Source: an optimization exercise on an open RTL-to-GDS flow (aim: small area and a short achievable clock period). Production flows keep margins and buffers that such runs may drop.
At most, simulation tests tie the RTL to the original design; equivalence was not proved.
Not every run is shown, and edits may drop behaviour that the tests do not exercise.
Only the layout flow was run in runs 2 to 8; the RTL was not checked for function there.
Power and IR drop assume default switching activity.

### Cells coloured by class, run 1

Fill, decap, tap and diode cells in grey.
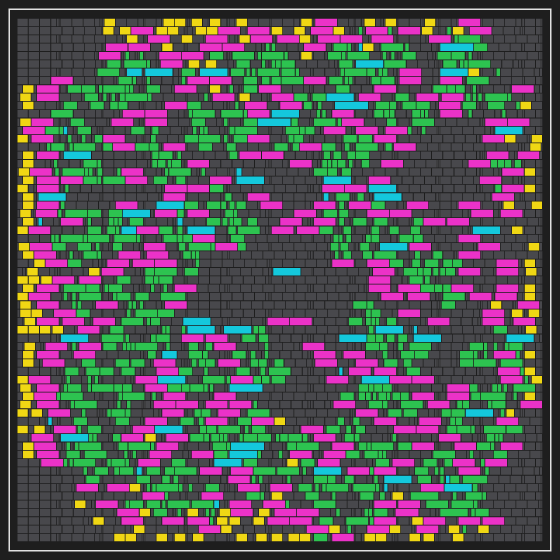
### Layout detail, run 1

Bar = 5 um. Region (34, 123) to (54, 143) um. Cells in grey, sequential cells in the stronger grey; small squares are vias.
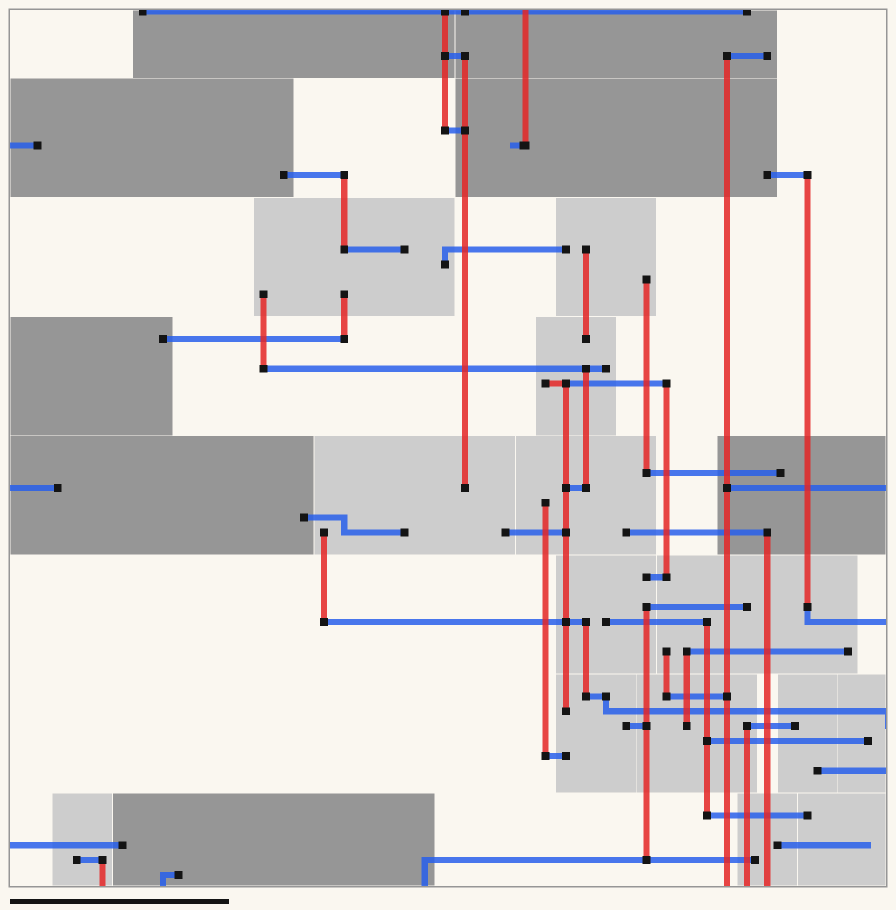
### Signal wires by layer, run 1

Bar = 50 um.
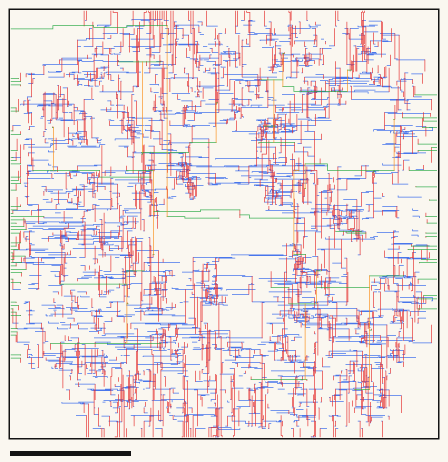
===== flow/run.sh =====
#!/bin/bash
# synth_recipe.tcl (not shown) runs the flow's synth.tcl, then flattens the netlist and writes it again
# the make line also repeats each setting of config.mk as NAME=value (left out here)
make -C /OpenROAD-flow-scripts/flow DESIGN_CONFIG=/design/flow/config.mk WORK_HOME=/design/flow/orfs CLKGATE_MAP_FILE= SYNTH_SCRIPT=/design/flow/synth_recipe.tcl finish

===== flow/config.mk =====
export PLATFORM = sky130hd
export DESIGN_NAME = bit_population_counter_top
export DESIGN_NICKNAME = bit_population_counter_top
export VERILOG_FILES = /design/flow/design.v
export SDC_FILE = /design/flow/constraint.sdc
export NUM_CORES = 4
export LEC_CHECK = 0
export CAP_MARGIN = 20
export CORE_MARGIN = 2
export CORE_UTILIZATION = 40
export SLEW_MARGIN = 20

===== flow/constraint.sdc =====
create_clock -name core_clock -period 2.6 [get_ports {clk_i}]
set_input_delay 0.5200 -clock core_clock [delete_from_list [all_inputs] [get_ports {clk_i}]]
set_output_delay 0.5200 -clock core_clock [all_outputs]
set_load 0.01 [all_outputs]

===== flow/design.v =====
module bit_population_counter #(
  parameter WIDTH = 24
)(
  input  logic                       clk_i,
  input  logic                       srst_i,
  input  logic [WIDTH - 1:0]         data_i,
  input  logic                       data_val_i,
  output logic [$clog2(WIDTH) - 1:0] data_o,
  output logic                       data_val_o
);
  localparam WIDTH_ALLIGNED     = 2**$clog2(WIDTH);
  localparam OUT_DATA_SIZE      = $clog2(WIDTH);
  localparam LNUMBER_OF_WINDOWS = $clog2(WIDTH_ALLIGNED / 4);
  localparam NUMBER_OF_BUFFERS  = LNUMBER_OF_WINDOWS + 1;
  logic [WIDTH_ALLIGNED - 1:0]                                                 data_i_buf;
  logic [LNUMBER_OF_WINDOWS - 1:0]                                             data_val_buf;
  logic [NUMBER_OF_BUFFERS - 1:0][WIDTH_ALLIGNED/4 - 1:0][OUT_DATA_SIZE - 1:0] buffers;
  assign data_i_buf = (WIDTH_ALLIGNED)'(data_i);
  genvar k;
  generate
    for ( k = 0; k < WIDTH_ALLIGNED / 4; k++ )
      begin: initial_count
        assign buffers[0][k] = data_i_buf[k*4] + data_i_buf[k*4 + 1] + data_i_buf[k*4 + 2] + data_i_buf[k*4 + 3];
      end
  endgenerate
  genvar i;
  generate
    for ( i = 1; i < LNUMBER_OF_WINDOWS + 1; i++ )
      begin: adding
        always_ff @( posedge clk_i )
          begin
            for ( int j = 0; j < WIDTH_ALLIGNED / (2**(2+i)); j++ )
              begin
                buffers[i][j] <= buffers[i - 1][j*2] + buffers[i - 1][j*2 + 1];
              end
          end
      end
  endgenerate
  assign data_o = buffers[NUMBER_OF_BUFFERS - 1][0];
  always_ff @( posedge clk_i )
    begin
      if ( srst_i )
        data_val_buf <= '0;
      else
        data_val_buf <= { data_val_buf[LNUMBER_OF_WINDOWS - 2:0], data_val_i };  
    end
  assign data_val_o = data_val_buf[LNUMBER_OF_WINDOWS - 1];
endmodule
module bit_population_counter_top (
  input  logic                    clk_i,
  input  logic                    srst_i,
  input  logic [127:0]             data_i,
  input  logic                     data_val_i,
  output logic [$clog2(128) - 1:0] data_o,
  output logic                     data_val_o
);
  logic                     srst;
  logic [127:0]              data;
  logic                      data_val;
  logic [$clog2(128) - 1:0] data_output;
  logic                     data_val_output;
  always_ff @( posedge clk_i )
    begin
      srst     <= srst_i;
      data     <= data_i;
      data_val <= data_val_i; 
    end 
  bit_population_counter #(
    .WIDTH      ( 128              )
  ) bit_population_counter (
    .clk_i      ( clk_i           ),
    .srst_i     ( srst            ),
    .data_i     ( data            ),
    .data_val_i ( data_val        ),
    .data_o     ( data_output     ),
    .data_val_o ( data_val_output )  
);
  always_ff @( posedge clk_i )
    begin
      data_o     <= data_output;
      data_val_o <= data_val_output;
    end
endmodule

==> notes.md, run 1 <==
status complete, no violations; max_cap viols 0; fin crit share 96.1%; cell mode on critical path inv_1; Primary FF master, synth dfxtp_1; post-CTS setup buffer count 0; first-pass GRT wire length 29300 um; worst endpoint data arrival time 2890 ps; chip height 177 um; highest clock rate 400 MHz; hold violation total from the final report 0; IO Count 139; Syn Area/Cell 12.2 sq um; DRC 0; Post-synth EDFFs 0; vias 6465; GRT Total Usage 11.3%; most used cells in the layout excluding fill and tap cells dfxtp_1, inv_1, ha_1; Lkg Pwr 7.28 nW; Critical Path Source Type flop; post-DR vias/cell 4.13; Syn Nets 1372; sequential area share after synthesis 48.9%; layout cells sized above 1 5.69%; clk slew on worst S/H paths 60 ps; clock buffer count from CTS 34; routed length per instance 10.4 um; Top delay family on crit path adder cells; ys async rst share 0%; hold buffer count at cts 0; Clk Latency, worst-skew pair 490 ps; Worst path max stage delay 520 ps; max-slew violations 0; Initial Utilization 40.5%; initial antenna violation count 0; placed inst area 0.0138 sq mm; Post-Synth Adder-Cell Area 32.3%; Layout area overhead 25.9%; largest net degree at the start of global routing 14; commonest non-fill, non-tap cell in the layout dfxtp_1; CP max-delay cell fa_2; Syn. warnings 2; Final #Nets 1547; critical path class reg2reg; Post-Synthesis Cells 980; CTS tree built; Synth Cell Area 0.0119 sq mm; Root Buffer clkbuf_16; total power 16.3 mW; vias in the first global route 6760; Antenna diodes 0; Worst Path Buf+Inv 4; GR Overflow Total 0; estimated wirelength of the detail-placed design 12500 um; crit-path cells ha_1, fa_1, inv_1, fa_1, inv_1, ha_2, inv_1, fa_2, inv_1; Setup Skew 11.8 ps; H-Tree Depth 2; pwr dens 1090 mW/mm^2; HP Class reg2reg; mux cell area share after synthesis 0%; critical path required time 2990 ps; Peak VDD IR 0.000525 V; Compound-Gate Fraction of Synth Area 6.29%; post-route ant nets 0; Pre-antenna DRT Iters 4; Worst-Margin Slew 223 ps; CP Max Fanout 2; GP Congestion 0.710; Total Wirelength 16300 um; final setup violation count 0; xor and xnor fraction of the mapped netlist area 3.81%; main combinational cell family by area after synthesis adder cells; die area 0.0313 sq mm; Yosys cell types 17; Simple-Gate Fraction of Synth Area 1.79%; # resized after CTS 0; CTS Buffer Depth 3; chip width 177 um; DR iter-0 viols 133; register bit total from synthesis 292; CTS sink cnt 292; CP endpoint kind flop; crit path time final 2500 ps; Port Buf Inserts 138; Slew HR 85.1%
About 'Cells coloured by class':
Magenta is flops, cells 292, share of their area 40%. Yellow is other buffers and delay cells, cells 139, share of their area 9.5%. Cyan is clock drivers and dummy loads, cells 58, share of their area 8.1%. Green is combinational and other logic, cells 688, share of their area 42%.
fraction of area in registers: 38.9%
Layout Utilization: 51.0%
Core Area: 0.0295 sq mm
Final Cell Area: 0.0150 sq mm
Core Rows: 63

About 'Layout detail':
Red is metal 2. Blue is metal 1.
Sequential cells in the window: 8. Netlist names of flops here include bit_population_counter.buffers (8). 20 logic cells have their middle in the window. Most frequent: dfxtp_1 (8), inv_1 (3), ha_1 (3).

About 'Signal wires by layer':
Orange is metal 4, wire length 422 um. Red is metal 2, wire length 7440 um. Blue is metal 1, wire length 7590 um. Green is metal 3, wire length 856 um.

==> run 1: metrics by stage <==
step | setup TNS, ps | instances | setup slack (ps) | utilization (%) | hold WS, ps
after global routing | -20.2 | 1567 | -10.4 | 51.0 | 332
after CTS | 0 | 1566 | 89.9 | 50.8 | 328
after global placement | 0 | 1508 | 135 | 46.9 | 312
after detailed placement | 0 | 1508 | 77.0 | 46.9 | 313
final | 0 | 1567 | 100 | 51.0 | 325
after floorplan | 0 | 980 | 176 | - | 310
==> run 1: final timing paths <==
check,from,slack (ps),cells past startpoint,to
setup reg to reg,data[61],100,9,bit_population_counter.buffers[274]
hold / removal,bit_population_counter.buffers[1124],320,0,data_o[4]
hold reg to reg,bit_population_counter.buffers[1124],320,0,data_o[4]
setup / recovery,data[61],100,9,bit_population_counter.buffers[274]
==> run 1: layout make-up <==
cell class / instances / area, sq um
fillers: 2614 / 14400
flip-flops and latches: 292 / 5850
multi-input cells: 470 / 5320
repair buffers: 139 / 1390
clock buffers: 48 / 997
inverters: 218 / 818
well taps: 390 / 488
clock inverters: 10 / 175
==> run 1: cell usage after synthesis, types with 13 or more instances <==
cell,instances,share of area [%]
dfxtp_1,292,49
inv_1,218,6.9
ha_1,182,19
fa_1,79,13
a21oi_1,35,1.5
xnor2_1,34,2.5
o21ai_0,24,1.0
a21o_1,21,1.3
o21bai_1,20,1.3
xor2_1,18,1.3
a211oi_1,14,0.88
nand2b_1,14,0.73
nor2b_1,13,0.68
==> run 1: registers in the layout, indices dropped and copies added, names as in the netlist <==
signal / cells
data_val: 1
data_val_o: 1
bit_population_counter.data_val_buf: 5
bit_population_counter.buffers: 149
srst: 1
data: 128
data_o: 7
==> run 1: cell families after synthesis <==
family,after synthesis
AO/OA/AOI/OAI,118
XOR/XNOR,52
adder cells (fa/ha/maj),261
buffers and inverters,218
flip-flops,292
AND/OR/NAND/NOR,39
==> run 1: metal layers <==
metal  vias to the layer above  routed length, um  global-route usage [%]
li1                       3401                  -                       -
met1                      2910               7590                    14.6
met2                       116               7440                    18.5
met3                        38                856                    2.66
met4                         0                422                    4.41
met5                         -                  0                       0
==> run 1: where the power goes <==
part           switching [mW]  internal, mW  leakage (nW)
Sequential              0.495          5.79          2.45
Combinational            2.50          2.64          4.25
Clock                    1.74          3.16         0.577
Total                    4.74          11.6          7.28
## Run 2: files that changed since run 1, shown whole
removed: flow/run.sh
==> flow/design.v <==
module bit_population_counter_top (
  input  logic         clk_i,
  input  logic         srst_i,
  input  logic [127:0] data_i,
  input  logic         data_val_i,
  output logic [6:0]   data_o,
  output logic         data_val_o
);
  wire s1 = data_i[0] ^ data_i[100] ^ data_i[101];
  wire c2 = (data_i[0] & data_i[100]) | (data_i[0] & data_i[101]) | (data_i[100] & data_i[101]);
  wire s3 = data_i[102] ^ data_i[103] ^ data_i[104];
  wire c4 = (data_i[102] & data_i[103]) | (data_i[102] & data_i[104]) | (data_i[103] & data_i[104]);
  wire s5 = data_i[105] ^ data_i[106] ^ data_i[107];
  wire c6 = (data_i[105] & data_i[106]) | (data_i[105] & data_i[107]) | (data_i[106] & data_i[107]);
  wire s7 = data_i[108] ^ data_i[109] ^ data_i[10];
  wire c8 = (data_i[108] & data_i[109]) | (data_i[108] & data_i[10]) | (data_i[109] & data_i[10]);
  wire s9 = data_i[110] ^ data_i[111] ^ data_i[112];
  wire c10 = (data_i[110] & data_i[111]) | (data_i[110] & data_i[112]) | (data_i[111] & data_i[112]);
  wire s11 = data_i[113] ^ data_i[114] ^ data_i[115];
  wire c12 = (data_i[113] & data_i[114]) | (data_i[113] & data_i[115]) | (data_i[114] & data_i[115]);
  wire s13 = data_i[116] ^ data_i[117] ^ data_i[118];
  wire c14 = (data_i[116] & data_i[117]) | (data_i[116] & data_i[118]) | (data_i[117] & data_i[118]);
  wire s15 = data_i[119] ^ data_i[11] ^ data_i[120];
  wire c16 = (data_i[119] & data_i[11]) | (data_i[119] & data_i[120]) | (data_i[11] & data_i[120]);
  wire s17 = data_i[121] ^ data_i[122] ^ data_i[123];
  wire c18 = (data_i[121] & data_i[122]) | (data_i[121] & data_i[123]) | (data_i[122] & data_i[123]);
  wire s19 = data_i[124] ^ data_i[125] ^ data_i[126];
  wire c20 = (data_i[124] & data_i[125]) | (data_i[124] & data_i[126]) | (data_i[125] & data_i[126]);
  wire s21 = data_i[127] ^ data_i[12] ^ data_i[13];
  wire c22 = (data_i[127] & data_i[12]) | (data_i[127] & data_i[13]) | (data_i[12] & data_i[13]);
  wire s23 = data_i[14] ^ data_i[15] ^ data_i[16];
  wire c24 = (data_i[14] & data_i[15]) | (data_i[14] & data_i[16]) | (data_i[15] & data_i[16]);
  wire s25 = data_i[17] ^ data_i[18] ^ data_i[19];
  wire c26 = (data_i[17] & data_i[18]) | (data_i[17] & data_i[19]) | (data_i[18] & data_i[19]);
  wire s27 = data_i[1] ^ data_i[20] ^ data_i[21];
  wire c28 = (data_i[1] & data_i[20]) | (data_i[1] & data_i[21]) | (data_i[20] & data_i[21]);
  wire s29 = data_i[22] ^ data_i[23] ^ data_i[24];
  wire c30 = (data_i[22] & data_i[23]) | (data_i[22] & data_i[24]) | (data_i[23] & data_i[24]);
  wire s31 = data_i[25] ^ data_i[26] ^ data_i[27];
  wire c32 = (data_i[25] & data_i[26]) | (data_i[25] & data_i[27]) | (data_i[26] & data_i[27]);
  wire s33 = data_i[28] ^ data_i[29] ^ data_i[2];
  wire c34 = (data_i[28] & data_i[29]) | (data_i[28] & data_i[2]) | (data_i[29] & data_i[2]);
  wire s35 = data_i[30] ^ data_i[31] ^ data_i[32];
  wire c36 = (data_i[30] & data_i[31]) | (data_i[30] & data_i[32]) | (data_i[31] & data_i[32]);
  wire s37 = data_i[33] ^ data_i[34] ^ data_i[35];
  wire c38 = (data_i[33] & data_i[34]) | (data_i[33] & data_i[35]) | (data_i[34] & data_i[35]);
  wire s39 = data_i[36] ^ data_i[37] ^ data_i[38];
  wire c40 = (data_i[36] & data_i[37]) | (data_i[36] & data_i[38]) | (data_i[37] & data_i[38]);
  wire s41 = data_i[39] ^ data_i[3] ^ data_i[40];
  wire c42 = (data_i[39] & data_i[3]) | (data_i[39] & data_i[40]) | (data_i[3] & data_i[40]);
  wire s43 = data_i[41] ^ data_i[42] ^ data_i[43];
  wire c44 = (data_i[41] & data_i[42]) | (data_i[41] & data_i[43]) | (data_i[42] & data_i[43]);
  wire s45 = data_i[44] ^ data_i[45] ^ data_i[46];
  wire c46 = (data_i[44] & data_i[45]) | (data_i[44] & data_i[46]) | (data_i[45] & data_i[46]);
  wire s47 = data_i[47] ^ data_i[48] ^ data_i[49];
  wire c48 = (data_i[47] & data_i[48]) | (data_i[47] & data_i[49]) | (data_i[48] & data_i[49]);
  wire s49 = data_i[4] ^ data_i[50] ^ data_i[51];
  wire c50 = (data_i[4] & data_i[50]) | (data_i[4] & data_i[51]) | (data_i[50] & data_i[51]);
  wire s51 = data_i[52] ^ data_i[53] ^ data_i[54];
  wire c52 = (data_i[52] & data_i[53]) | (data_i[52] & data_i[54]) | (data_i[53] & data_i[54]);
  wire s53 = data_i[55] ^ data_i[56] ^ data_i[57];
  wire c54 = (data_i[55] & data_i[56]) | (data_i[55] & data_i[57]) | (data_i[56] & data_i[57]);
  wire s55 = data_i[58] ^ data_i[59] ^ data_i[5];
  wire c56 = (data_i[58] & data_i[59]) | (data_i[58] & data_i[5]) | (data_i[59] & data_i[5]);
  wire s57 = data_i[60] ^ data_i[61] ^ data_i[62];
  wire c58 = (data_i[60] & data_i[61]) | (data_i[60] & data_i[62]) | (data_i[61] & data_i[62]);
  wire s59 = data_i[63] ^ data_i[64] ^ data_i[65];
  wire c60 = (data_i[63] & data_i[64]) | (data_i[63] & data_i[65]) | (data_i[64] & data_i[65]);
  wire s61 = data_i[66] ^ data_i[67] ^ data_i[68];
  wire c62 = (data_i[66] & data_i[67]) | (data_i[66] & data_i[68]) | (data_i[67] & data_i[68]);
  wire s63 = data_i[69] ^ data_i[6] ^ data_i[70];
  wire c64 = (data_i[69] & data_i[6]) | (data_i[69] & data_i[70]) | (data_i[6] & data_i[70]);
  wire s65 = data_i[71] ^ data_i[72] ^ data_i[73];
  wire c66 = (data_i[71] & data_i[72]) | (data_i[71] & data_i[73]) | (data_i[72] & data_i[73]);
  wire s67 = data_i[74] ^ data_i[75] ^ data_i[76];
  wire c68 = (data_i[74] & data_i[75]) | (data_i[74] & data_i[76]) | (data_i[75] & data_i[76]);
  wire s69 = data_i[77] ^ data_i[78] ^ data_i[79];
  wire c70 = (data_i[77] & data_i[78]) | (data_i[77] & data_i[79]) | (data_i[78] & data_i[79]);
  wire s71 = data_i[7] ^ data_i[80] ^ data_i[81];
  wire c72 = (data_i[7] & data_i[80]) | (data_i[7] & data_i[81]) | (data_i[80] & data_i[81]);
  wire s73 = data_i[82] ^ data_i[83] ^ data_i[84];
  wire c74 = (data_i[82] & data_i[83]) | (data_i[82] & data_i[84]) | (data_i[83] & data_i[84]);
  wire s75 = data_i[85] ^ data_i[86] ^ data_i[87];
  wire c76 = (data_i[85] & data_i[86]) | (data_i[85] & data_i[87]) | (data_i[86] & data_i[87]);
  wire s77 = data_i[88] ^ data_i[89] ^ data_i[8];
  wire c78 = (data_i[88] & data_i[89]) | (data_i[88] & data_i[8]) | (data_i[89] & data_i[8]);
  wire s79 = data_i[90] ^ data_i[91] ^ data_i[92];
  wire c80 = (data_i[90] & data_i[91]) | (data_i[90] & data_i[92]) | (data_i[91] & data_i[92]);
  wire s81 = data_i[93] ^ data_i[94] ^ data_i[95];
  wire c82 = (data_i[93] & data_i[94]) | (data_i[93] & data_i[95]) | (data_i[94] & data_i[95]);
  wire s83 = data_i[96] ^ data_i[97] ^ data_i[98];
  wire c84 = (data_i[96] & data_i[97]) | (data_i[96] & data_i[98]) | (data_i[97] & data_i[98]);
  wire s85 = data_i[99] ^ data_i[9] ^ s1;
  wire c86 = (data_i[99] & data_i[9]) | (data_i[99] & s1) | (data_i[9] & s1);
  wire s87 = s11 ^ s13 ^ s15;
  wire c88 = (s11 & s13) | (s11 & s15) | (s13 & s15);
  wire s89 = s17 ^ s19 ^ s21;
  wire c90 = (s17 & s19) | (s17 & s21) | (s19 & s21);
  wire s91 = s23 ^ s25 ^ s27;
  wire c92 = (s23 & s25) | (s23 & s27) | (s25 & s27);
  wire s93 = s29 ^ s3 ^ s31;
  wire c94 = (s29 & s3) | (s29 & s31) | (s3 & s31);
  wire s95 = s33 ^ s35 ^ s37;
  wire c96 = (s33 & s35) | (s33 & s37) | (s35 & s37);
  wire s97 = s39 ^ s41 ^ s43;
  wire c98 = (s39 & s41) | (s39 & s43) | (s41 & s43);
  wire s99 = s45 ^ s47 ^ s49;
  wire c100 = (s45 & s47) | (s45 & s49) | (s47 & s49);
  wire s101 = s5 ^ s51 ^ s53;
  wire c102 = (s5 & s51) | (s5 & s53) | (s51 & s53);
  wire s103 = s55 ^ s57 ^ s59;
  wire c104 = (s55 & s57) | (s55 & s59) | (s57 & s59);
  wire s105 = s61 ^ s63 ^ s65;
  wire c106 = (s61 & s63) | (s61 & s65) | (s63 & s65);
  wire s107 = s67 ^ s69 ^ s7;
  wire c108 = (s67 & s69) | (s67 & s7) | (s69 & s7);
  wire s109 = s71 ^ s73 ^ s75;
  wire c110 = (s71 & s73) | (s71 & s75) | (s73 & s75);
  wire s111 = s77 ^ s79 ^ s81;
  wire c112 = (s77 & s79) | (s77 & s81) | (s79 & s81);
  wire s113 = s83 ^ s9 ^ s101;
  wire c114 = (s83 & s9) | (s83 & s101) | (s9 & s101);
  wire s115 = s103 ^ s105 ^ s107;
  wire c116 = (s103 & s105) | (s103 & s107) | (s105 & s107);
  wire s117 = s109 ^ s111 ^ s85;
  wire c118 = (s109 & s111) | (s109 & s85) | (s111 & s85);
  wire s119 = s87 ^ s89 ^ s91;
  wire c120 = (s87 & s89) | (s87 & s91) | (s89 & s91);
  wire s121 = s93 ^ s95 ^ s97;
  wire c122 = (s93 & s95) | (s93 & s97) | (s95 & s97);
  wire s123 = c10 ^ c12 ^ c14;
  wire c124 = (c10 & c12) | (c10 & c14) | (c12 & c14);
  wire s125 = c16 ^ c18 ^ c2;
  wire c126 = (c16 & c18) | (c16 & c2) | (c18 & c2);
  wire s127 = c20 ^ c22 ^ c24;
  wire c128 = (c20 & c22) | (c20 & c24) | (c22 & c24);
  wire s129 = c26 ^ c28 ^ c30;
  wire c130 = (c26 & c28) | (c26 & c30) | (c28 & c30);
  wire s131 = c32 ^ c34 ^ c36;
  wire c132 = (c32 & c34) | (c32 & c36) | (c34 & c36);
  wire s133 = c38 ^ c4 ^ c40;
  wire c134 = (c38 & c4) | (c38 & c40) | (c4 & c40);
  wire s135 = c42 ^ c44 ^ c46;
  wire c136 = (c42 & c44) | (c42 & c46) | (c44 & c46);
  wire s137 = c48 ^ c50 ^ c52;
  wire c138 = (c48 & c50) | (c48 & c52) | (c50 & c52);
  wire s139 = c54 ^ c56 ^ c58;
  wire c140 = (c54 & c56) | (c54 & c58) | (c56 & c58);
  wire s141 = c6 ^ c60 ^ c62;
  wire c142 = (c6 & c60) | (c6 & c62) | (c60 & c62);
  wire s143 = c64 ^ c66 ^ c68;
  wire c144 = (c64 & c66) | (c64 & c68) | (c66 & c68);
  wire s145 = c70 ^ c72 ^ c74;
  wire c146 = (c70 & c72) | (c70 & c74) | (c72 & c74);
  wire s147 = c76 ^ c78 ^ c8;
  wire c148 = (c76 & c78) | (c76 & c8) | (c78 & c8);
  wire s149 = c80 ^ c82 ^ c84;
  wire c150 = (c80 & c82) | (c80 & c84) | (c82 & c84);
  wire s151 = c100 ^ c102 ^ c104;
  wire c152 = (c100 & c102) | (c100 & c104) | (c102 & c104);
  wire s153 = c106 ^ c108 ^ c110;
  wire c154 = (c106 & c108) | (c106 & c110) | (c108 & c110);
  wire s155 = c112 ^ c86 ^ c88;
  wire c156 = (c112 & c86) | (c112 & c88) | (c86 & c88);
  wire s157 = c90 ^ c92 ^ c94;
  wire c158 = (c90 & c92) | (c90 & c94) | (c92 & c94);
  wire s159 = c96 ^ c98 ^ s123;
  wire c160 = (c96 & c98) | (c96 & s123) | (c98 & s123);
  wire s161 = s125 ^ s127 ^ s129;
  wire c162 = (s125 & s127) | (s125 & s129) | (s127 & s129);
  wire s163 = s131 ^ s133 ^ s135;
  wire c164 = (s131 & s133) | (s131 & s135) | (s133 & s135);
  wire s165 = s137 ^ s139 ^ s141;
  wire c166 = (s137 & s139) | (s137 & s141) | (s139 & s141);
  wire s167 = s143 ^ s145 ^ s147;
  wire c168 = (s143 & s145) | (s143 & s147) | (s145 & s147);
  wire s169 = c124 ^ c126 ^ c128;
  wire c170 = (c124 & c126) | (c124 & c128) | (c126 & c128);
  wire s171 = c130 ^ c132 ^ c134;
  wire c172 = (c130 & c132) | (c130 & c134) | (c132 & c134);
  wire s173 = c136 ^ c138 ^ c140;
  wire c174 = (c136 & c138) | (c136 & c140) | (c138 & c140);
  wire s175 = c142 ^ c144 ^ c146;
  wire c176 = (c142 & c144) | (c142 & c146) | (c144 & c146);
  logic [39:0] p0;
  wire s177 = p0[0] ^ p0[1] ^ p0[2];
  wire c178 = (p0[0] & p0[1]) | (p0[0] & p0[2]) | (p0[1] & p0[2]);
  wire s179 = p0[3] ^ p0[4] ^ p0[5];
  wire c180 = (p0[3] & p0[4]) | (p0[3] & p0[5]) | (p0[4] & p0[5]);
  wire s181 = p0[10] ^ p0[11] ^ p0[12];
  wire c182 = (p0[10] & p0[11]) | (p0[10] & p0[12]) | (p0[11] & p0[12]);
  wire s183 = p0[13] ^ p0[14] ^ p0[15];
  wire c184 = (p0[13] & p0[14]) | (p0[13] & p0[15]) | (p0[14] & p0[15]);
  wire s185 = p0[16] ^ p0[17] ^ p0[18];
  wire c186 = (p0[16] & p0[17]) | (p0[16] & p0[18]) | (p0[17] & p0[18]);
  wire s187 = p0[19] ^ p0[20] ^ p0[6];
  wire c188 = (p0[19] & p0[20]) | (p0[19] & p0[6]) | (p0[20] & p0[6]);
  wire s189 = p0[7] ^ p0[8] ^ p0[9];
  wire c190 = (p0[7] & p0[8]) | (p0[7] & p0[9]) | (p0[8] & p0[9]);
  wire s191 = c178 ^ c180 ^ s181;
  wire c192 = (c178 & c180) | (c178 & s181) | (c180 & s181);
  wire s193 = s183 ^ s185 ^ s187;
  wire c194 = (s183 & s185) | (s183 & s187) | (s185 & s187);
  wire s195 = s189 ^ s191 ^ s193;
  wire c196 = (s189 & s191) | (s189 & s193) | (s191 & s193);
  wire s197 = p0[21] ^ p0[22] ^ p0[23];
  wire c198 = (p0[21] & p0[22]) | (p0[21] & p0[23]) | (p0[22] & p0[23]);
  wire s199 = p0[24] ^ p0[25] ^ p0[26];
  wire c200 = (p0[24] & p0[25]) | (p0[24] & p0[26]) | (p0[25] & p0[26]);
  wire s201 = p0[27] ^ p0[28] ^ p0[29];
  wire c202 = (p0[27] & p0[28]) | (p0[27] & p0[29]) | (p0[28] & p0[29]);
  wire s203 = p0[30] ^ p0[31] ^ p0[32];
  wire c204 = (p0[30] & p0[31]) | (p0[30] & p0[32]) | (p0[31] & p0[32]);
  wire s205 = p0[33] ^ p0[34] ^ p0[35];
  wire c206 = (p0[33] & p0[34]) | (p0[33] & p0[35]) | (p0[34] & p0[35]);
  wire s207 = c182 ^ c184 ^ c186;
  wire c208 = (c182 & c184) | (c182 & c186) | (c184 & c186);
  wire s209 = c188 ^ c190 ^ s197;
  wire c210 = (c188 & c190) | (c188 & s197) | (c190 & s197);
  wire s211 = s199 ^ s201 ^ s203;
  wire c212 = (s199 & s201) | (s199 & s203) | (s201 & s203);
  wire s213 = s205 ^ c192 ^ c194;
  wire c214 = (s205 & c192) | (s205 & c194) | (c192 & c194);
  wire s215 = s207 ^ s209 ^ s211;
  wire c216 = (s207 & s209) | (s207 & s211) | (s209 & s211);
  wire s217 = p0[36] ^ p0[37] ^ p0[38];
  wire c218 = (p0[36] & p0[37]) | (p0[36] & p0[38]) | (p0[37] & p0[38]);
  wire s219 = p0[39] ^ c198 ^ c200;
  wire c220 = (p0[39] & c198) | (p0[39] & c200) | (c198 & c200);
  wire s221 = c202 ^ c204 ^ c206;
  wire c222 = (c202 & c204) | (c202 & c206) | (c204 & c206);
  wire s223 = s217 ^ c208 ^ c210;
  wire c224 = (s217 & c208) | (s217 & c210) | (c208 & c210);
  wire s225 = c212 ^ s219 ^ s221;
  wire c226 = (c212 & s219) | (c212 & s221) | (s219 & s221);
  wire s227 = c214 ^ c216 ^ s223;
  wire c228 = (c214 & c216) | (c214 & s223) | (c216 & s223);
  wire s229 = c218 ^ c220 ^ c222;
  wire c230 = (c218 & c220) | (c218 & c222) | (c220 & c222);
  wire s231 = c224 ^ c226 ^ s229;
  wire c232 = (c224 & c226) | (c224 & s229) | (c226 & s229);
  logic [11:0] p1;
  wire s233 = p1[3] ^ p1[4] ^ p1[5];
  wire c234 = (p1[3] & p1[4]) | (p1[3] & p1[5]) | (p1[4] & p1[5]);
  wire s235 = p1[6] ^ p1[7] ^ c234;
  wire c236 = (p1[6] & p1[7]) | (p1[6] & c234) | (p1[7] & c234);
  wire s237 = p1[8] ^ p1[9] ^ c236;
  wire c238 = (p1[8] & p1[9]) | (p1[8] & c236) | (p1[9] & c236);
  wire s239 = p1[10] ^ p1[11] ^ c238;
  wire c240 = (p1[10] & p1[11]) | (p1[10] & c238) | (p1[11] & c238);
  logic [7:0] p2;
  wire s241 = p2[0] ^ p2[1];
  wire c242 = p2[0] & p2[1];
  wire s243 = p2[2] ^ c242;
  wire c244 = p2[2] & c242;
  wire s245 = p2[3] ^ c244;
  wire c246 = p2[3] & c244;
  wire s247 = p2[4] ^ c246;
  wire c248 = p2[4] & c246;
  wire s249 = p2[5] ^ c248;
  wire c250 = p2[5] & c248;
  wire s251 = p2[6] ^ c250;
  wire c252 = p2[6] & c250;
  wire s253 = p2[7] ^ c252;
  always_ff @( posedge clk_i )
    begin
      p0[0] <= s99;
      p0[1] <= s113;
      p0[2] <= s115;
      p0[3] <= s117;
      p0[4] <= s119;
      p0[5] <= s121;
      p0[6] <= s149;
      p0[7] <= c114;
      p0[8] <= c116;
      p0[9] <= c118;
      p0[10] <= c120;
      p0[11] <= c122;
      p0[12] <= s151;
      p0[13] <= s153;
      p0[14] <= s155;
      p0[15] <= s157;
      p0[16] <= s159;
      p0[17] <= s161;
      p0[18] <= s163;
      p0[19] <= s165;
      p0[20] <= s167;
      p0[21] <= c148;
      p0[22] <= c150;
      p0[23] <= c152;
      p0[24] <= c154;
      p0[25] <= c156;
      p0[26] <= c158;
      p0[27] <= c160;
      p0[28] <= c162;
      p0[29] <= c164;
      p0[30] <= c166;
      p0[31] <= c168;
      p0[32] <= s169;
      p0[33] <= s171;
      p0[34] <= s173;
      p0[35] <= s175;
      p0[36] <= c170;
      p0[37] <= c172;
      p0[38] <= c174;
      p0[39] <= c176;
      p1[0] <= s177;
      p1[1] <= s179;
      p1[2] <= s195;
      p1[3] <= c196;
      p1[4] <= s213;
      p1[5] <= s215;
      p1[6] <= s225;
      p1[7] <= s227;
      p1[8] <= s231;
      p1[9] <= c228;
      p1[10] <= c230;
      p1[11] <= c232;
      p2[0] <= p1[0];
      p2[1] <= p1[1];
      p2[2] <= p1[2];
      p2[3] <= s233;
      p2[4] <= s235;
      p2[5] <= s237;
      p2[6] <= s239;
      p2[7] <= c240;
    end
  wire [6:0] count = {s253, s251, s249, s247, s245, s243, s241};
  logic [2:0] val;
  always_ff @( posedge clk_i )
    begin
      if ( srst_i )
        val <= '0;
      else
        val <= { val[1:0], data_val_i };
    end
  assign data_val_o = val[2];
  assign data_o = count;
endmodule
==> flow/flow/run.sh <==
#!/bin/bash
# The standard layout, with plain buffers (instead of the default delay
# buffers) on the ports. Each tool's output goes to flow.log.
set -euo pipefail
cat >> config.mk <<'CFG'
export BUFFER_PORTS_ARGS = -buffer_cell sky130_fd_sc_hd__buf_2
CFG
bash standard.sh finish > flow.log 2>&1
==> flow/standard.sh <==
#!/bin/bash
# synth_recipe.tcl (not shown) runs the flow's synth.tcl, then flattens the netlist and writes it again
# the make line also repeats each setting of config.mk as NAME=value (left out here)
make -C /OpenROAD-flow-scripts/flow DESIGN_CONFIG=/design/flow/config.mk WORK_HOME=/design/flow/orfs CLKGATE_MAP_FILE= SYNTH_SCRIPT=/design/flow/synth_recipe.tcl "${@:-finish}"
==> flow/config.mk <==
export PLATFORM = sky130hd
export DESIGN_NAME = bit_population_counter_top
export DESIGN_NICKNAME = bit_population_counter_top
export VERILOG_FILES = /design/flow/design.v
export SDC_FILE = /design/flow/constraint.sdc
export NUM_CORES = 4
export LEC_CHECK = 0
export CAP_MARGIN = 20
export CORE_MARGIN = 2
export CORE_UTILIZATION = 40
export SLEW_MARGIN = 20
export BUFFER_PORTS_ARGS = -buffer_cell sky130_fd_sc_hd__buf_2
### Cell sizes after repair, run 2

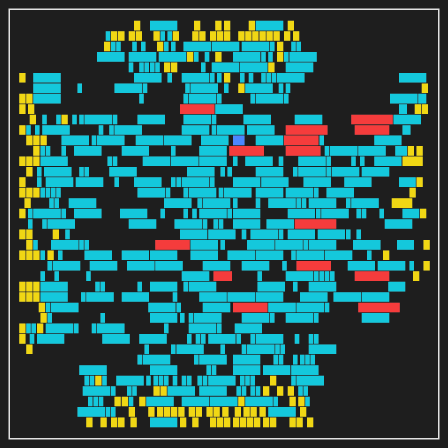
Blue is _3 and _4 cells, cells 1. Cyan is _0 and _1 cells, cells 406. Yellow is _2 cells, cells 140. Red is _6 and larger, cells 14.

### Layout detail, run 2

Bar = 5 um. Region (18, 74) to (38, 94) um. Cells in grey, sequential cells in the stronger grey; small squares are vias.
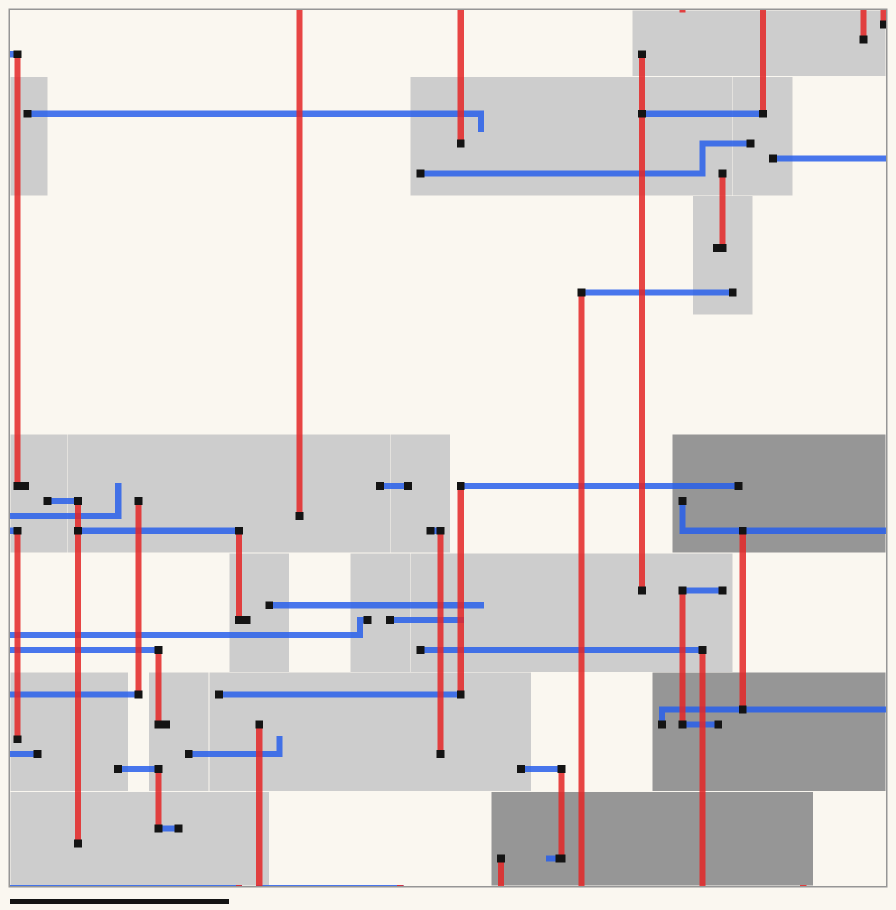
Red is metal 2. Blue is metal 1.
Most frequent: inv_1 (8), fa_1 (6), dfxtp_1 (3). 17 logic cells have their middle in the window. Netlist names of flops here include p0 (3). Sequential cells in the window: 3.

==> run 2 against run 1 <==
Utilization up 0.14 points. Non-clock buffer count down 1. Clock-buffer cell count down 37. Cell area down 61%. Global-route usage up 2.6 points. Final cell count down 55%. Critical path type is now reg2out. Largest cell class is now multi-input gates. Largest power group is now combinational logic.
==> notes.md, run 2 <==
status complete, no violations (unchanged); biggest regs p0 x40, p1 x12, p2 x8 (was bit_population_counter.buffers x149, data x128, data_o x7); Post-synth EDFFs 0 (unchanged); Layout area overhead 25.8% (was 25.9%); Initial Utilization 40.7% (was 40.5%); chip height 111 um (was 177 um); storage element area 0.00126 sq mm (was 0.00585 sq mm); sequential area share after synthesis 27.3% (was 48.9%); Slew HR 91.3% (was 85.1%); IO Count 139 (unchanged); Syn Nets 671 (was 1372); DRC 0 (unchanged); Peak VDD IR 0.000783 V (was 0.000525 V); multi-input logic area 0.00251 sq mm (was 0.00532 sq mm); Fill cells 1002 (was 2614); most frequent cell after synthesis inv_1 (was dfxtp_1); CTS sink cnt 63 (was 292); crit path time final 2460 ps (was 2500 ps); post-DR vias/cell 3.90 (was 4.13); estimated wirelength of the detail-placed design 7120 um (was 12500 um); final setup violation count 0 (unchanged); highest clock rate 407 MHz (was 400 MHz); Top reg by flops p0 (was bit_population_counter.buffers); Synth top area share 52.0% (was 48.9%); GP Congestion 0.766 (was 0.710); Fin Setup TNS 0 ps (unchanged); Layout Utilization 51.2% (was 51.0%); Port Buf Inserts 138 (unchanged); hold slack 324 ps (was 325 ps); Critical Path Source Type flop (unchanged); initial antenna violation count 0 (unchanged); most used cells in the layout excluding fill and tap cells inv_1, buf_2, fa_1 (was dfxtp_1, inv_1, ha_1); dominant cell type by area after synthesis fa_1 (was dfxtp_1); Pre-antenna DRT Iters 4 (unchanged); Total Wirelength 7460 um (was 16300 um); HP Class reg2reg (unchanged); GRT Total Usage 13.9% (was 11.3%); top post-synthesis cells by area fa_1, dfxtp_1, inv_1, ha_1, buf_4 (was dfxtp_1, ha_1, fa_1, inv_1, xnor2_1); layout cells sized above 1 27.6% (was 5.69%); Lkg Pwr 3.33 nW (was 7.28 nW); Syn. warnings 1 (was 2); routed length per instance 10.6 um (was 10.4 um); Post-synth top cells inv_1, fa_1, dfxtp_1, buf_4, ha_1 (was dfxtp_1, inv_1, ha_1, fa_1, a21oi_1); largest net degree at the start of global routing 12 (was 14); Primary FF master, synth dfxtp_1 (unchanged); Clk Latency, worst-skew pair 320 ps (was 490 ps); ys async rst share 0% (unchanged); total power 6.00 mW (was 16.3 mW); register bit total from synthesis 63 (was 292); hold violation total from the final report 0 (unchanged); Yosys cell types 7 (was 17); Final #Nets 813 (was 1547); Setup Skew 5.38 ps (was 11.8 ps); post-CTS setup buffer count 0 (unchanged); vias 2743 (was 6465); Syn Area/Cell 11.2 sq um (was 12.2 sq um); placed cell count 688 (was 1508); Post-Layout Cell Count 704 (was 1567); Post-Synthesis Cells 414 (was 980); post-route ant nets 0 (unchanged); GR Overflow Total 0 (unchanged); max reg flops 40 (was 149); max-slew violations 0 (unchanged); Worst-Margin Slew 131 ps (was 223 ps); Root Buffer clkbuf_16 (unchanged)
-- run 2: final timing paths --
| path | startpoint | to | slack [ps] | cells after the start |
|---|---|---|---|---|
| max reg2reg | p0[24] | p1[7] | 150 | 6 |
| min reg2reg | p1[2] | p2[2] | 320 | 0 |
| min | p1[2] | p2[2] | 320 | 0 |
| max | p2[0] | data_o[6] | 140 | 8 |
-- run 2: report_power, final --
part / internal, mW / switching, mW
Sequential: 1.50 / 0.179
Clock: 1.06 / 0.391
Combinational: 1.28 / 1.59
-- run 2: worst max-delay path, stage by stage (launching register included) --
cell and delay, ps:
dfxtp_1 300, ha_1 190, ha_1 180, ha_1 180, ha_2 160, ha_1 170
ha_2 170, xor2_1 130, buf_2 130
-- run 2: logic make-up after synthesis --
| logic type | Yosys count | synth area share [%] |
|---|---|---|
| adder cells (fa/ha/maj) | 126 | 53.6 |
| flip-flops | 63 | 27.3 |
| AND/OR/NAND/NOR | 3 | 0.406 |
| buffers and inverters | 221 | 18.5 |
| XOR/XNOR | 1 | 0.190 |
-- run 2: repair_timing --
item	CTS	global route
endpoints found under the setup margin	0	1
hold buffers	0	0
gates resized for setup	0	2
-- run 2: area by class of cell --
type | instances | share of cell area [%]
flip-flops and latches | 63 | 21.7
multi-input cells | 130 | 43.2
well taps | 143 | 3.08
clock inverters | 5 | 2.22
clock buffers | 11 | 4.17
inverters | 214 | 13.8
repair buffers | 138 | 11.9
-- run 2: routing by layer --
metal	part of all wire, %	global-route usage, %
met5	0	0
met4	1.9	5.19
met3	5.2	3.65
met2	54	25.2
met1	38	15.8
-- run 2: metrics by stage --
stage	cell area, sq um	worst slack, ps
global route	5820	4.67
global placement	5440	199
CTS	5810	51.2
floorplan	4620	229
finish	5820	141
detailed placement	5440	125
--- run 3 (diff from run 2) ---
==> flow/run.sh (new file) <==
#!/bin/bash
# synth_recipe.tcl (not shown) runs the flow's synth.tcl, then flattens the netlist and writes it again
# the make line also repeats each setting of config.mk as NAME=value (left out here)
make -C /OpenROAD-flow-scripts/flow DESIGN_CONFIG=/design/flow/config.mk WORK_HOME=/design/flow/orfs CLKGATE_MAP_FILE= SYNTH_SCRIPT=/design/flow/synth_recipe.tcl finish
--- a/flow/config.mk
+++ b/flow/config.mk
@@ -11,2 +11 @@
 export SLEW_MARGIN = 20
-export BUFFER_PORTS_ARGS = -buffer_cell sky130_fd_sc_hd__buf_2
removed: flow/flow/run.sh
removed: flow/standard.sh
### Cell sizes after repair, run 3

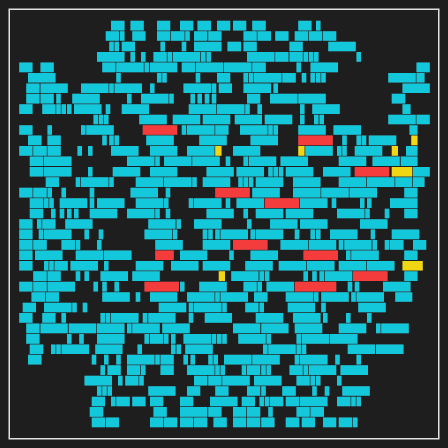
Cyan is _0 and _1 cells, cells 543. Red is _6 and larger, cells 11. Yellow is _2 cells, cells 7.

### Layout detail, run 3

Bar = 5 um. Region (18, 74) to (38, 94) um. Cells in grey, sequential cells in the stronger grey; small squares are vias.
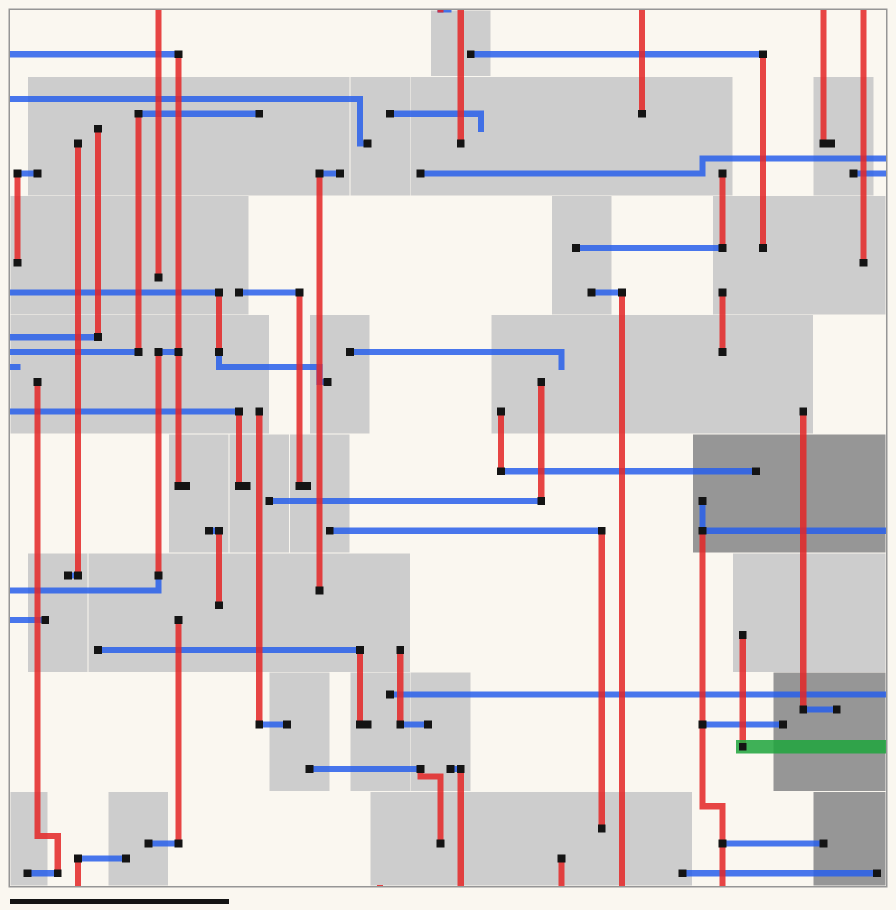

==> run 3 against run 2 <==
Clock skew decreased by 2.4 ps. Clock-buffer cell count rose by 1. Area after synthesis unchanged. Fmax decreased by 0.32%. Die area did not move. Utilization up 5.3 points. Sequential share of layout area decreased by 2.0 points. Cell area up 10%. First-iteration DRC count is 33% lower. Wire length grew 7.9%. Register-to-register slack barely moved.
==> notes.md, run 3 <==
status complete, no violations (unchanged); max-slew violations 0 (unchanged); Comb pwr share 51.6% (was 47.9%); CTS tree built (unchanged); Lkg Pwr 3.29 nW (was 3.33 nW); Seq pwr share 28.8% (was 27.9%); crit-path cells ha_1, ha_2, ha_1, ha_1, ha_1, ha_2, xor2_1, buf_2 (was ha_1, ha_1, ha_1, ha_2, ha_1, ha_2, xor2_1, buf_2); CTS sink cnt 63 (unchanged); biggest regs p0 x40, p1 x12, p2 x8 (unchanged); CP max-delay cell dfxtp_1 (unchanged); hold depth 0 (unchanged); sequential area share after synthesis 27.3% (unchanged); Synth top area share 52.0% (unchanged); Final Cell Area 0.00641 sq mm (was 0.00582 sq mm); critical path class reg2out (unchanged); worst endpoint data arrival time 1950 ps (was 1940 ps); initial antenna violation count 0 (unchanged); largest net degree at the start of global routing 11 (was 12); total power 5.83 mW (was 6.00 mW); Worst path max stage delay 300 ps (about the same); clk slew on worst S/H paths 50 ps (about the same); sw frac 36.9% (was 36.0%); Syn Area/Cell 11.2 sq um (unchanged); fin crit share 94.9% (was 94.6%); critical path required time 2080 ps (about the same); Critical Path Source Type flop (unchanged); Sw Pwr 2.15 mW (was 2.16 mW); Top delay family on crit path adder cells (unchanged); Slew HR 91.0% (was 91.3%); vias in the first global route 3365 (was 3182); die area 0.0124 sq mm (unchanged); layout cells sized above 1 3.21% (was 27.6%); crit path time final 2470 ps (was 2460 ps); chip height 111 um (unchanged); GRT Total Usage 14.6% (was 13.9%); Layout Utilization 56.4% (was 51.2%); GR Overflow Total 0 (unchanged); first-pass GRT wire length 14200 um (was 13500 um); HP Class reg2reg (unchanged); Clk Latency, worst-skew pair 320 ps (about the same); Synth Cell Area 0.00462 sq mm (unchanged); DR iter-0 viols 46 (was 69); IO Count 139 (unchanged); Total Wirelength 8050 um (was 7460 um); CP Max Fanout 1 (unchanged); dominant cell type by area after synthesis fa_1 (unchanged); routed length per instance 11.4 um (was 10.6 um); Peak VDD IR 0.000908 V (was 0.000783 V); Syn. warnings 1 (unchanged); clock buffer count from CTS 9 (unchanged)
-- run 3: cell types whose count changed in the layout (fill, tap and decap cells not counted), sizes merged --
cell	previous run	this run
clkdlybuf4s50	0	135
clkinv	1	3
dlygate4sd2	0	1
bufinv	4	1
buf	138	1
clkbuf	11	13
-- run 3: worst paths after layout --
check        startpoint         to  slack, ps
max               p2[0]  data_o[6]        130
max reg2reg      p0[24]      p1[7]        140
min reg2reg       p1[1]      p2[1]        330
min               p1[1]      p2[1]        330
-- run 3: per-stage QoR --
| step | std cells | setup slack [ps] |
|---|---|---|
| 2_1_floorplan | 414 | 229 |
| 3_3_place_gp | 688 | -127 |
| 4_1_cts | 704 | 3.36 |
| 6_report | 704 | 133 |
| 5_1_grt | 704 | 11.0 |
| 3_5_place_dp | 688 | -146 |
-- run 3: cell families after synthesis --
family / Yosys count / share of synthesized area (%)
adders and majority gates: 126 / 53.6
buffers and inverters: 221 / 18.5
DFF: 63 / 27.3
and+or+nand+nor: 3 / 0.406
xor gates and xnor gates: 1 / 0.190
-- run 3: layout make-up --
class | instances | area (sq um)
clock buffers | 12 | 246
clock inverters | 4 | 45.0
fillers | 1002 | 4950
inverters | 214 | 803
multi-input cells | 130 | 2510
flip-flops and latches | 63 | 1260
well taps | 143 | 179
repair buffers | 138 | 1370
-- run 3: repair_timing --
item	4_1_cts	5_1_grt
setup endpoints to repair	3	2
gates resized for setup	7	3
pin swaps	0	1
hold buffers	0	0
cloned	0	0
-- run 3: layer usage --
metal	part of all wire, %	vias up	track usage [%]
li1	-	1314	-
met1	40	1371	17.2
met2	55	67	26.9
met3	4.6	8	3.70
met4	0.93	0	3.46
met5	0	-	0
-- run 3: power by group through the flow --
stage | Clock, mW | Combinational (mW) | Sequential, mW
final | 1.14 | 3.01 | 1.68
after global routing | 1.22 | 3.64 | 1.72
after CTS | 1.17 | 3.11 | 1.69
after detailed placement | 0 | 3.10 | 1.71
after global placement | 0 | 2.98 | 1.70
after floorplan | 0 | 2.12 | 1.64
--- run 4 (diff from run 3) ---
--- a/flow/design.v
+++ b/flow/design.v
@@ -235,31 +235,37 @@
   wire c226 = (c212 & s219) | (c212 & s221) | (s219 & s221);
-  wire s227 = c214 ^ c216 ^ s223;
-  wire c228 = (c214 & c216) | (c214 & s223) | (c216 & s223);
-  wire s229 = c218 ^ c220 ^ c222;
-  wire c230 = (c218 & c220) | (c218 & c222) | (c220 & c222);
-  wire s231 = c224 ^ c226 ^ s229;
-  wire c232 = (c224 & c226) | (c224 & s229) | (c226 & s229);
-  logic [11:0] p1;
-  wire s233 = p1[3] ^ p1[4] ^ p1[5];
-  wire c234 = (p1[3] & p1[4]) | (p1[3] & p1[5]) | (p1[4] & p1[5]);
-  wire s235 = p1[6] ^ p1[7] ^ c234;
-  wire c236 = (p1[6] & p1[7]) | (p1[6] & c234) | (p1[7] & c234);
-  wire s237 = p1[8] ^ p1[9] ^ c236;
-  wire c238 = (p1[8] & p1[9]) | (p1[8] & c236) | (p1[9] & c236);
-  wire s239 = p1[10] ^ p1[11] ^ c238;
-  wire c240 = (p1[10] & p1[11]) | (p1[10] & c238) | (p1[11] & c238);
-  logic [7:0] p2;
+  wire s227 = c218 ^ c220 ^ c222;
+  wire c228 = (c218 & c220) | (c218 & c222) | (c220 & c222);
+  logic [13:0] p1;
+  wire s229 = p1[3] ^ p1[4] ^ p1[5];
+  wire c230 = (p1[3] & p1[4]) | (p1[3] & p1[5]) | (p1[4] & p1[5]);
+  wire s231 = p1[6] ^ p1[7] ^ p1[8];
+  wire c232 = (p1[6] & p1[7]) | (p1[6] & p1[8]) | (p1[7] & p1[8]);
+  wire s233 = p1[9] ^ c230 ^ s231;
+  wire c234 = (p1[9] & c230) | (p1[9] & s231) | (c230 & s231);
+  wire s235 = p1[10] ^ p1[11] ^ p1[12];
+  wire c236 = (p1[10] & p1[11]) | (p1[10] & p1[12]) | (p1[11] & p1[12]);
+  wire s237 = c232 ^ s235 ^ c234;
+  wire c238 = (c232 & s235) | (c232 & c234) | (s235 & c234);
+  logic [8:0] p2;
+  wire s239 = p2[6] ^ p2[7] ^ p2[8];
+  wire c240 = (p2[6] & p2[7]) | (p2[6] & p2[8]) | (p2[7] & p2[8]);
   wire s241 = p2[0] ^ p2[1];
   wire c242 = p2[0] & p2[1];
-  wire s243 = p2[2] ^ c242;
-  wire c244 = p2[2] & c242;
-  wire s245 = p2[3] ^ c244;
-  wire c246 = p2[3] & c244;
-  wire s247 = p2[4] ^ c246;
-  wire c248 = p2[4] & c246;
-  wire s249 = p2[5] ^ c248;
-  wire c250 = p2[5] & c248;
-  wire s251 = p2[6] ^ c250;
-  wire c252 = p2[6] & c250;
-  wire s253 = p2[7] ^ c252;
+  wire o243 = p2[2] ^ c242;
+  wire g244 = (p2[2] & c242);
+  wire o245 = p2[3] ^ g244;
+  wire q246 = p2[3] & p2[2];
+  wire g247 = (q246 & c242);
+  wire o248 = p2[4] ^ g247;
+  wire q249 = p2[4] & p2[3];
+  wire g250 = (q249 & g244);
+  wire o251 = p2[5] ^ g250;
+  wire q252 = p2[5] & p2[4];
+  wire q253 = q252 & p2[3];
+  wire g254 = (q253 & g244);
+  wire o255 = s239 ^ g254;
+  wire q256 = s239 & p2[5];
+  wire q257 = q256 & p2[4];
+  wire g258 = (q257 & g247);
+  wire o259 = c240 ^ g258;
   always_ff @( posedge clk_i )
@@ -312,8 +318,10 @@
       p1[5] <= s215;
-      p1[6] <= s225;
-      p1[7] <= s227;
-      p1[8] <= s231;
-      p1[9] <= c228;
-      p1[10] <= c230;
-      p1[11] <= c232;
+      p1[6] <= c214;
+      p1[7] <= c216;
+      p1[8] <= s223;
+      p1[9] <= s225;
+      p1[10] <= c224;
+      p1[11] <= c226;
+      p1[12] <= s227;
+      p1[13] <= c228;
       p2[0] <= p1[0];
@@ -321,9 +329,10 @@
       p2[2] <= p1[2];
-      p2[3] <= s233;
-      p2[4] <= s235;
+      p2[3] <= s229;
+      p2[4] <= s233;
       p2[5] <= s237;
-      p2[6] <= s239;
-      p2[7] <= c240;
+      p2[6] <= p1[13];
+      p2[7] <= c236;
+      p2[8] <= c238;
     end
-  wire [6:0] count = {s253, s251, s249, s247, s245, s243, s241};
+  wire [6:0] count = {o259, o255, o251, o248, o245, o243, s241};
   logic [2:0] val;
==> flow/flow/run.sh (new file) <==
#!/bin/bash
# The standard layout (standard.sh) with three changes to its settings:
#  - Yosys's synth runs without its early "abc -fast" pass (SYNTH_ARGS=-noabc),
#    so extract_fa keeps the RTL's full adders in their true polarity instead
#    of adding inverters around them; the registers are the same;
#  - ports are buffered with plain buf_1 cells instead of delay buffers;
#  - CTS inserts no dummy loads and uses small clock buffers.
# make's output (every step's log is also kept under orfs/logs) goes to flow.log.
set -euo pipefail
cat >> config.mk <<'CFG'
export SYNTH_ARGS = -noabc
export BUFFER_PORTS_ARGS = -buffer_cell sky130_fd_sc_hd__buf_1
export CTS_ARGS = -sink_clustering_enable -repair_clock_nets -dont_use_dummy_load -buf_list {sky130_fd_sc_hd__clkbuf_4 sky130_fd_sc_hd__clkbuf_8}
CFG
bash standard.sh finish > flow.log 2>&1
==> flow/standard.sh (new file) <==
#!/bin/bash
# synth_recipe.tcl (not shown) runs the flow's synth.tcl, then flattens the netlist and writes it again
# the make line also repeats each setting of config.mk as NAME=value (left out here)
make -C /OpenROAD-flow-scripts/flow DESIGN_CONFIG=/design/flow/config.mk WORK_HOME=/design/flow/orfs CLKGATE_MAP_FILE= SYNTH_SCRIPT=/design/flow/synth_recipe.tcl "${@:-finish}"
--- a/flow/config.mk
+++ b/flow/config.mk
@@ -11 +11,4 @@
 export SLEW_MARGIN = 20
+export SYNTH_ARGS = -noabc
+export BUFFER_PORTS_ARGS = -buffer_cell sky130_fd_sc_hd__buf_1
+export CTS_ARGS = -sink_clustering_enable -repair_clock_nets -dont_use_dummy_load -buf_list {sky130_fd_sc_hd__clkbuf_4 sky130_fd_sc_hd__clkbuf_8}
removed: flow/run.sh
### The clock tree on the layout, run 4

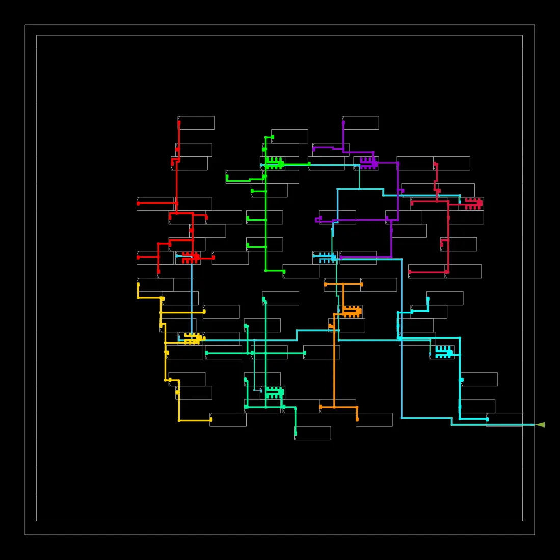
sequential cell count: 66
Root Buffer: clkbuf_8
CTS sink cnt: 66
H-Tree Depth: 3

### Signal wires by layer, run 4

Bar = 20 um.
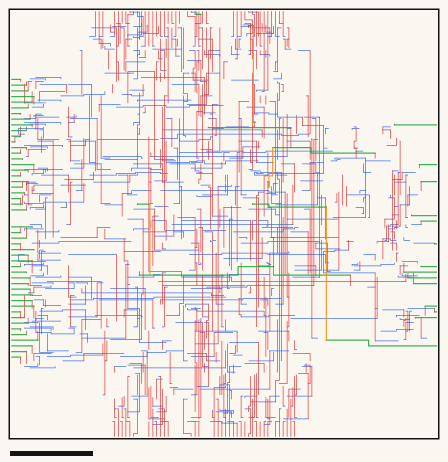
Orange is metal 4, wire length 82.5 um. Blue is metal 1, wire length 2510 um. Red is metal 2, wire length 3540 um. Green is metal 3, wire length 380 um.

==> run 4 against run 3 <==
Combinational power shrank 22%. Wire length is 19% lower. Non-clock buffer count unchanged. Via count shrank 28%. Synthesized cell count down 50%. Worst hold slack about the same. Sequential power up 9%. Clock-buffer cell count is 3 lower. Critical path type unchanged. Highest routed layer unchanged.
==> notes.md, run 4 <==
Layout area overhead 19.4% (was 38.8%); post-CTS setup buffer count 0 (unchanged); max-slew violations 0 (unchanged); Port Buf Inserts 138 (unchanged); max_cap viols 0 (unchanged); chip height 103 um (was 111 um); HP Class reg2reg (unchanged); initial antenna violation count 0 (unchanged); Worst path max stage delay 570 ps (was 300 ps); Syn. warnings 1 (unchanged); sequential area share after synthesis 33.9% (was 27.3%); fin crit share 84.7% (was 94.9%); Post-Synthesis Cells 208 (was 414); Peak VDD IR 0.000415 V (was 0.000908 V); Primary FF master, synth dfxtp_1 (unchanged); Initial Utilization 40.6% (was 40.7%); top post-synthesis cells by area fa_1, dfxtp_1, buf_4, xnor2_1, ha_1 (was fa_1, dfxtp_1, inv_1, ha_1, buf_4); pwr dens 1030 mW/mm^2 (was 909 mW/mm^2); Clk Latency, worst-skew pair 340 ps (was 320 ps); max reg flops 40 (unchanged); Final #Nets 603 (was 813); clock buffer count from CTS 9 (unchanged); IO Count 139 (unchanged); Critical Path Sink data_o[6] (unchanged); post-DR vias/cell 4.13 (was 3.92); DRC 0 (unchanged); most used cells in the layout excluding fill and tap cells buf_1, fa_1, dfxtp_1 (was inv_1, clkdlybuf4s50_1, fa_1); first-pass GRT wire length 10800 um (was 14200 um); Core Rows 36 (was 39); commonest non-fill, non-tap cell in the layout buf_1 (was inv_1); crit path time final 2200 ps (was 2470 ps); CTS Buffer Depth 2 (unchanged); post-route ant nets 0 (unchanged); crit-path cells fa_1, nand3_1, nor2_2, xor2_1, buf_1 (was ha_1, ha_2, ha_1, ha_1, ha_1, ha_2, xor2_1, buf_2); worst endpoint data arrival time 1680 ps (was 1950 ps); Synth Cell Area 0.00390 sq mm (was 0.00462 sq mm); routed length per instance 13.5 um (was 11.4 um); largest net degree at the start of global routing 13 (was 11); Setup Skew 21.2 ps (was 2.95 ps); Total Wirelength 6510 um (was 8050 um); Pre-antenna DRT Iters 4 (was 3); worst r2r src p0[0] (was p0[24]); CP Max Fanout 2 (was 1); Fin Setup TNS 0 ps (unchanged); register bit total from synthesis 66 (was 63); vias 1985 (was 2760); Post-synth top cells fa_1, dfxtp_1, buf_4, nor2b_1, xnor2_1 (was inv_1, fa_1, dfxtp_1, buf_4, ha_1); highest clock rate 454 MHz (was 405 MHz); Worst-Margin Slew 231 ps (was 135 ps); Syn Area/Cell 18.7 sq um (was 11.2 sq um); GP Congestion 0.802 (was 0.816); GRT Total Usage 14.5% (was 14.6%); CTS tree built (unchanged); R2R setup slack 660 ps (was 140 ps); hold violation total from the final report 0 (unchanged); Post-synth EDFFs 0 (unchanged); total power 4.80 mW (was 5.83 mW); Critical Path Source Type flop (unchanged); hold buffer count at cts 0 (unchanged); placed cell count 472 (was 688); r2r endpoint p1[2] (was p1[7]); Synth top area share 61.7% (was 52.0%); dominant cell type by area after synthesis fa_1 (unchanged); vias in the first global route 2330 (was 3365); Syn Nets 461 (was 671); ys async rst share 0% (unchanged); chip width 103 um (was 111 um); Lkg Pwr 1.71 nW (was 3.29 nW); status complete, no violations (unchanged); # resized after CTS 0 (was 7); Slew HR 84.6% (was 91.0%); estimated wirelength of the detail-placed design 6200 um (was 7620 um); critical path class reg2out (unchanged); CP Launch Point p2[6] (was p2[0]); R2R depth 3 (was 6); DR iter-0 viols 46 (unchanged); CP endpoint kind primary output (unchanged); biggest regs p0 x40, p1 x14, p2 x9 (was p0 x40, p1 x12, p2 x8); Antenna diodes 0 (unchanged); Post-Layout Cell Count 481 (was 704); Core Area 0.00959 sq mm (was 0.0114 sq mm); Yosys cell types 11 (was 7); layout cells sized above 1 3.16% (was 3.21%); die area 0.0105 sq mm (was 0.0124 sq mm); GR Overflow Total 0 (unchanged); most frequent cell after synthesis fa_1 (was inv_1); clk slew on worst S/H paths 50 ps (about the same); Top reg by flops p0 (unchanged)
[run 4: worst max-delay path: cells and delay by family (launching register included)]
| family | cells | cell delay [ps] |
|---|---|---|
| AND/OR/NAND/NOR | 2 | 180 |
| adder cells (fa/ha/maj) | 1 | 570 |
| flip-flops | 1 | 310 |
| XOR/XNOR | 1 | 140 |
| buffers and inverters | 1 | 160 |
[run 4: report_power, final]
group | switching, mW | internal [mW] | total [mW]
clock network | 0.309 | 0.307 | 0.616
registers | 0.269 | 1.56 | 1.83
logic | 1.20 | 1.16 | 2.36
[run 4: final cells by class]
type / count / area, sq um
Fill cell: 857 / 4940
Tap cell: 133 / 166
Sequential cell: 66 / 1320
Clock buffer: 9 / 124
Timing Repair Buffer: 138 / 518
Multi-Input combinational cell: 135 / 2520
[run 4: through the flow]
step / worst slack, ps / utilization (%) / cell area, sq um
after CTS: 353 / 48.5 / 4650
after detailed placement: 278 / 47.2 / 4530
after global placement: 296 / 47.2 / 4530
after global routing: 259 / 48.5 / 4650
final: 397 / 48.5 / 4650
after floorplan: 483 / - / 3900
[run 4: logic make-up (layout without fill, tap and decap cells)]
logic type	count (synthesis)	in the layout	synth area share [%]
xor+xnor	5	5	1.12
flops	66	66	33.9
fa+ha+maj	122	122	62.3
simple gates	8	8	1.32
buf+inv	7	147	1.35
[run 4: routing by layer]
layer / up-vias / wire (um) / GRT usage, %
li1: 906 / - / -
met1: 994 / 2510 / 18.2
met3: 8 / 379 / 3.86
met2: 77 / 3540 / 24.8
met5: - / 0 / 0
met4: 0 / 82 / 4.31
[run 4: worst min-delay path by stage]
stage	start	endpoint	slack (ps)	depth (start not counted)
6_report	p1[2]	p2[2]	330	0
3_5_place_dp	p1[0]	p2[0]	310	0
3_3_place_gp	p1[1]	p2[1]	310	0
4_1_cts	p1[2]	p2[2]	330	0
2_1_floorplan	p1[0]	p2[0]	310	0
5_1_grt	p1[2]	p2[2]	330	0
--- run 5 (diff from run 4) ---
--- a/flow/design.v
+++ b/flow/design.v
@@ -337,3 +337,3 @@
   wire [6:0] count = {o259, o255, o251, o248, o245, o243, s241};
-  logic [2:0] val;
+  logic [3:0] val;
   always_ff @( posedge clk_i )
@@ -343,6 +343,7 @@
       else
-        val <= { val[1:0], data_val_i };
+        val <= { val[2:0], data_val_i };
     end
-  assign data_val_o = val[2];
-  assign data_o = count;
+  assign data_val_o = val[3];
+  always_ff @( posedge clk_i )
+    data_o <= count;
 endmodule
### Layout detail, run 5

Bar = 5 um. Region (16, 68) to (36, 88) um. Cells in grey, sequential cells in the stronger grey; small squares are vias.
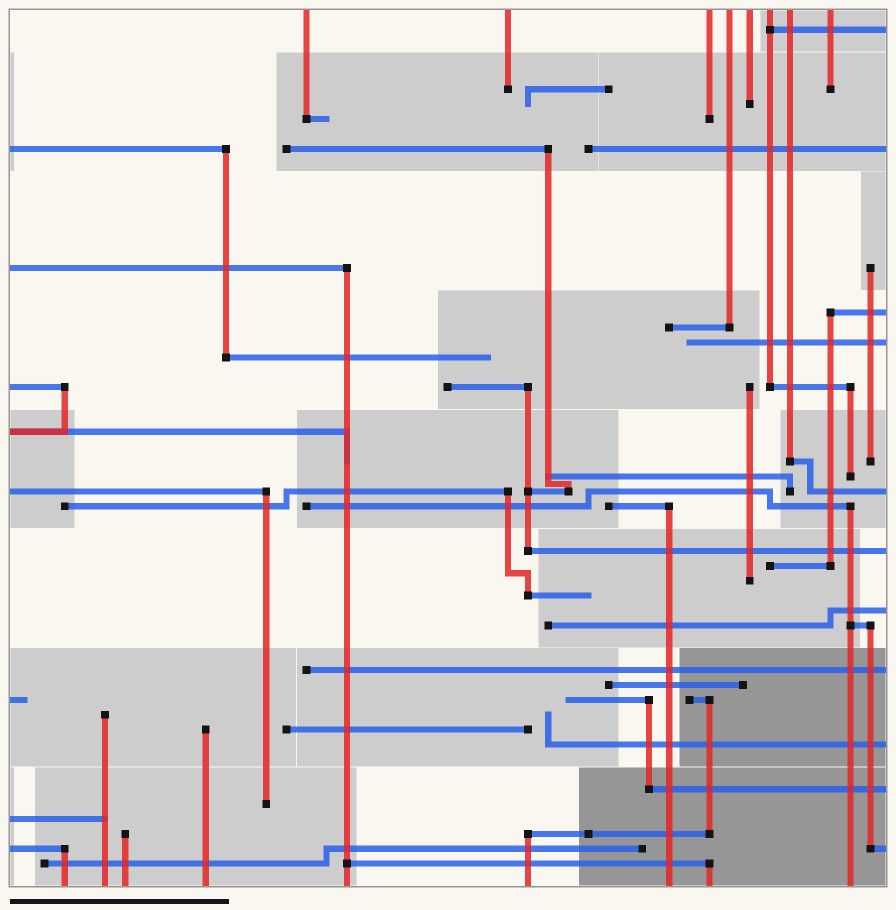
Red is metal 2. Blue is metal 1.
Most frequent: fa_1 (8), dfxtp_1 (2). 10 logic cells have their middle in the window. Netlist names of flops here include p0 (2). Sequential cells in the window: 2.

### Cell sizes after repair, run 5

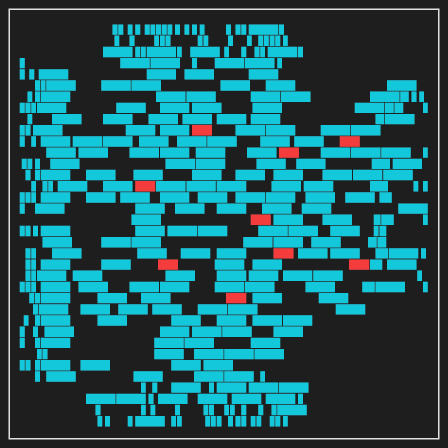
Layout area overhead: 20.2%
Final Cell Area: 0.00481 sq mm
final worst setup slack: 642 ps

==> run 5 against run 4 <==
Sequential share of layout area increased by 2.4 points. Via count increased by 3.1%. Setup slack improved by 250 ps. Synthesized cell count increased by 0.96%. Still clean. Combinational power decreased by 3%. Fmax increased by 13%. Clock power increased by 4.5%. Register-to-register slack improved by 20 ps. Sequential power increased by about 10%.
==> notes.md, run 5 <==
clk slew on worst S/H paths 70 ps (was 50 ps); CP endpoint kind flop (was primary output); Lkg Pwr 1.78 nW (was 1.71 nW); Worst path max stage delay 620 ps (was 570 ps); R2R setup slack 680 ps (was 660 ps); H-Tree Depth 3 (unchanged); post-DR vias/cell 4.18 (was 4.13); Post-Layout Cell Count 490 (was 481); GRT Total Usage 14.0% (was 14.5%); dominant cell type by area after synthesis fa_1 (unchanged); Worst-Margin Slew 188 ps (was 231 ps); routed length per instance 14.0 um (was 13.5 um); final setup violation count 0 (unchanged); status complete, no violations (unchanged); Critical Path Source Type input port (was flop); Peak VDD IR 0.000451 V (was 0.000415 V); Syn Area/Cell 19.1 sq um (was 18.7 sq um); GP Congestion 0.798 (was 0.802); worst endpoint data arrival time 2170 ps (was 1680 ps); first-pass GRT wire length 11500 um (was 10800 um); GR Overflow Total 0 (unchanged); CTS Buffer Depth 2 (unchanged); layout cells sized above 1 2.52% (was 3.16%); Total Wirelength 6840 um (was 6510 um); register bit total from synthesis 74 (was 66); biggest regs p0 x40, p1 x14, p2 x9 (unchanged); total power 4.96 mW (was 4.80 mW); most frequent cell after synthesis fa_1 (unchanged); die area 0.0108 sq mm (was 0.0105 sq mm); Syn. warnings 1 (unchanged); Int Power 3.19 mW (was 3.02 mW); fin crit share 75.3% (was 84.7%); CP max-delay cell fa_1 (unchanged); chip width 104 um (was 103 um); CTS tree built (unchanged); max reg flops 40 (unchanged); highest clock rate 511 MHz (was 454 MHz); Port Buf Inserts 138 (unchanged); max-slew violations 0 (unchanged); ys async rst share 0% (unchanged); Clk Latency, worst-skew pair 330 ps (was 340 ps); post-route ant nets 0 (unchanged); Post-synth top cells fa_1, dfxtp_1, nor2b_1, xnor2_1 (was fa_1, dfxtp_1, buf_4, nor2b_1, xnor2_1); R2R depth 3 (unchanged); Core Rows 36 (unchanged); max_cap viols 0 (unchanged); # resized after CTS 0 (unchanged); DP Worst Slack 286 ps (was 278 ps); critical path class in2reg (was reg2out); clock buffer count from CTS 9 (unchanged); Yosys cell types 10 (was 11); Slew HR 87.4% (was 84.6%); crit path time final 1960 ps (was 2200 ps); Core Area 0.00973 sq mm (was 0.00959 sq mm); CTS sink cnt 74 (was 66); Layout Utilization 49.5% (was 48.5%); Synth top area share 60.0% (was 61.7%); Fin Setup TNS 0 ps (unchanged); IO Count 139 (unchanged); hold slack 321 ps (was 326 ps); most used cells in the layout excluding fill and tap cells buf_1, fa_1, dfxtp_1 (unchanged); critical path required time 2810 ps (was 2080 ps); Primary FF master, synth dfxtp_1 (unchanged); DRC 0 (unchanged); Post-Synthesis Cells 210 (was 208); sequential area share after synthesis 37.0% (was 33.9%); Post-synth EDFFs 0 (unchanged); Setup Skew 10.9 ps (was 21.2 ps); top post-synthesis cells by area fa_1, dfxtp_1, xnor2_1, ha_1, nor2b_1 (was fa_1, dfxtp_1, buf_4, xnor2_1, ha_1); HP Start p1[0] (was p1[2]); Seq pwr share 40.8% (was 38.1%); Pre-antenna DRT Iters 4 (unchanged); commonest non-fill, non-tap cell in the layout buf_1 (unchanged); vias 2046 (was 1985); Sw Pwr 1.76 mW (was 1.78 mW); DR iter-0 viols 56 (was 46); sw frac 35.5% (was 37.1%); hold buffer count at cts 0 (unchanged); multi-input logic area 0.00252 sq mm (unchanged); Comb pwr share 46.2% (was 49.1%); vias in the first global route 2496 (was 2330); Top reg by flops p0 (unchanged); CP Max Fanout 1 (was 2); chip height 104 um (was 103 um); Synth Cell Area 0.00400 sq mm (was 0.00390 sq mm); Antenna diodes 0 (unchanged); storage element area 0.00148 sq mm (was 0.00132 sq mm); post-CTS setup buffer count 0 (unchanged); r2r endpoint p1[2] (unchanged); Final #Nets 612 (was 603); worst r2r src p0[13] (was p0[0]); estimated wirelength of the detail-placed design 6390 um (was 6200 um); WHS Endpoint p2[0] (was p2[2]); crit-path cells buf_1, fa_1, fa_1, fa_1 (was fa_1, nand3_1, nor2_2, xor2_1, buf_1); cell mode on critical path fa_1
[run 5: changes by cell type after synthesis, sizes merged]
cell   before  now
dfxtp      66   74
nor2b       3    4
xor2        2    1
xnor2       3    4
nand3       3    2
nand2       0    1
buf         7    0
and3        0    1
nor2        1    0
[run 5: worst max path at each step]
stage                         start     to  slack (ps)  cells after the start
after floorplan           data_i[5]  p0[2]         480                      3
after global placement    data_i[0]  p0[3]         290                      4
after detailed placement  data_i[0]  p0[3]         290                      4
after CTS                 data_i[0]  p0[3]         650                      4
after global routing      data_i[0]  p0[3]         590                      4
final                     data_i[0]  p0[3]         640                      4
[run 5: cell families after synthesis]
family                     share of synthesized area (%)
adders and majority gates                           60.6
DFF                                                 37.0
and+or+nand+nor                                     1.28
xor gates and xnor gates                            1.09
[run 5: metal layers]
layer	track usage, %	up-vias	routed length [um]
li1	-	933	-
met1	16.8	1031	2700
met2	25.4	75	3720
met3	3.45	7	362
met4	3.47	0	53
met5	0	-	0
[run 5: critical path: cells and delay by family]
| family | cells | cell delay (ps) |
|---|---|---|
| adder cells (fa/ha/maj) | 3 | 1550 |
| buffers and inverters | 1 | 90 |
[run 5: area by class of cell]
type	instances	area share [%]
timing repair buffer	138	10.8
clock buffer	9	2.57
sequential	74	30.8
multi-input combinational	136	52.4
tap	133	3.46
[run 5: power by group through the flow]
stage	registers [mW]	logic (mW)	clock network [mW]
2_1_floorplan	2.00	1.57	0
3_3_place_gp	2.04	2.30	0
3_5_place_dp	2.06	2.37	0
4_1_cts	2.04	2.37	0.672
5_1_grt	2.08	2.75	0.709
6_report	2.02	2.29	0.644
--- run 6 (diff from run 5) ---
--- a/flow/design.v
+++ b/flow/design.v
@@ -251,21 +251,22 @@
   wire c240 = (p2[6] & p2[7]) | (p2[6] & p2[8]) | (p2[7] & p2[8]);
-  wire s241 = p2[0] ^ p2[1];
-  wire c242 = p2[0] & p2[1];
-  wire o243 = p2[2] ^ c242;
-  wire g244 = (p2[2] & c242);
-  wire o245 = p2[3] ^ g244;
-  wire q246 = p2[3] & p2[2];
+  logic [7:0] p3;
+  wire s241 = p3[0] ^ p3[1];
+  wire c242 = p3[0] & p3[1];
+  wire o243 = p3[2] ^ c242;
+  wire g244 = (p3[2] & c242);
+  wire o245 = p3[3] ^ g244;
+  wire q246 = p3[3] & p3[2];
   wire g247 = (q246 & c242);
-  wire o248 = p2[4] ^ g247;
-  wire q249 = p2[4] & p2[3];
+  wire o248 = p3[4] ^ g247;
+  wire q249 = p3[4] & p3[3];
   wire g250 = (q249 & g244);
-  wire o251 = p2[5] ^ g250;
-  wire q252 = p2[5] & p2[4];
-  wire q253 = q252 & p2[3];
+  wire o251 = p3[5] ^ g250;
+  wire q252 = p3[5] & p3[4];
+  wire q253 = q252 & p3[3];
   wire g254 = (q253 & g244);
-  wire o255 = s239 ^ g254;
-  wire q256 = s239 & p2[5];
-  wire q257 = q256 & p2[4];
+  wire o255 = p3[6] ^ g254;
+  wire q256 = p3[6] & p3[5];
+  wire q257 = q256 & p3[4];
   wire g258 = (q257 & g247);
-  wire o259 = c240 ^ g258;
+  wire o259 = p3[7] ^ g258;
   always_ff @( posedge clk_i )
@@ -335,2 +336,10 @@
       p2[8] <= c238;
+      p3[0] <= p2[0];
+      p3[1] <= p2[1];
+      p3[2] <= p2[2];
+      p3[3] <= p2[3];
+      p3[4] <= p2[4];
+      p3[5] <= p2[5];
+      p3[6] <= s239;
+      p3[7] <= c240;
     end
@@ -346,4 +355,3 @@
   assign data_val_o = val[3];
-  always_ff @( posedge clk_i )
-    data_o <= count;
+  assign data_o = count;
 endmodule
### Signal wires by layer, run 6

Bar = 20 um.
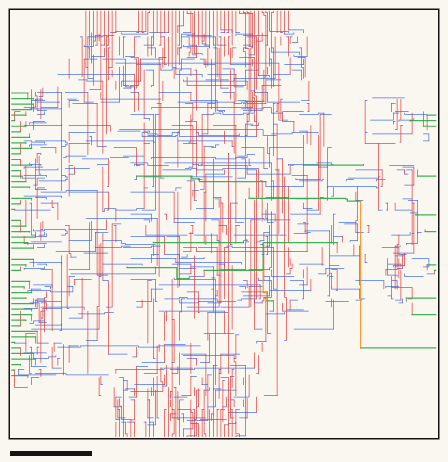
Green is metal 3, wire length 393 um. Blue is metal 1, wire length 2610 um. Orange is metal 4, wire length 44.4 um. Red is metal 2, wire length 3650 um.

### Layout detail, run 6

Bar = 5 um. Region (16, 69) to (36, 89) um. Cells in grey, sequential cells in the stronger grey; small squares are vias.
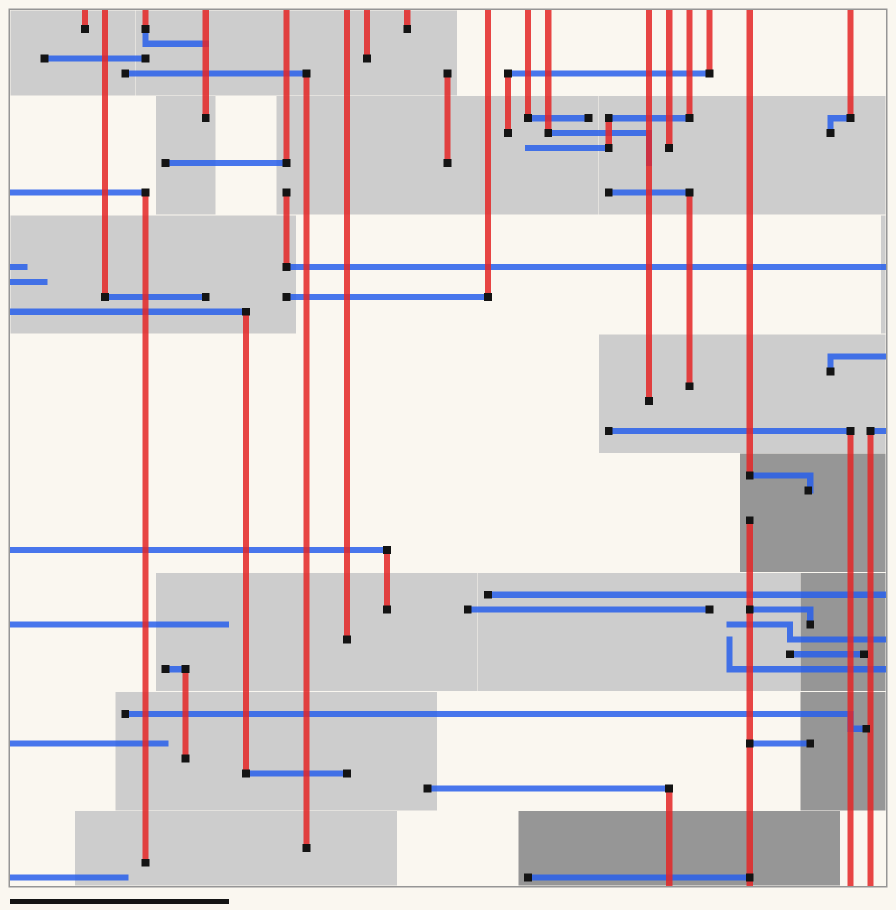

==> run 6 against run 5 <==
Still clean on timing, DRC and antenna. Clock skew is 4.2 ps higher. Synthesized cell count rose by 3.8%. Combinational power hardly changed. Power decreased by 0.35%. Largest cell class unchanged.
==> notes.md, run 6 <==
routed length per instance 13.6 um (was 14.0 um); max-slew violations 0 (unchanged); Clk Latency, worst-skew pair 330 ps (about the same); Post-Synthesis Cells 218 (was 210); largest net degree at the start of global routing 13 (unchanged); first-pass GRT wire length 11700 um (was 11500 um); worst endpoint data arrival time 1510 ps (was 2170 ps); Total Wirelength 6690 um (was 6840 um); xor and xnor fraction of the mapped netlist area 1.07% (was 1.09%); hold violation total from the final report 0 (unchanged); Critical Path Source Type flop (was input port); pwr dens 1020 mW/mm^2 (was 1030 mW/mm^2); storage element area 0.00150 sq mm (was 0.00148 sq mm); CTS sink cnt 75 (was 74); critical path class reg2out (was in2reg); highest clock rate 491 MHz (was 511 MHz); hold buffer count at cts 0 (unchanged); Lkg Pwr 1.78 nW (about the same); critical path depth 5 (was 4); max_cap viols 0 (unchanged); Syn Nets 471 (was 463); chip width 105 um (was 104 um); Core Rows 36 (unchanged); dominant cell type by area after synthesis fa_1 (unchanged); CP Launch Point p3[0] (was data_i[0]); DRC 0 (unchanged); estimated wirelength of the detail-placed design 6290 um (was 6390 um); r2r endpoint p1[5] (was p1[2]); Initial Utilization 41.6% (was 41.2%); mux cell area share after synthesis 0% (unchanged); final setup violation count 0 (unchanged); critical path required time 2080 ps (was 2810 ps); layout cells sized above 1 3.07% (was 2.52%); biggest regs p0 x40, p1 x14, p2 x9 (unchanged); Pre-antenna DRT Iters 4 (unchanged); clock buffer count from CTS 9 (unchanged); Syn Area/Cell 18.7 sq um (was 19.1 sq um); CP max-delay cell dfxtp_1 (was fa_1); GP Congestion 0.792 (was 0.798); status complete, no violations (unchanged); DR iter-0 viols 65 (was 56); Setup Skew 15.1 ps (was 10.9 ps); crit path time final 2030 ps (was 1960 ps); post-route ant nets 0 (unchanged); Top delay family on crit path adder cells (unchanged); R2R depth 3 (unchanged); met2 WL 3650 um (was 3720 um); Worst-Margin Slew 164 ps (was 188 ps); WL met1 2610 um (was 2700 um); Slew HR 89.1% (was 87.4%); CTS Buffer Depth 2 (unchanged); top post-synthesis cells by area fa_1, dfxtp_1, buf_4, xnor2_1, ha_1 (was fa_1, dfxtp_1, xnor2_1, ha_1, nor2b_1); Peak VDD IR 0.000462 V (was 0.000451 V); Core Area 0.00982 sq mm (was 0.00973 sq mm); Layout area overhead 18.5% (was 20.2%); # resized after CTS 0 (unchanged); Synth Cell Area 0.00408 sq mm (was 0.00400 sq mm); HP Class reg2reg (unchanged); Yosys cell types 11 (was 10); GR Overflow Total 0 (unchanged); Antenna diodes 0 (unchanged); commonest non-fill, non-tap cell in the layout buf_1 (unchanged); Worst Path Buf+Inv 1 (unchanged); Top reg by flops p0 (unchanged); crit-path cells ha_1, ha_1, nand4_1, xnor2_1, buf_1 (was buf_1, fa_1, fa_1, fa_1); die area 0.0110 sq mm (was 0.0108 sq mm); Compound-Gate Fraction of Synth Area 0% (unchanged); Fill cells 875 (was 877); worst r2r src p0[24] (was p0[13]); register bit total from synthesis 75 (was 74)
[run 6: power breakdown]
| group | total [mW] | leakage, nW | internal, mW | switching [mW] |
|---|---|---|---|---|
| combinational | 2.26 | 1.09 | 1.12 | 1.14 |
| sequential | 2.05 | 0.632 | 1.77 | 0.279 |
| clock | 0.630 | 0.0647 | 0.308 | 0.322 |
| total | 4.94 | 1.78 | 3.19 | 1.75 |
[run 6: cells by family after synthesis]
logic type | count (synthesis)
adders and majority gates | 122
DFF | 75
and+or+nand+nor | 9
buffers and inverters | 7
xor gates and xnor gates | 5
[run 6: how the worst min path moves through the flow]
| stage | endpoint | cells past startpoint |
|---|---|---|
| 2_1_floorplan | p2[0] | 0 |
| 3_3_place_gp | p3[3] | 0 |
| 3_5_place_dp | p2[1] | 0 |
| 4_1_cts | p2[1] | 0 |
| 5_1_grt | p2[1] | 0 |
| 6_report | p2[1] | 0 |
[run 6: area by class of cell]
cell class,count,area share [%]
multi-input combinational,136,52.3
sequential,75,31.0
timing repair buffer,138,10.7
tap,133,3.44
clock buffer,9,2.56
[run 6: per-stage QoR]
stage | hold slack (ps) | util [%] | area, sq um | total power [mW] | setup slack [ps]
6_report | 320 | 49.3 | 4840 | 4.94 | 565
5_1_grt | 336 | 49.3 | 4840 | 5.55 | 408
4_1_cts | 317 | 49.3 | 4840 | 5.08 | 534
3_5_place_dp | 312 | 48.0 | 4710 | 4.44 | 274
3_3_place_gp | 310 | 48.0 | 4710 | 4.36 | 300
2_1_floorplan | 310 | - | 4080 | 3.71 | 483
[run 6: layer usage]
layer,vias up,track usage [%]
met1,1033,17.0
li1,936,-
met2,74,24.7
met5,-,0
met4,0,3.43
met3,4,4.05
--- run 7 (diff from run 6) ---
--- a/flow/design.v
+++ b/flow/design.v
@@ -203,70 +203,80 @@
   wire c194 = (s183 & s185) | (s183 & s187) | (s185 & s187);
-  wire s195 = s189 ^ s191 ^ s193;
-  wire c196 = (s189 & s191) | (s189 & s193) | (s191 & s193);
-  wire s197 = p0[21] ^ p0[22] ^ p0[23];
-  wire c198 = (p0[21] & p0[22]) | (p0[21] & p0[23]) | (p0[22] & p0[23]);
-  wire s199 = p0[24] ^ p0[25] ^ p0[26];
-  wire c200 = (p0[24] & p0[25]) | (p0[24] & p0[26]) | (p0[25] & p0[26]);
-  wire s201 = p0[27] ^ p0[28] ^ p0[29];
-  wire c202 = (p0[27] & p0[28]) | (p0[27] & p0[29]) | (p0[28] & p0[29]);
-  wire s203 = p0[30] ^ p0[31] ^ p0[32];
-  wire c204 = (p0[30] & p0[31]) | (p0[30] & p0[32]) | (p0[31] & p0[32]);
-  wire s205 = p0[33] ^ p0[34] ^ p0[35];
-  wire c206 = (p0[33] & p0[34]) | (p0[33] & p0[35]) | (p0[34] & p0[35]);
-  wire s207 = c182 ^ c184 ^ c186;
-  wire c208 = (c182 & c184) | (c182 & c186) | (c184 & c186);
-  wire s209 = c188 ^ c190 ^ s197;
-  wire c210 = (c188 & c190) | (c188 & s197) | (c190 & s197);
-  wire s211 = s199 ^ s201 ^ s203;
-  wire c212 = (s199 & s201) | (s199 & s203) | (s201 & s203);
-  wire s213 = s205 ^ c192 ^ c194;
-  wire c214 = (s205 & c192) | (s205 & c194) | (c192 & c194);
-  wire s215 = s207 ^ s209 ^ s211;
-  wire c216 = (s207 & s209) | (s207 & s211) | (s209 & s211);
-  wire s217 = p0[36] ^ p0[37] ^ p0[38];
-  wire c218 = (p0[36] & p0[37]) | (p0[36] & p0[38]) | (p0[37] & p0[38]);
-  wire s219 = p0[39] ^ c198 ^ c200;
-  wire c220 = (p0[39] & c198) | (p0[39] & c200) | (c198 & c200);
-  wire s221 = c202 ^ c204 ^ c206;
-  wire c222 = (c202 & c204) | (c202 & c206) | (c204 & c206);
-  wire s223 = s217 ^ c208 ^ c210;
-  wire c224 = (s217 & c208) | (s217 & c210) | (c208 & c210);
-  wire s225 = c212 ^ s219 ^ s221;
-  wire c226 = (c212 & s219) | (c212 & s221) | (s219 & s221);
-  wire s227 = c218 ^ c220 ^ c222;
-  wire c228 = (c218 & c220) | (c218 & c222) | (c220 & c222);
-  logic [13:0] p1;
-  wire s229 = p1[3] ^ p1[4] ^ p1[5];
-  wire c230 = (p1[3] & p1[4]) | (p1[3] & p1[5]) | (p1[4] & p1[5]);
-  wire s231 = p1[6] ^ p1[7] ^ p1[8];
-  wire c232 = (p1[6] & p1[7]) | (p1[6] & p1[8]) | (p1[7] & p1[8]);
-  wire s233 = p1[9] ^ c230 ^ s231;
-  wire c234 = (p1[9] & c230) | (p1[9] & s231) | (c230 & s231);
-  wire s235 = p1[10] ^ p1[11] ^ p1[12];
-  wire c236 = (p1[10] & p1[11]) | (p1[10] & p1[12]) | (p1[11] & p1[12]);
-  wire s237 = c232 ^ s235 ^ c234;
-  wire c238 = (c232 & s235) | (c232 & c234) | (s235 & c234);
-  logic [8:0] p2;
-  wire s239 = p2[6] ^ p2[7] ^ p2[8];
-  wire c240 = (p2[6] & p2[7]) | (p2[6] & p2[8]) | (p2[7] & p2[8]);
-  logic [7:0] p3;
-  wire s241 = p3[0] ^ p3[1];
-  wire c242 = p3[0] & p3[1];
-  wire o243 = p3[2] ^ c242;
-  wire g244 = (p3[2] & c242);
-  wire o245 = p3[3] ^ g244;
-  wire q246 = p3[3] & p3[2];
-  wire g247 = (q246 & c242);
-  wire o248 = p3[4] ^ g247;
-  wire q249 = p3[4] & p3[3];
-  wire g250 = (q249 & g244);
-  wire o251 = p3[5] ^ g250;
-  wire q252 = p3[5] & p3[4];
-  wire q253 = q252 & p3[3];
-  wire g254 = (q253 & g244);
-  wire o255 = p3[6] ^ g254;
-  wire q256 = p3[6] & p3[5];
-  wire q257 = q256 & p3[4];
-  wire g258 = (q257 & g247);
-  wire o259 = p3[7] ^ g258;
+  wire s195 = p0[21] ^ p0[22] ^ p0[23];
+  wire c196 = (p0[21] & p0[22]) | (p0[21] & p0[23]) | (p0[22] & p0[23]);
+  wire s197 = p0[24] ^ p0[25] ^ p0[26];
+  wire c198 = (p0[24] & p0[25]) | (p0[24] & p0[26]) | (p0[25] & p0[26]);
+  wire s199 = p0[27] ^ p0[28] ^ p0[29];
+  wire c200 = (p0[27] & p0[28]) | (p0[27] & p0[29]) | (p0[28] & p0[29]);
+  wire s201 = p0[30] ^ p0[31] ^ p0[32];
+  wire c202 = (p0[30] & p0[31]) | (p0[30] & p0[32]) | (p0[31] & p0[32]);
+  wire s203 = p0[33] ^ p0[34] ^ p0[35];
+  wire c204 = (p0[33] & p0[34]) | (p0[33] & p0[35]) | (p0[34] & p0[35]);
+  wire s205 = c182 ^ c184 ^ c186;
+  wire c206 = (c182 & c184) | (c182 & c186) | (c184 & c186);
+  wire s207 = c188 ^ c190 ^ s195;
+  wire c208 = (c188 & c190) | (c188 & s195) | (c190 & s195);
+  wire s209 = s197 ^ s199 ^ s201;
+  wire c210 = (s197 & s199) | (s197 & s201) | (s199 & s201);
+  wire s211 = s203 ^ c192 ^ c194;
+  wire c212 = (s203 & c192) | (s203 & c194) | (c192 & c194);
+  wire s213 = p0[36] ^ p0[37] ^ p0[38];
+  wire c214 = (p0[36] & p0[37]) | (p0[36] & p0[38]) | (p0[37] & p0[38]);
+  wire s215 = p0[39] ^ c196 ^ c198;
+  wire c216 = (p0[39] & c196) | (p0[39] & c198) | (c196 & c198);
+  wire s217 = c200 ^ c202 ^ c204;
+  wire c218 = (c200 & c202) | (c200 & c204) | (c202 & c204);
+  wire s219 = s213 ^ c206 ^ c208;
+  wire c220 = (s213 & c206) | (s213 & c208) | (c206 & c208);
+  wire s221 = c210 ^ s215 ^ s217;
+  wire c222 = (c210 & s215) | (c210 & s217) | (s215 & s217);
+  wire s223 = c214 ^ c216 ^ c218;
+  wire c224 = (c214 & c216) | (c214 & c218) | (c216 & c218);
+  wire s225 = s189 ^ s191;
+  wire c226 = s189 & s191;
+  wire s227 = s205 ^ s207;
+  wire c228 = s205 & s207;
+  wire s229 = s209 ^ c226;
+  wire c230 = s209 & c226;
+  logic [15:0] p1;
+  wire s231 = p1[4] ^ p1[5] ^ p1[6];
+  wire c232 = (p1[4] & p1[5]) | (p1[4] & p1[6]) | (p1[5] & p1[6]);
+  wire s233 = p1[10] ^ p1[11] ^ p1[7];
+  wire c234 = (p1[10] & p1[11]) | (p1[10] & p1[7]) | (p1[11] & p1[7]);
+  wire s235 = p1[8] ^ p1[9] ^ c232;
+  wire c236 = (p1[8] & p1[9]) | (p1[8] & c232) | (p1[9] & c232);
+  wire s237 = p1[12] ^ p1[13] ^ p1[14];
+  wire c238 = (p1[12] & p1[13]) | (p1[12] & p1[14]) | (p1[13] & p1[14]);
+  wire s239 = c234 ^ s237 ^ c236;
+  wire c240 = (c234 & s237) | (c234 & c236) | (s237 & c236);
+  wire s241 = p1[15] ^ c238;
+  wire c242 = p1[15] & c238;
+  logic [10:0] p2;
+  wire s243 = p2[0] ^ p2[1];
+  wire c244 = p2[0] & p2[1];
+  wire s245 = p2[2] ^ p2[3];
+  wire c246 = p2[2] & p2[3];
+  wire s247 = p2[5] ^ p2[6];
+  wire c248 = p2[5] & p2[6];
+  wire s249 = p2[8] ^ p2[9];
+  wire c250 = p2[8] & p2[9];
+  wire o251 = s245 ^ c244;
+  wire g252 = (s245 & c244) | c246;
+  wire o253 = p2[4] ^ g252;
+  wire g254 = (p2[4] & c246);
+  wire q255 = p2[4] & s245;
+  wire g256 = (q255 & c244) | g254;
+  wire o257 = s247 ^ g256;
+  wire q258 = s247 & p2[4];
+  wire g259 = (q258 & g252) | c248;
+  wire o260 = p2[7] ^ g259;
+  wire g261 = (p2[7] & c248);
+  wire q262 = p2[7] & s247;
+  wire q263 = q262 & p2[4];
+  wire g264 = (q263 & g252) | g261;
+  wire o265 = s249 ^ g264;
+  wire q266 = s249 & p2[7];
+  wire g267 = (q266 & c248) | c250;
+  wire q268 = q266 & s247;
+  wire g269 = (q268 & g256) | g267;
+  wire o270 = p2[10] ^ g269;
   always_ff @( posedge clk_i )
@@ -315,14 +325,16 @@
       p1[1] <= s179;
-      p1[2] <= s195;
-      p1[3] <= c196;
-      p1[4] <= s213;
-      p1[5] <= s215;
-      p1[6] <= c214;
-      p1[7] <= c216;
-      p1[8] <= s223;
-      p1[9] <= s225;
-      p1[10] <= c224;
-      p1[11] <= c226;
-      p1[12] <= s227;
-      p1[13] <= c228;
+      p1[2] <= s193;
+      p1[3] <= s225;
+      p1[4] <= s227;
+      p1[5] <= s211;
+      p1[6] <= s229;
+      p1[7] <= c228;
+      p1[8] <= c230;
+      p1[9] <= c212;
+      p1[10] <= s219;
+      p1[11] <= s221;
+      p1[12] <= c220;
+      p1[13] <= c222;
+      p1[14] <= s223;
+      p1[15] <= c224;
       p2[0] <= p1[0];
@@ -330,18 +342,12 @@
       p2[2] <= p1[2];
-      p2[3] <= s229;
-      p2[4] <= s233;
-      p2[5] <= s237;
-      p2[6] <= p1[13];
-      p2[7] <= c236;
-      p2[8] <= c238;
-      p3[0] <= p2[0];
-      p3[1] <= p2[1];
-      p3[2] <= p2[2];
-      p3[3] <= p2[3];
-      p3[4] <= p2[4];
-      p3[5] <= p2[5];
-      p3[6] <= s239;
-      p3[7] <= c240;
+      p2[3] <= p1[3];
+      p2[4] <= s231;
+      p2[5] <= s233;
+      p2[6] <= s235;
+      p2[7] <= s239;
+      p2[8] <= s241;
+      p2[9] <= c240;
+      p2[10] <= c242;
     end
-  wire [6:0] count = {o259, o255, o251, o248, o245, o243, s241};
+  wire [6:0] count = {o270, o265, o260, o257, o253, o251, s243};
   logic [3:0] val;
@@ -355,3 +361,4 @@
   assign data_val_o = val[3];
-  assign data_o = count;
+  always_ff @( posedge clk_i )
+    data_o <= count;
 endmodule
### Cell sizes after repair, run 7

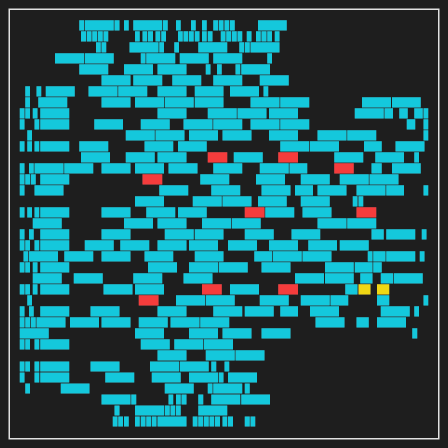
Layout area overhead: 19.6%
final worst setup slack: 641 ps

### Layout detail, run 7

Bar = 5 um. Region (16, 69) to (36, 89) um. Cells in grey, sequential cells in the stronger grey; small squares are vias.
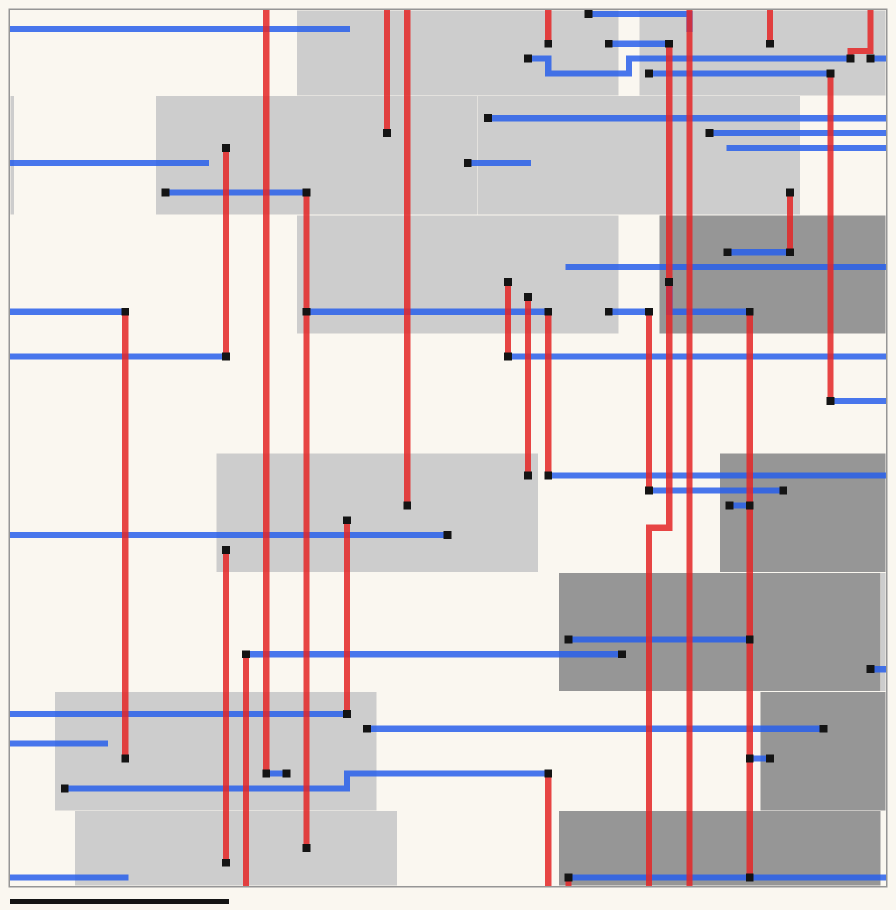
Red is metal 2. Blue is metal 1.
Most frequent: fa_1 (8), dfxtp_1 (4). Sequential cells in the window: 4. Netlist names of flops here include p0 (4). 12 logic cells have their middle in the window.

==> run 7 against run 6 <==
Global-route usage is 0.34 points lower. Register-to-register slack better by 40 ps. First-iteration DRC count is 38% higher. Critical path type is now in2reg.
==> notes.md, run 7 <==
Antenna diodes 0 (unchanged); worst r2r src p0[0] (was p0[24]); Fill cells 914 (was 875); biggest regs p0 x40, p1 x16, p2 x11 (was p0 x40, p1 x14, p2 x9); chip height 106 um (was 105 um); GRT Total Usage 13.7% (was 14.1%); Post-synth EDFFs 0 (unchanged); hold violation total from the final report 0 (unchanged); cell mode on critical path fa_1 (was ha_1); max-slew violations 0 (unchanged); Top delay family on crit path adder cells (unchanged); routed length per instance 13.6 um (about the same); Primary FF master, synth dfxtp_1 (unchanged); GR Overflow Total 0 (unchanged); status complete, no violations (unchanged); estimated wirelength of the detail-placed design 6440 um (was 6290 um); Post-Synthesis Cells 220 (was 218); layout cells sized above 1 3.00% (was 3.07%); CP max-delay cell fa_1 (was dfxtp_1); Post-synth top cells fa_1, dfxtp_1, ha_1, nor2b_1, xnor2_1 (was fa_1, dfxtp_1, buf_4, nor2b_1, xnor2_1); Worst Path Buf+Inv 1 (unchanged); GP Congestion 0.777 (was 0.792); Pre-antenna DRT Iters 3 (was 4); Seq pwr share 42.0% (was 41.4%); CTS tree built (unchanged); hold buffer count at cts 0 (unchanged); Syn Area/Cell 18.8 sq um (was 18.7 sq um); Clk pwr share 12.9% (was 12.8%); vias 2099 (was 2047); register bit total from synthesis 78 (was 75); post-route ant nets 0 (unchanged); most used cells in the layout excluding fill and tap cells buf_1, fa_1, dfxtp_1 (unchanged); Worst-Margin Slew 273 ps (was 164 ps); die area 0.0112 sq mm (was 0.0110 sq mm); vias in the first global route 2430 (was 2522); critical path class in2reg (was reg2out); Worst path max stage delay 600 ps (was 320 ps); final setup violation count 0 (unchanged); largest net degree at the start of global routing 13 (unchanged); Core Rows 37 (was 36)
## run 7: stage by stage
step | worst slack [ps] | area [sq um] | std cells | hold slack (ps)
4_1_cts | 634 | 4960 | 503 | 315
3_3_place_gp | 305 | 4830 | 494 | 311
6_report | 641 | 4960 | 503 | 316
3_5_place_dp | 283 | 4830 | 494 | 312
5_1_grt | 618 | 4960 | 503 | 328
2_1_floorplan | 483 | 4150 | 220 | 310
## run 7: area by class of cell
class	instances	area (sq um)	share of cell area (%)
tap	136	170	3.43
sequential	78	1560	31.5
timing repair buffer	138	518	10.4
clock buffer	9	124	2.50
multi-input combinational	142	2580	52.1
## run 7: cells by family after synthesis
family | share of synthesized area [%]
flip-flops | 37.7
adder cells (fa/ha/maj) | 59.4
AND/OR/NAND/NOR | 1.12
XOR/XNOR | 1.06
AO/OA/AOI/OAI | 0.755
## run 7: worst paths after layout
kind           end  slack [ps]  depth (start not counted)
max reg2reg  p1[5]         710                          3
max          p0[3]         640                          4
min reg2reg  p2[3]         320                          0
min          p2[3]         320                          0
## run 7: worst register-to-register path: cells and delay by family, from the launching register on
family                     cells  cell delay (ps)
adders and majority gates      3             1430
DFF                            1              330
## run 7: power by group through the flow
| stage | clock network (mW) | registers [mW] | logic (mW) |
|---|---|---|---|
| final | 0.646 | 2.10 | 2.26 |
| after global routing | 0.730 | 2.16 | 2.68 |
| after CTS | 0.678 | 2.11 | 2.37 |
| after detailed placement | 0 | 2.14 | 2.34 |
| after global placement | 0 | 2.13 | 2.29 |
| after floorplan | 0 | 2.09 | 1.52 |
## run 7: layer usage
layer | GRT usage (%) | share of wire, %
met5 | 0 | 0
met4 | 3.76 | 1.7
met3 | 4.21 | 5.0
met2 | 23.2 | 53
met1 | 17.1 | 40
## Run 8: large edit since run 7, in outline
flow/design.v: 364 -> 382 lines; modules unchanged: 0
  bit_population_counter_top: edited, 364 -> 382 lines
### Cell sizes after repair, run 8

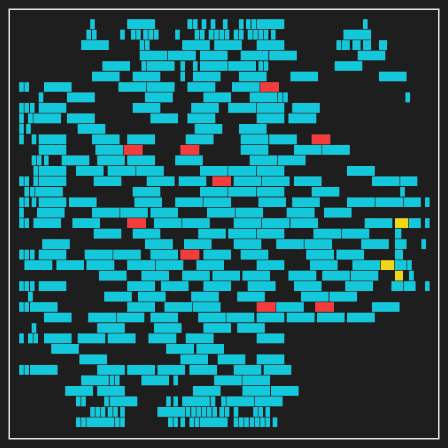
Red is _6 and larger, cells 9. Yellow is _2 cells, cells 3. Cyan is _0 and _1 cells, cells 371.
Final Cell Area: 0.00536 sq mm
Layout area overhead: 16.7%

### Signal wires by layer, run 8

Bar = 20 um.
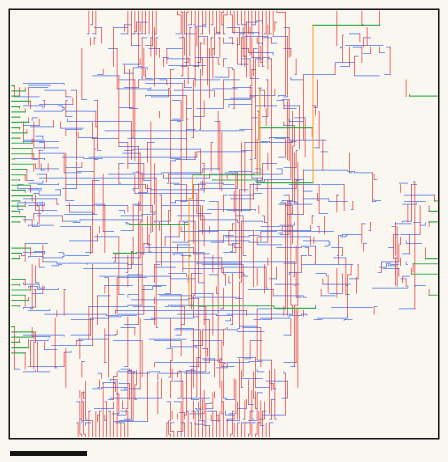
Orange is metal 4, wire length 98.2 um. Blue is metal 1, wire length 2850 um. Green is metal 3, wire length 302 um. Red is metal 2, wire length 4020 um.
vias: 2204
Total Wirelength: 7270 um

==> run 8 against run 7 <==
Still clean. Wire length increased by 6.3%. Final cell count rose by 4.6%. Global-route usage down 0.41 points. Non-clock buffer count stayed put. Combinational power down 2%. Power increased by 8.9%. Synthesized cell count is 10% higher. Critical path type is now reg2out.
==> notes.md, run 8 <==
status complete, no violations (unchanged); max-slew violations 0 (unchanged); Setup Skew 23.3 ps (was 12.1 ps); register bit total from synthesis 100 (was 78); Synth top area share 52.4% (was 57.0%); most used cells in the layout excluding fill and tap cells buf_1, fa_1, dfxtp_1 (unchanged); pwr dens 1020 mW/mm^2 (was 1010 mW/mm^2); CP Max Fanout 3 (was 1); DRC 0 (unchanged); placed inst area 0.00523 sq mm (was 0.00483 sq mm); DR iter-0 viols 55 (was 90); IO Count 139 (unchanged); HP Class reg2reg (unchanged); final setup violation count 0 (unchanged); sw frac 34.2% (was 34.8%); most frequent cell after synthesis fa_1 (unchanged); CTS tree built (unchanged); worst endpoint data arrival time 1500 ps (was 2150 ps); Clk pwr share 13.8% (was 12.9%); Final #Nets 638 (was 626); commonest non-fill, non-tap cell in the layout buf_1 (unchanged); Root Buffer clkbuf_8 (unchanged); clk slew on worst S/H paths 80 ps (was 70 ps); # resized after CTS 0 (unchanged); clock buffer count from CTS 9 (unchanged); Seq pwr share 45.4% (was 42.0%); Int Power 3.59 mW (was 3.26 mW); critical path class reg2out (was in2reg); GR Overflow Total 0 (unchanged); fin crit share 77.7% (was 75.3%); die area 0.0123 sq mm (was 0.0112 sq mm); Post-Synthesis Cells 243 (was 220); DP Worst Slack 610 ps (was 283 ps); hold violation total from the final report 0 (unchanged); Slew HR 88.0% (was 81.7%); GP Congestion 0.734 (was 0.777); Yosys cell types 11 (was 13); Port Buf Inserts 138 (unchanged); Top reg by flops p0 (unchanged); critical path required time 2080 ps (was 2800 ps); initial antenna violation count 0 (unchanged); CTS sink cnt 100 (was 78); final worst setup slack 579 ps (was 641 ps); crit path time final 2020 ps (was 1960 ps); Worst-Margin Slew 179 ps (was 273 ps); post-route ant nets 0 (unchanged); H-Tree Depth 3 (unchanged); highest clock rate 495 MHz (was 511 MHz); vias in the first global route 2700 (was 2430); Primary FF master, synth dfxtp_1 (unchanged); layout cells sized above 1 3.13% (was 3.00%); chip width 111 um (was 106 um); max_cap viols 0 (unchanged); biggest regs p0 x58, p1 x20, p2 x10 (was p0 x40, p1 x16, p2 x11); Post-synth top cells fa_1, dfxtp_1, buf_4, nor2b_1, xnor2_1 (was fa_1, dfxtp_1, ha_1, nor2b_1, xnor2_1); Fin Setup TNS 0 ps (unchanged); ys async rst share 0% (unchanged); Core Area 0.0113 sq mm (was 0.0102 sq mm); top post-synthesis cells by area fa_1, dfxtp_1, buf_4, xnor2_1, ha_1 (was fa_1, dfxtp_1, ha_1, xnor2_1, nor2b_1); post-DR vias/cell 4.19 (was 4.17); estimated wirelength of the detail-placed design 6600 um (was 6440 um); Critical Path Source Type flop (was input port); largest net degree at the start of global routing 16 (was 13); hold buffer count at cts 0 (unchanged); Clk Latency, worst-skew pair 360 ps (was 330 ps); Lkg Pwr 2.00 nW (was 1.86 nW); Initial Utilization 40.5% (was 40.7%); Syn Nets 496 (was 477); sequential area share after synthesis 43.6% (was 37.7%); Syn Area/Cell 18.9 sq um (was 18.8 sq um); Core Rows 39 (was 37); Antenna diodes 0 (unchanged); CTS Buffer Depth 2 (unchanged); GRT Total Usage 13.3% (was 13.7%); first-pass GRT wire length 12500 um (was 11300 um); Synth Cell Area 0.00459 sq mm (was 0.00415 sq mm); post-CTS setup buffer count 0 (unchanged); Syn. warnings 1 (unchanged); Post-synth EDFFs 0 (unchanged); CP endpoint kind primary output (was flop); routed length per instance 13.8 um (was 13.6 um); chip height 111 um (was 106 um); Peak VDD IR 0.000440 V (was 0.000412 V); dominant cell type by area after synthesis fa_1 (unchanged); Sw Pwr 1.87 mW (was 1.74 mW); Pre-antenna DRT Iters 4 (was 3); RSZ-0062 raised after global routing false (unchanged); Comb pwr share 40.8% (was 45.1%); max reg flops 58 (was 40)
## run 8: cell types whose count changed after synthesis, sizes merged, moves of 2 or more
cell   change
dfxtp     +22
buf        +7
ha         -6
nand3      +3
fa         +2
## run 8: kinds of logic (layout without fill, tap and decap cells)
logic type               after synthesis  after routing  share of synthesized area [%]
adder cells (fa/ha/maj)              122            122                           52.9
XOR/XNOR                               5              5                          0.955
AND/OR/NAND/NOR                        9              9                           1.36
buffers and inverters                  7            147                           1.15
flip-flops                           100            100                           43.6
## run 8: layout make-up
class / count / area, sq um
multi-input combinational: 136 / 2530
timing repair buffer: 138 / 518
tap: 143 / 179
clock buffer: 9 / 124
sequential: 100 / 2000
fill: 995 / 5960
## run 8: metal layers
layer  wire length (um)  GRT usage (%)  up-vias
met5                  0              0        -
met3                301           3.34        9
met4                 98           3.95        0
met2               4020           24.1       62
met1               2850           15.6     1123
li1                   -              -     1010
## run 8: path summary, 6_finish.rpt
path,from,to,slack [ps],cells after the start
max reg2reg,p0[16],p1[4],640,3
min reg2reg,p2[4],p3[4],330,0
min,p2[4],p3[4],330,0
max,p3[0],data_o[5],580,5
## run 8: critical path: stages, from the launching register on
cell	delay, ps
dfxtp_1	340
ha_1	190
ha_1	210
nand4_1	110
xnor2_1	140
buf_1	160
## run 8: power by group through the flow
stage	clock, mW	combinational (mW)	sequential, mW
after CTS	0.786	2.33	2.49
final	0.753	2.22	2.47
after floorplan	0	1.62	2.45
after global routing	0.843	2.65	2.54
after detailed placement	0	2.33	2.53
after global placement	0	2.24	2.51
## run 8: metrics by stage
| step | std cells | utilization [%] | hold WS, ps | power (mW) |
|---|---|---|---|---|
| CTS | 526 | 47.3 | 333 | 5.61 |
| global placement | 517 | 46.2 | 311 | 4.75 |
| global route | 526 | 47.3 | 337 | 6.04 |
| detailed placement | 517 | 46.2 | 312 | 4.86 |
| finish | 526 | 47.3 | 331 | 5.45 |
| floorplan | 243 | - | 310 | 4.08 |
## Run 9: large edit since run 8, in outline
flow/design.v: 382 -> 405 lines; modules unchanged: 0
  bit_population_counter_top: edited, 382 -> 405 lines
### Layout detail, run 9

Bar = 5 um. Region (19, 78) to (39, 98) um. Cells in grey, sequential cells in the stronger grey; small squares are vias.
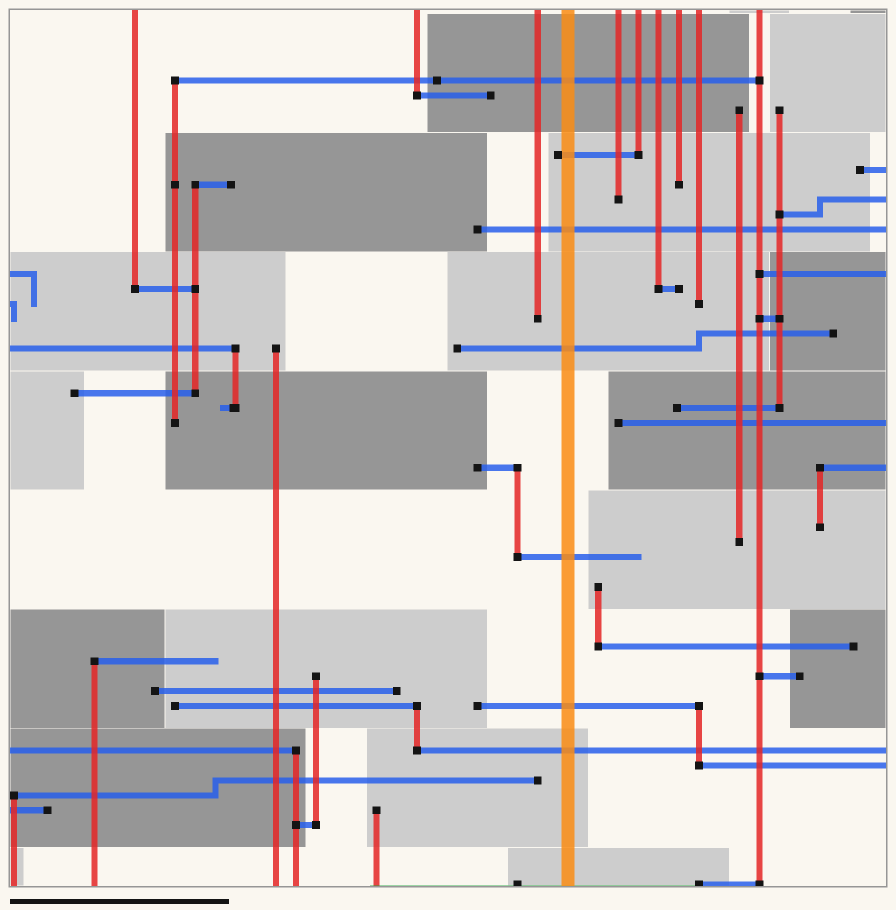
Blue is metal 1. Green is metal 3. Red is metal 2. Orange is metal 4.
11 logic cells have their middle in the window. Most frequent: fa_1 (5), dfxtp_1 (5), clkbuf_8 (1). Sequential cells in the window: 5. Netlist names of flops here include p0 (5).

### Cell sizes after repair, run 9

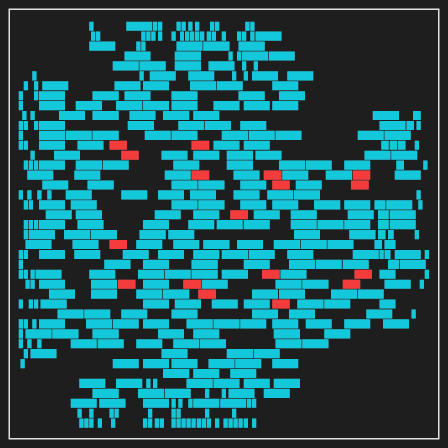
Plain + repair buffers: 138
Final Cell Area: 0.00610 sq mm
Layout area overhead: 18.8%

==> run 9 against run 8 <==
Sequential share of layout area grew 5.3 points. Register-to-register slack gained 440 ps. Cell area grew 14%. Critical path depth shrank 3. Clock power grew 55%. Global-route usage shrank 0.31 points. Worst hold slack lost 7.1 ps. Final cell count grew 13%. First-iteration DRC count grew 9.1%. Wire length grew 8.9%.
==> notes.md, run 9 <==
DR iter-0 viols 60 (was 55); post-DR vias/cell 4.10 (was 4.19); max-slew violations 0 (unchanged); Post-synth EDFFs 0 (unchanged); dominant cell type by area after synthesis dfxtp_1 (was fa_1); Core Rows 41 (was 39); commonest non-fill, non-tap cell in the layout buf_1 (unchanged); # resized after CTS 0 (unchanged); initial antenna violation count 0 (unchanged); Post-synth top cells dfxtp_1, fa_1, nor2b_1, xnor2_1 (was fa_1, dfxtp_1, buf_4, nor2b_1, xnor2_1); max_cap viols 0 (unchanged); final setup violation count 0 (unchanged); r2r endpoint p1[8] (was p1[4]); Initial Utilization 40.9% (was 40.5%); GR Overflow Total 0 (unchanged); ys async rst share 0% (unchanged); routed length per instance 13.3 um (was 13.8 um); crit-path cells fa_1, fa_1 (was ha_1, ha_1, nand4_1, xnor2_1, buf_1); HP Class reg2reg (unchanged); RSZ-0062 raised after global routing false (unchanged); post-route ant nets 0 (unchanged); top post-synthesis cells by area dfxtp_1, fa_1, nor2b_1, xnor2_1, ha_1 (was fa_1, dfxtp_1, buf_4, xnor2_1, ha_1); Setup Skew 23.3 ps (about the same); die area 0.0138 sq mm (was 0.0123 sq mm); R2R setup slack 1080 ps (was 640 ps); Worst-Margin Slew 216 ps (was 179 ps); Primary FF master, synth dfxtp_1 (unchanged); HP Start p2[0] (was p2[4]); most used cells in the layout excluding fill and tap cells buf_1, dfxtp_1, fa_1 (was buf_1, fa_1, dfxtp_1); hold buffer count at cts 0 (unchanged); Syn Nets 521 (was 496); Post-Synthesis Cells 268 (was 243); Layout Utilization 48.6% (was 47.3%); CTS sink cnt 130 (was 100); clk slew on worst S/H paths 60 ps (was 80 ps); Lkg Pwr 2.31 nW (was 2.00 nW); sequential area share after synthesis 50.7% (was 43.6%); Total Wirelength 7920 um (was 7270 um); chip width 117 um (was 111 um); mux cell area share after synthesis 0% (unchanged); register bit total from synthesis 130 (was 100); Port Buf Inserts 138 (unchanged); vias 2440 (was 2204); CP endpoint kind flop (was primary output); most frequent cell after synthesis dfxtp_1 (was fa_1); estimated wirelength of the detail-placed design 6970 um (was 6600 um); hold violation total from the final report 0 (unchanged); chip height 117 um (was 111 um); Core Area 0.0126 sq mm (was 0.0113 sq mm); post-CTS setup buffer count 0 (unchanged); CTS Buffer Depth 2 (unchanged); worst r2r src p0[34] (was p0[16]); worst endpoint data arrival time 1760 ps (was 1500 ps); highest clock rate 659 MHz (was 495 MHz); Root Buffer clkbuf_8 (unchanged); IO Count 139 (unchanged); Compound-Gate Fraction of Synth Area 0% (unchanged); status complete, no violations (unchanged); Post-Layout Cell Count 595 (was 526); Worst Path Buf+Inv 0 (was 1); H-Tree Depth 4 (was 3); critical path class reg2reg (was reg2out); Post-Synth Adder-Cell Area 47.2% (was 52.9%); R2R depth 2 (was 3); Antenna diodes 0 (unchanged); largest net degree at the start of global routing 17 (was 16); main combinational cell family by area after synthesis adder cells (unchanged); placed cell count 578 (was 517); GP Congestion 0.766 (was 0.734); cell mode on critical path fa_1 (was ha_1); CTS tree built (unchanged); Fin Setup TNS 0 ps (unchanged); Worst path max stage delay 530 ps (was 340 ps); biggest regs p0 x58, p1 x27, p2 x14 (was p0 x58, p1 x20, p2 x10); Clk Latency, worst-skew pair 400 ps (was 360 ps); vias in the first global route 2862 (was 2700); max reg flops 58 (unchanged); total power 6.23 mW (was 5.45 mW); Top reg by flops p0 (unchanged); Fill cells 1097 (was 995); xor and xnor fraction of the mapped netlist area 0.852% (was 0.954%); critical path required time 2840 ps (was 2080 ps); Pre-antenna DRT Iters 4 (unchanged); Yosys cell types 10 (was 11); Simple-Gate Fraction of Synth Area 1.24% (was 1.36%); crit path time final 1520 ps (was 2020 ps); first-pass GRT wire length 13400 um (was 12500 um); Synth Cell Area 0.00514 sq mm (was 0.00459 sq mm); Syn Area/Cell 19.2 sq um (was 18.9 sq um); CP Max Fanout 1 (was 3); hold slack 324 ps (was 331 ps); hold depth 0 (unchanged); pwr dens 1020 mW/mm^2 (about the same); Syn. warnings 1 (unchanged); GRT Total Usage 13.0% (was 13.3%); Slew HR 85.6% (was 88.0%); CP max-delay cell fa_1 (was dfxtp_1); layout cells sized above 1 4.02% (was 3.13%); Final #Nets 678 (was 638); WHS Endpoint p3[0] (was p3[4]); Synth top area share 50.7% (was 52.4%); clock buffer count from CTS 17 (was 9); Peak VDD IR 0.000400 V (was 0.000440 V); Top delay family on crit path adder cells (unchanged); fin crit share 58.4% (was 77.7%); DRC 0 (unchanged); Critical Path Source Type flop (unchanged)
==> run 9: changes by cell type after synthesis, moves of 2 or more <==
cell     delta
nor2b_1     +2
buf_4       -7
dfxtp_1    +30
nand3_2     -2
==> run 9: worst max path at each step <==
stage,cells past startpoint,slack [ps],startpoint,end
floorplan,2,990,data_i[121],p0[10]
global placement,3,780,data_i[0],p0[8]
detailed placement,3,790,data_i[0],p0[8]
CTS,2,1050,p0[34],p1[8]
global route,2,1030,p0[34],p1[8]
finish,2,1080,p0[34],p1[8]
==> run 9: layout make-up <==
cell class | instances | area [sq um] | area share, %
Tap cell | 172 | 215 | 3.53
Clock buffer | 17 | 234 | 3.83
Multi-Input combinational cell | 138 | 2530 | 41.5
Sequential cell | 130 | 2600 | 42.6
Timing Repair Buffer | 138 | 518 | 8.49
==> run 9: stage by stage <==
| step | setup slack (ps) | instance area [sq um] |
|---|---|---|
| floorplan | 995 | 5140 |
| global placement | 781 | 5870 |
| detailed placement | 790 | 5870 |
| CTS | 1050 | 6100 |
| global route | 1030 | 6100 |
| finish | 1080 | 6100 |
==> run 9: per-layer routing <==
layer  GRT usage, %  vias to the layer above  wire length [um]
li1               -                     1124                 -
met1           14.6                     1232              2970
met2           23.6                       77              4400
met3           4.23                        7               407
met4           3.61                        0               139
met5              0                        -                 0
==> run 9: power by group <==
part	switching, mW	internal (mW)
logic	0.906	0.904
clock network	0.592	0.574
registers	0.388	2.86
==> run 9: cell families after synthesis <==
kind of cell / after synthesis
AND/OR/NAND/NOR: 11
XOR/XNOR: 5
flip-flops: 130
adder cells (fa/ha/maj): 122
==> run 9: worst register-to-register path, stage by stage, from the launching register on <==
cell,delay [ps]
dfxtp_1,320
fa_1,530
fa_1,520

==> gallery <==
Cells coloured by class.
Fill, decap, tap and diode cells in grey.
picture 1
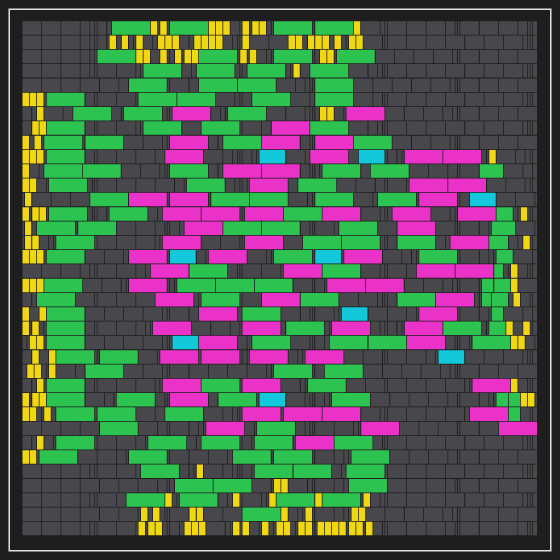
picture 2
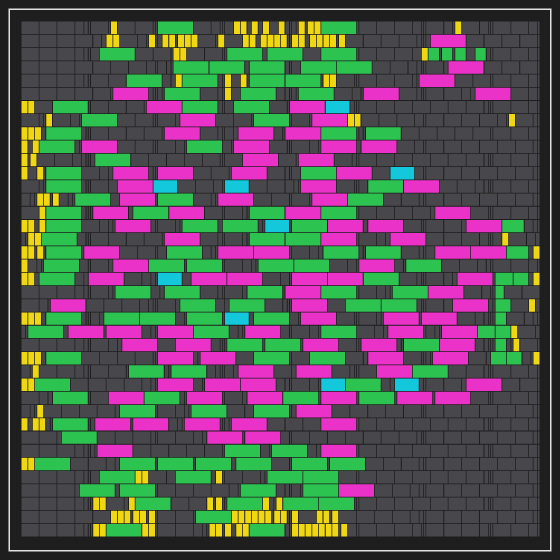
picture 3
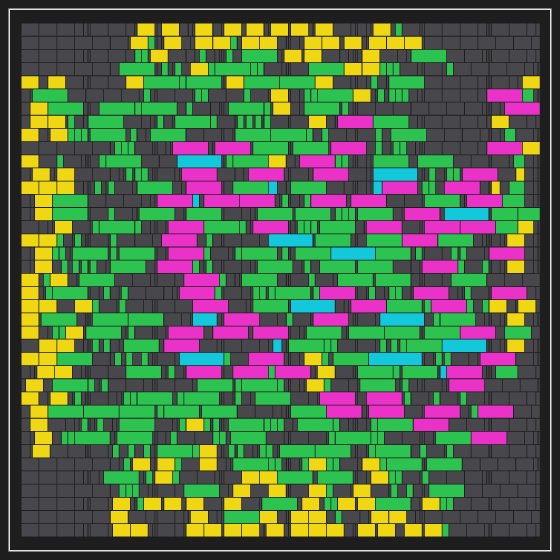
picture 4
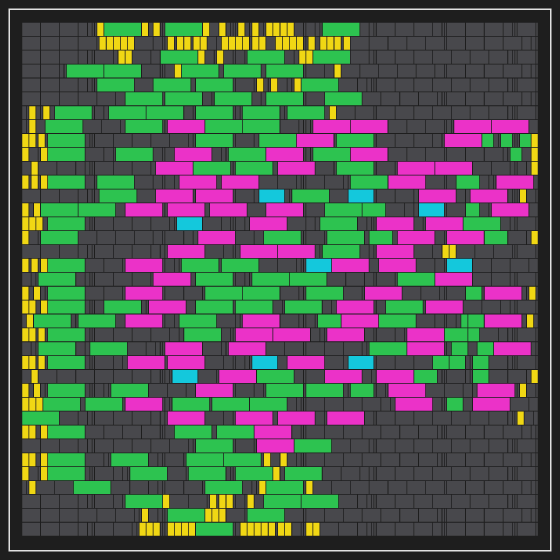
picture 5
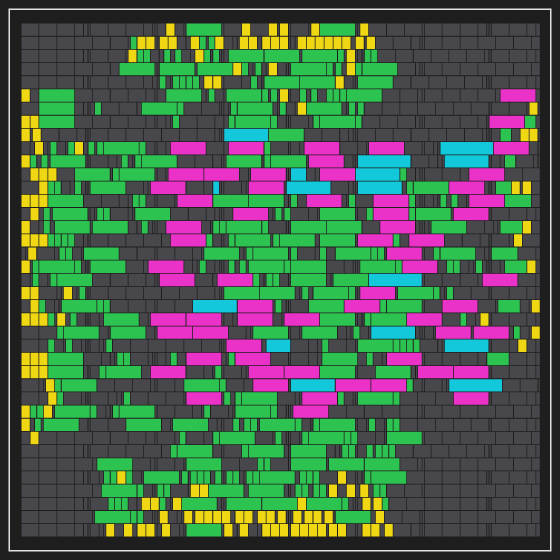
picture 6
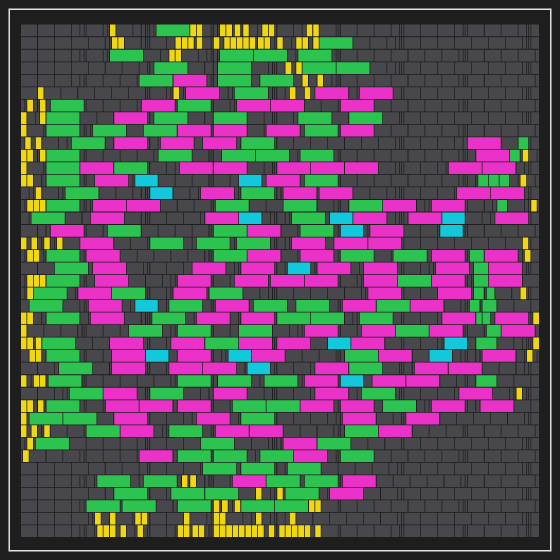
picture 3: run 3
picture 6: run 9
picture 4: run 7
picture 1: run 4
picture 2: run 8
picture 5: run 2

Key to picture 5:
Yellow is other buffers and delay cells, cells 138, share of their area 12%. Cyan is clock drivers and dummy loads, cells 16, share of their area 6.6%. Magenta is flops, cells 63, share of their area 22%. Green is combinational and other logic, cells 344, share of their area 59%.


==> gallery <==
The clock tree on the layout.
image #1
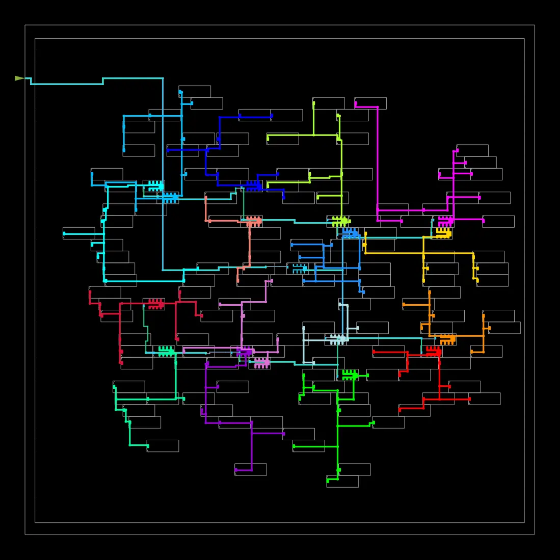
image #2
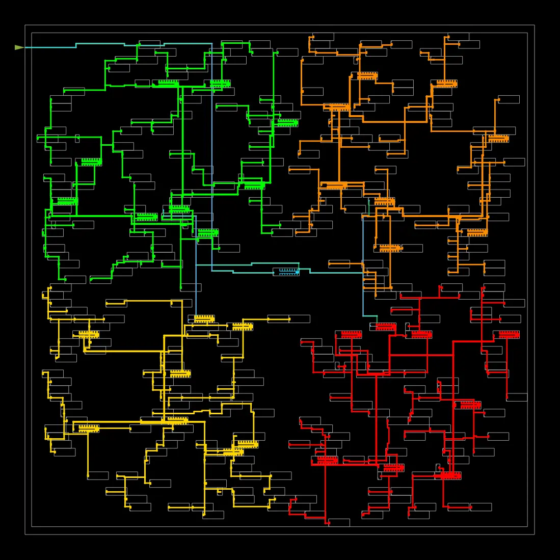
image #3
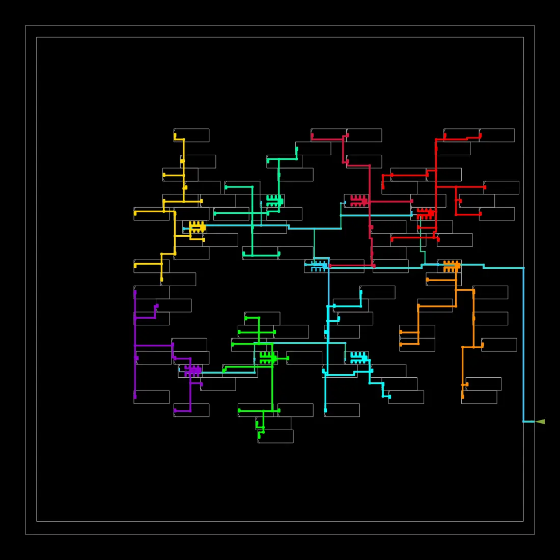
image #4
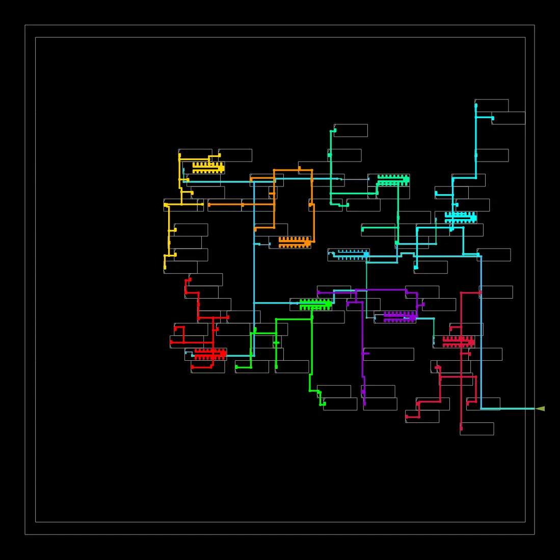
image #5
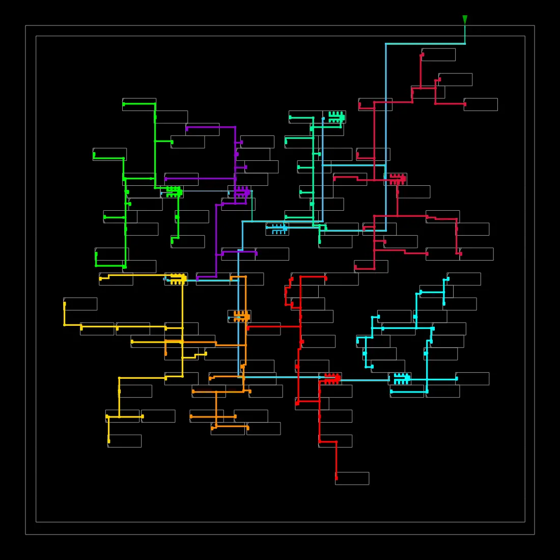
image #6
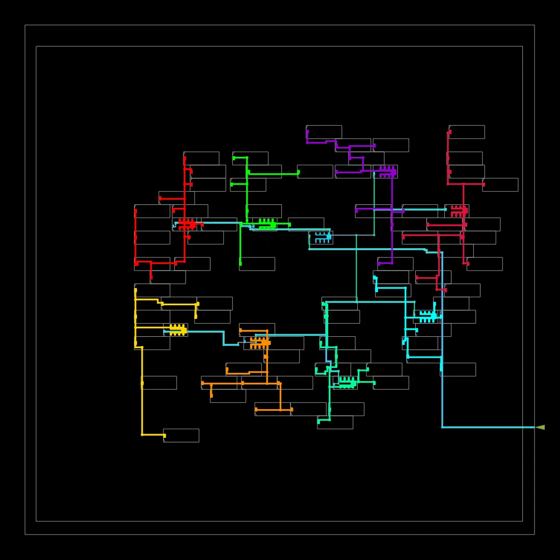
| from | picture |
|---|---|
| run 3 | image #4 |
| run 1 | image #2 |
| run 6 | image #6 |
| run 8 | image #5 |
| run 7 | image #3 |
| run 9 | image #1 |
Of these, most sequential cells: image #2
Of these, fewest sequential cells: image #4

## separate check: timing with driven ports
The flow's constraints put no driver on any port. The routed layouts listed below were extracted and timed again, unchanged, in two steps. Step 1 sets driving cells, clkbuf_16 on the clock port and buf_2 on the other inputs (assumed; they add their load-dependent delay and slew). Step 2, shift: input delay + t, output delay - t, t = (earliest + latest rising clock arrival at the registers) / 2. This alone moves slack from input paths to output paths. Three values: ideal, step 1, step 2; two values: the first two.
| run | t (ns) | setup slack, ns | latest minus earliest clock arrival (ns) | worst data-port slew with drivers (ns) | cell pins on the clock port's net |
|---|---|---|---|---|---|
| run 1 | 0.536 | 0.100 / 0.100 / 0.100 | 0.014 / 0.014 | 0.05 | 1 |
| run 2 | 0.355 | 0.141 / 0.105 / 0.152 | 0.009 / 0.008 | 0.04 | 1 |
| run 3 | 0.354 | 0.133 / 0.098 / -0.129 | 0.003 / 0.003 | 0.05 | 1 |
| run 4 | 0.355 | 0.397 / 0.368 / 0.283 | 0.021 / 0.021 | 0.04 | 1 |
| run 5 | 0.354 | 0.642 / 0.650 / 0.296 | 0.011 / 0.011 | 0.04 | 1 |
| run 6 | 0.353 | 0.565 / 0.535 / 0.312 | 0.015 / 0.015 | 0.04 | 1 |
| run 7 | 0.353 | 0.641 / 0.651 / 0.298 | 0.012 / 0.012 | 0.04 | 1 |
| run 8 | 0.374 | 0.579 / 0.549 / 0.641 | 0.024 / 0.023 | 0.04 | 1 |
| run 9 | 0.424 | 1.083 / 1.083 / 0.775 | 0.027 / 0.027 | 0.04 | 1 |
Met with ideal ports but missed after step 2: setup timing in run 3. For run 5, which loses most, drivers alone change the setup slack by +0.008 ns; drivers and shift together by -0.346 ns.
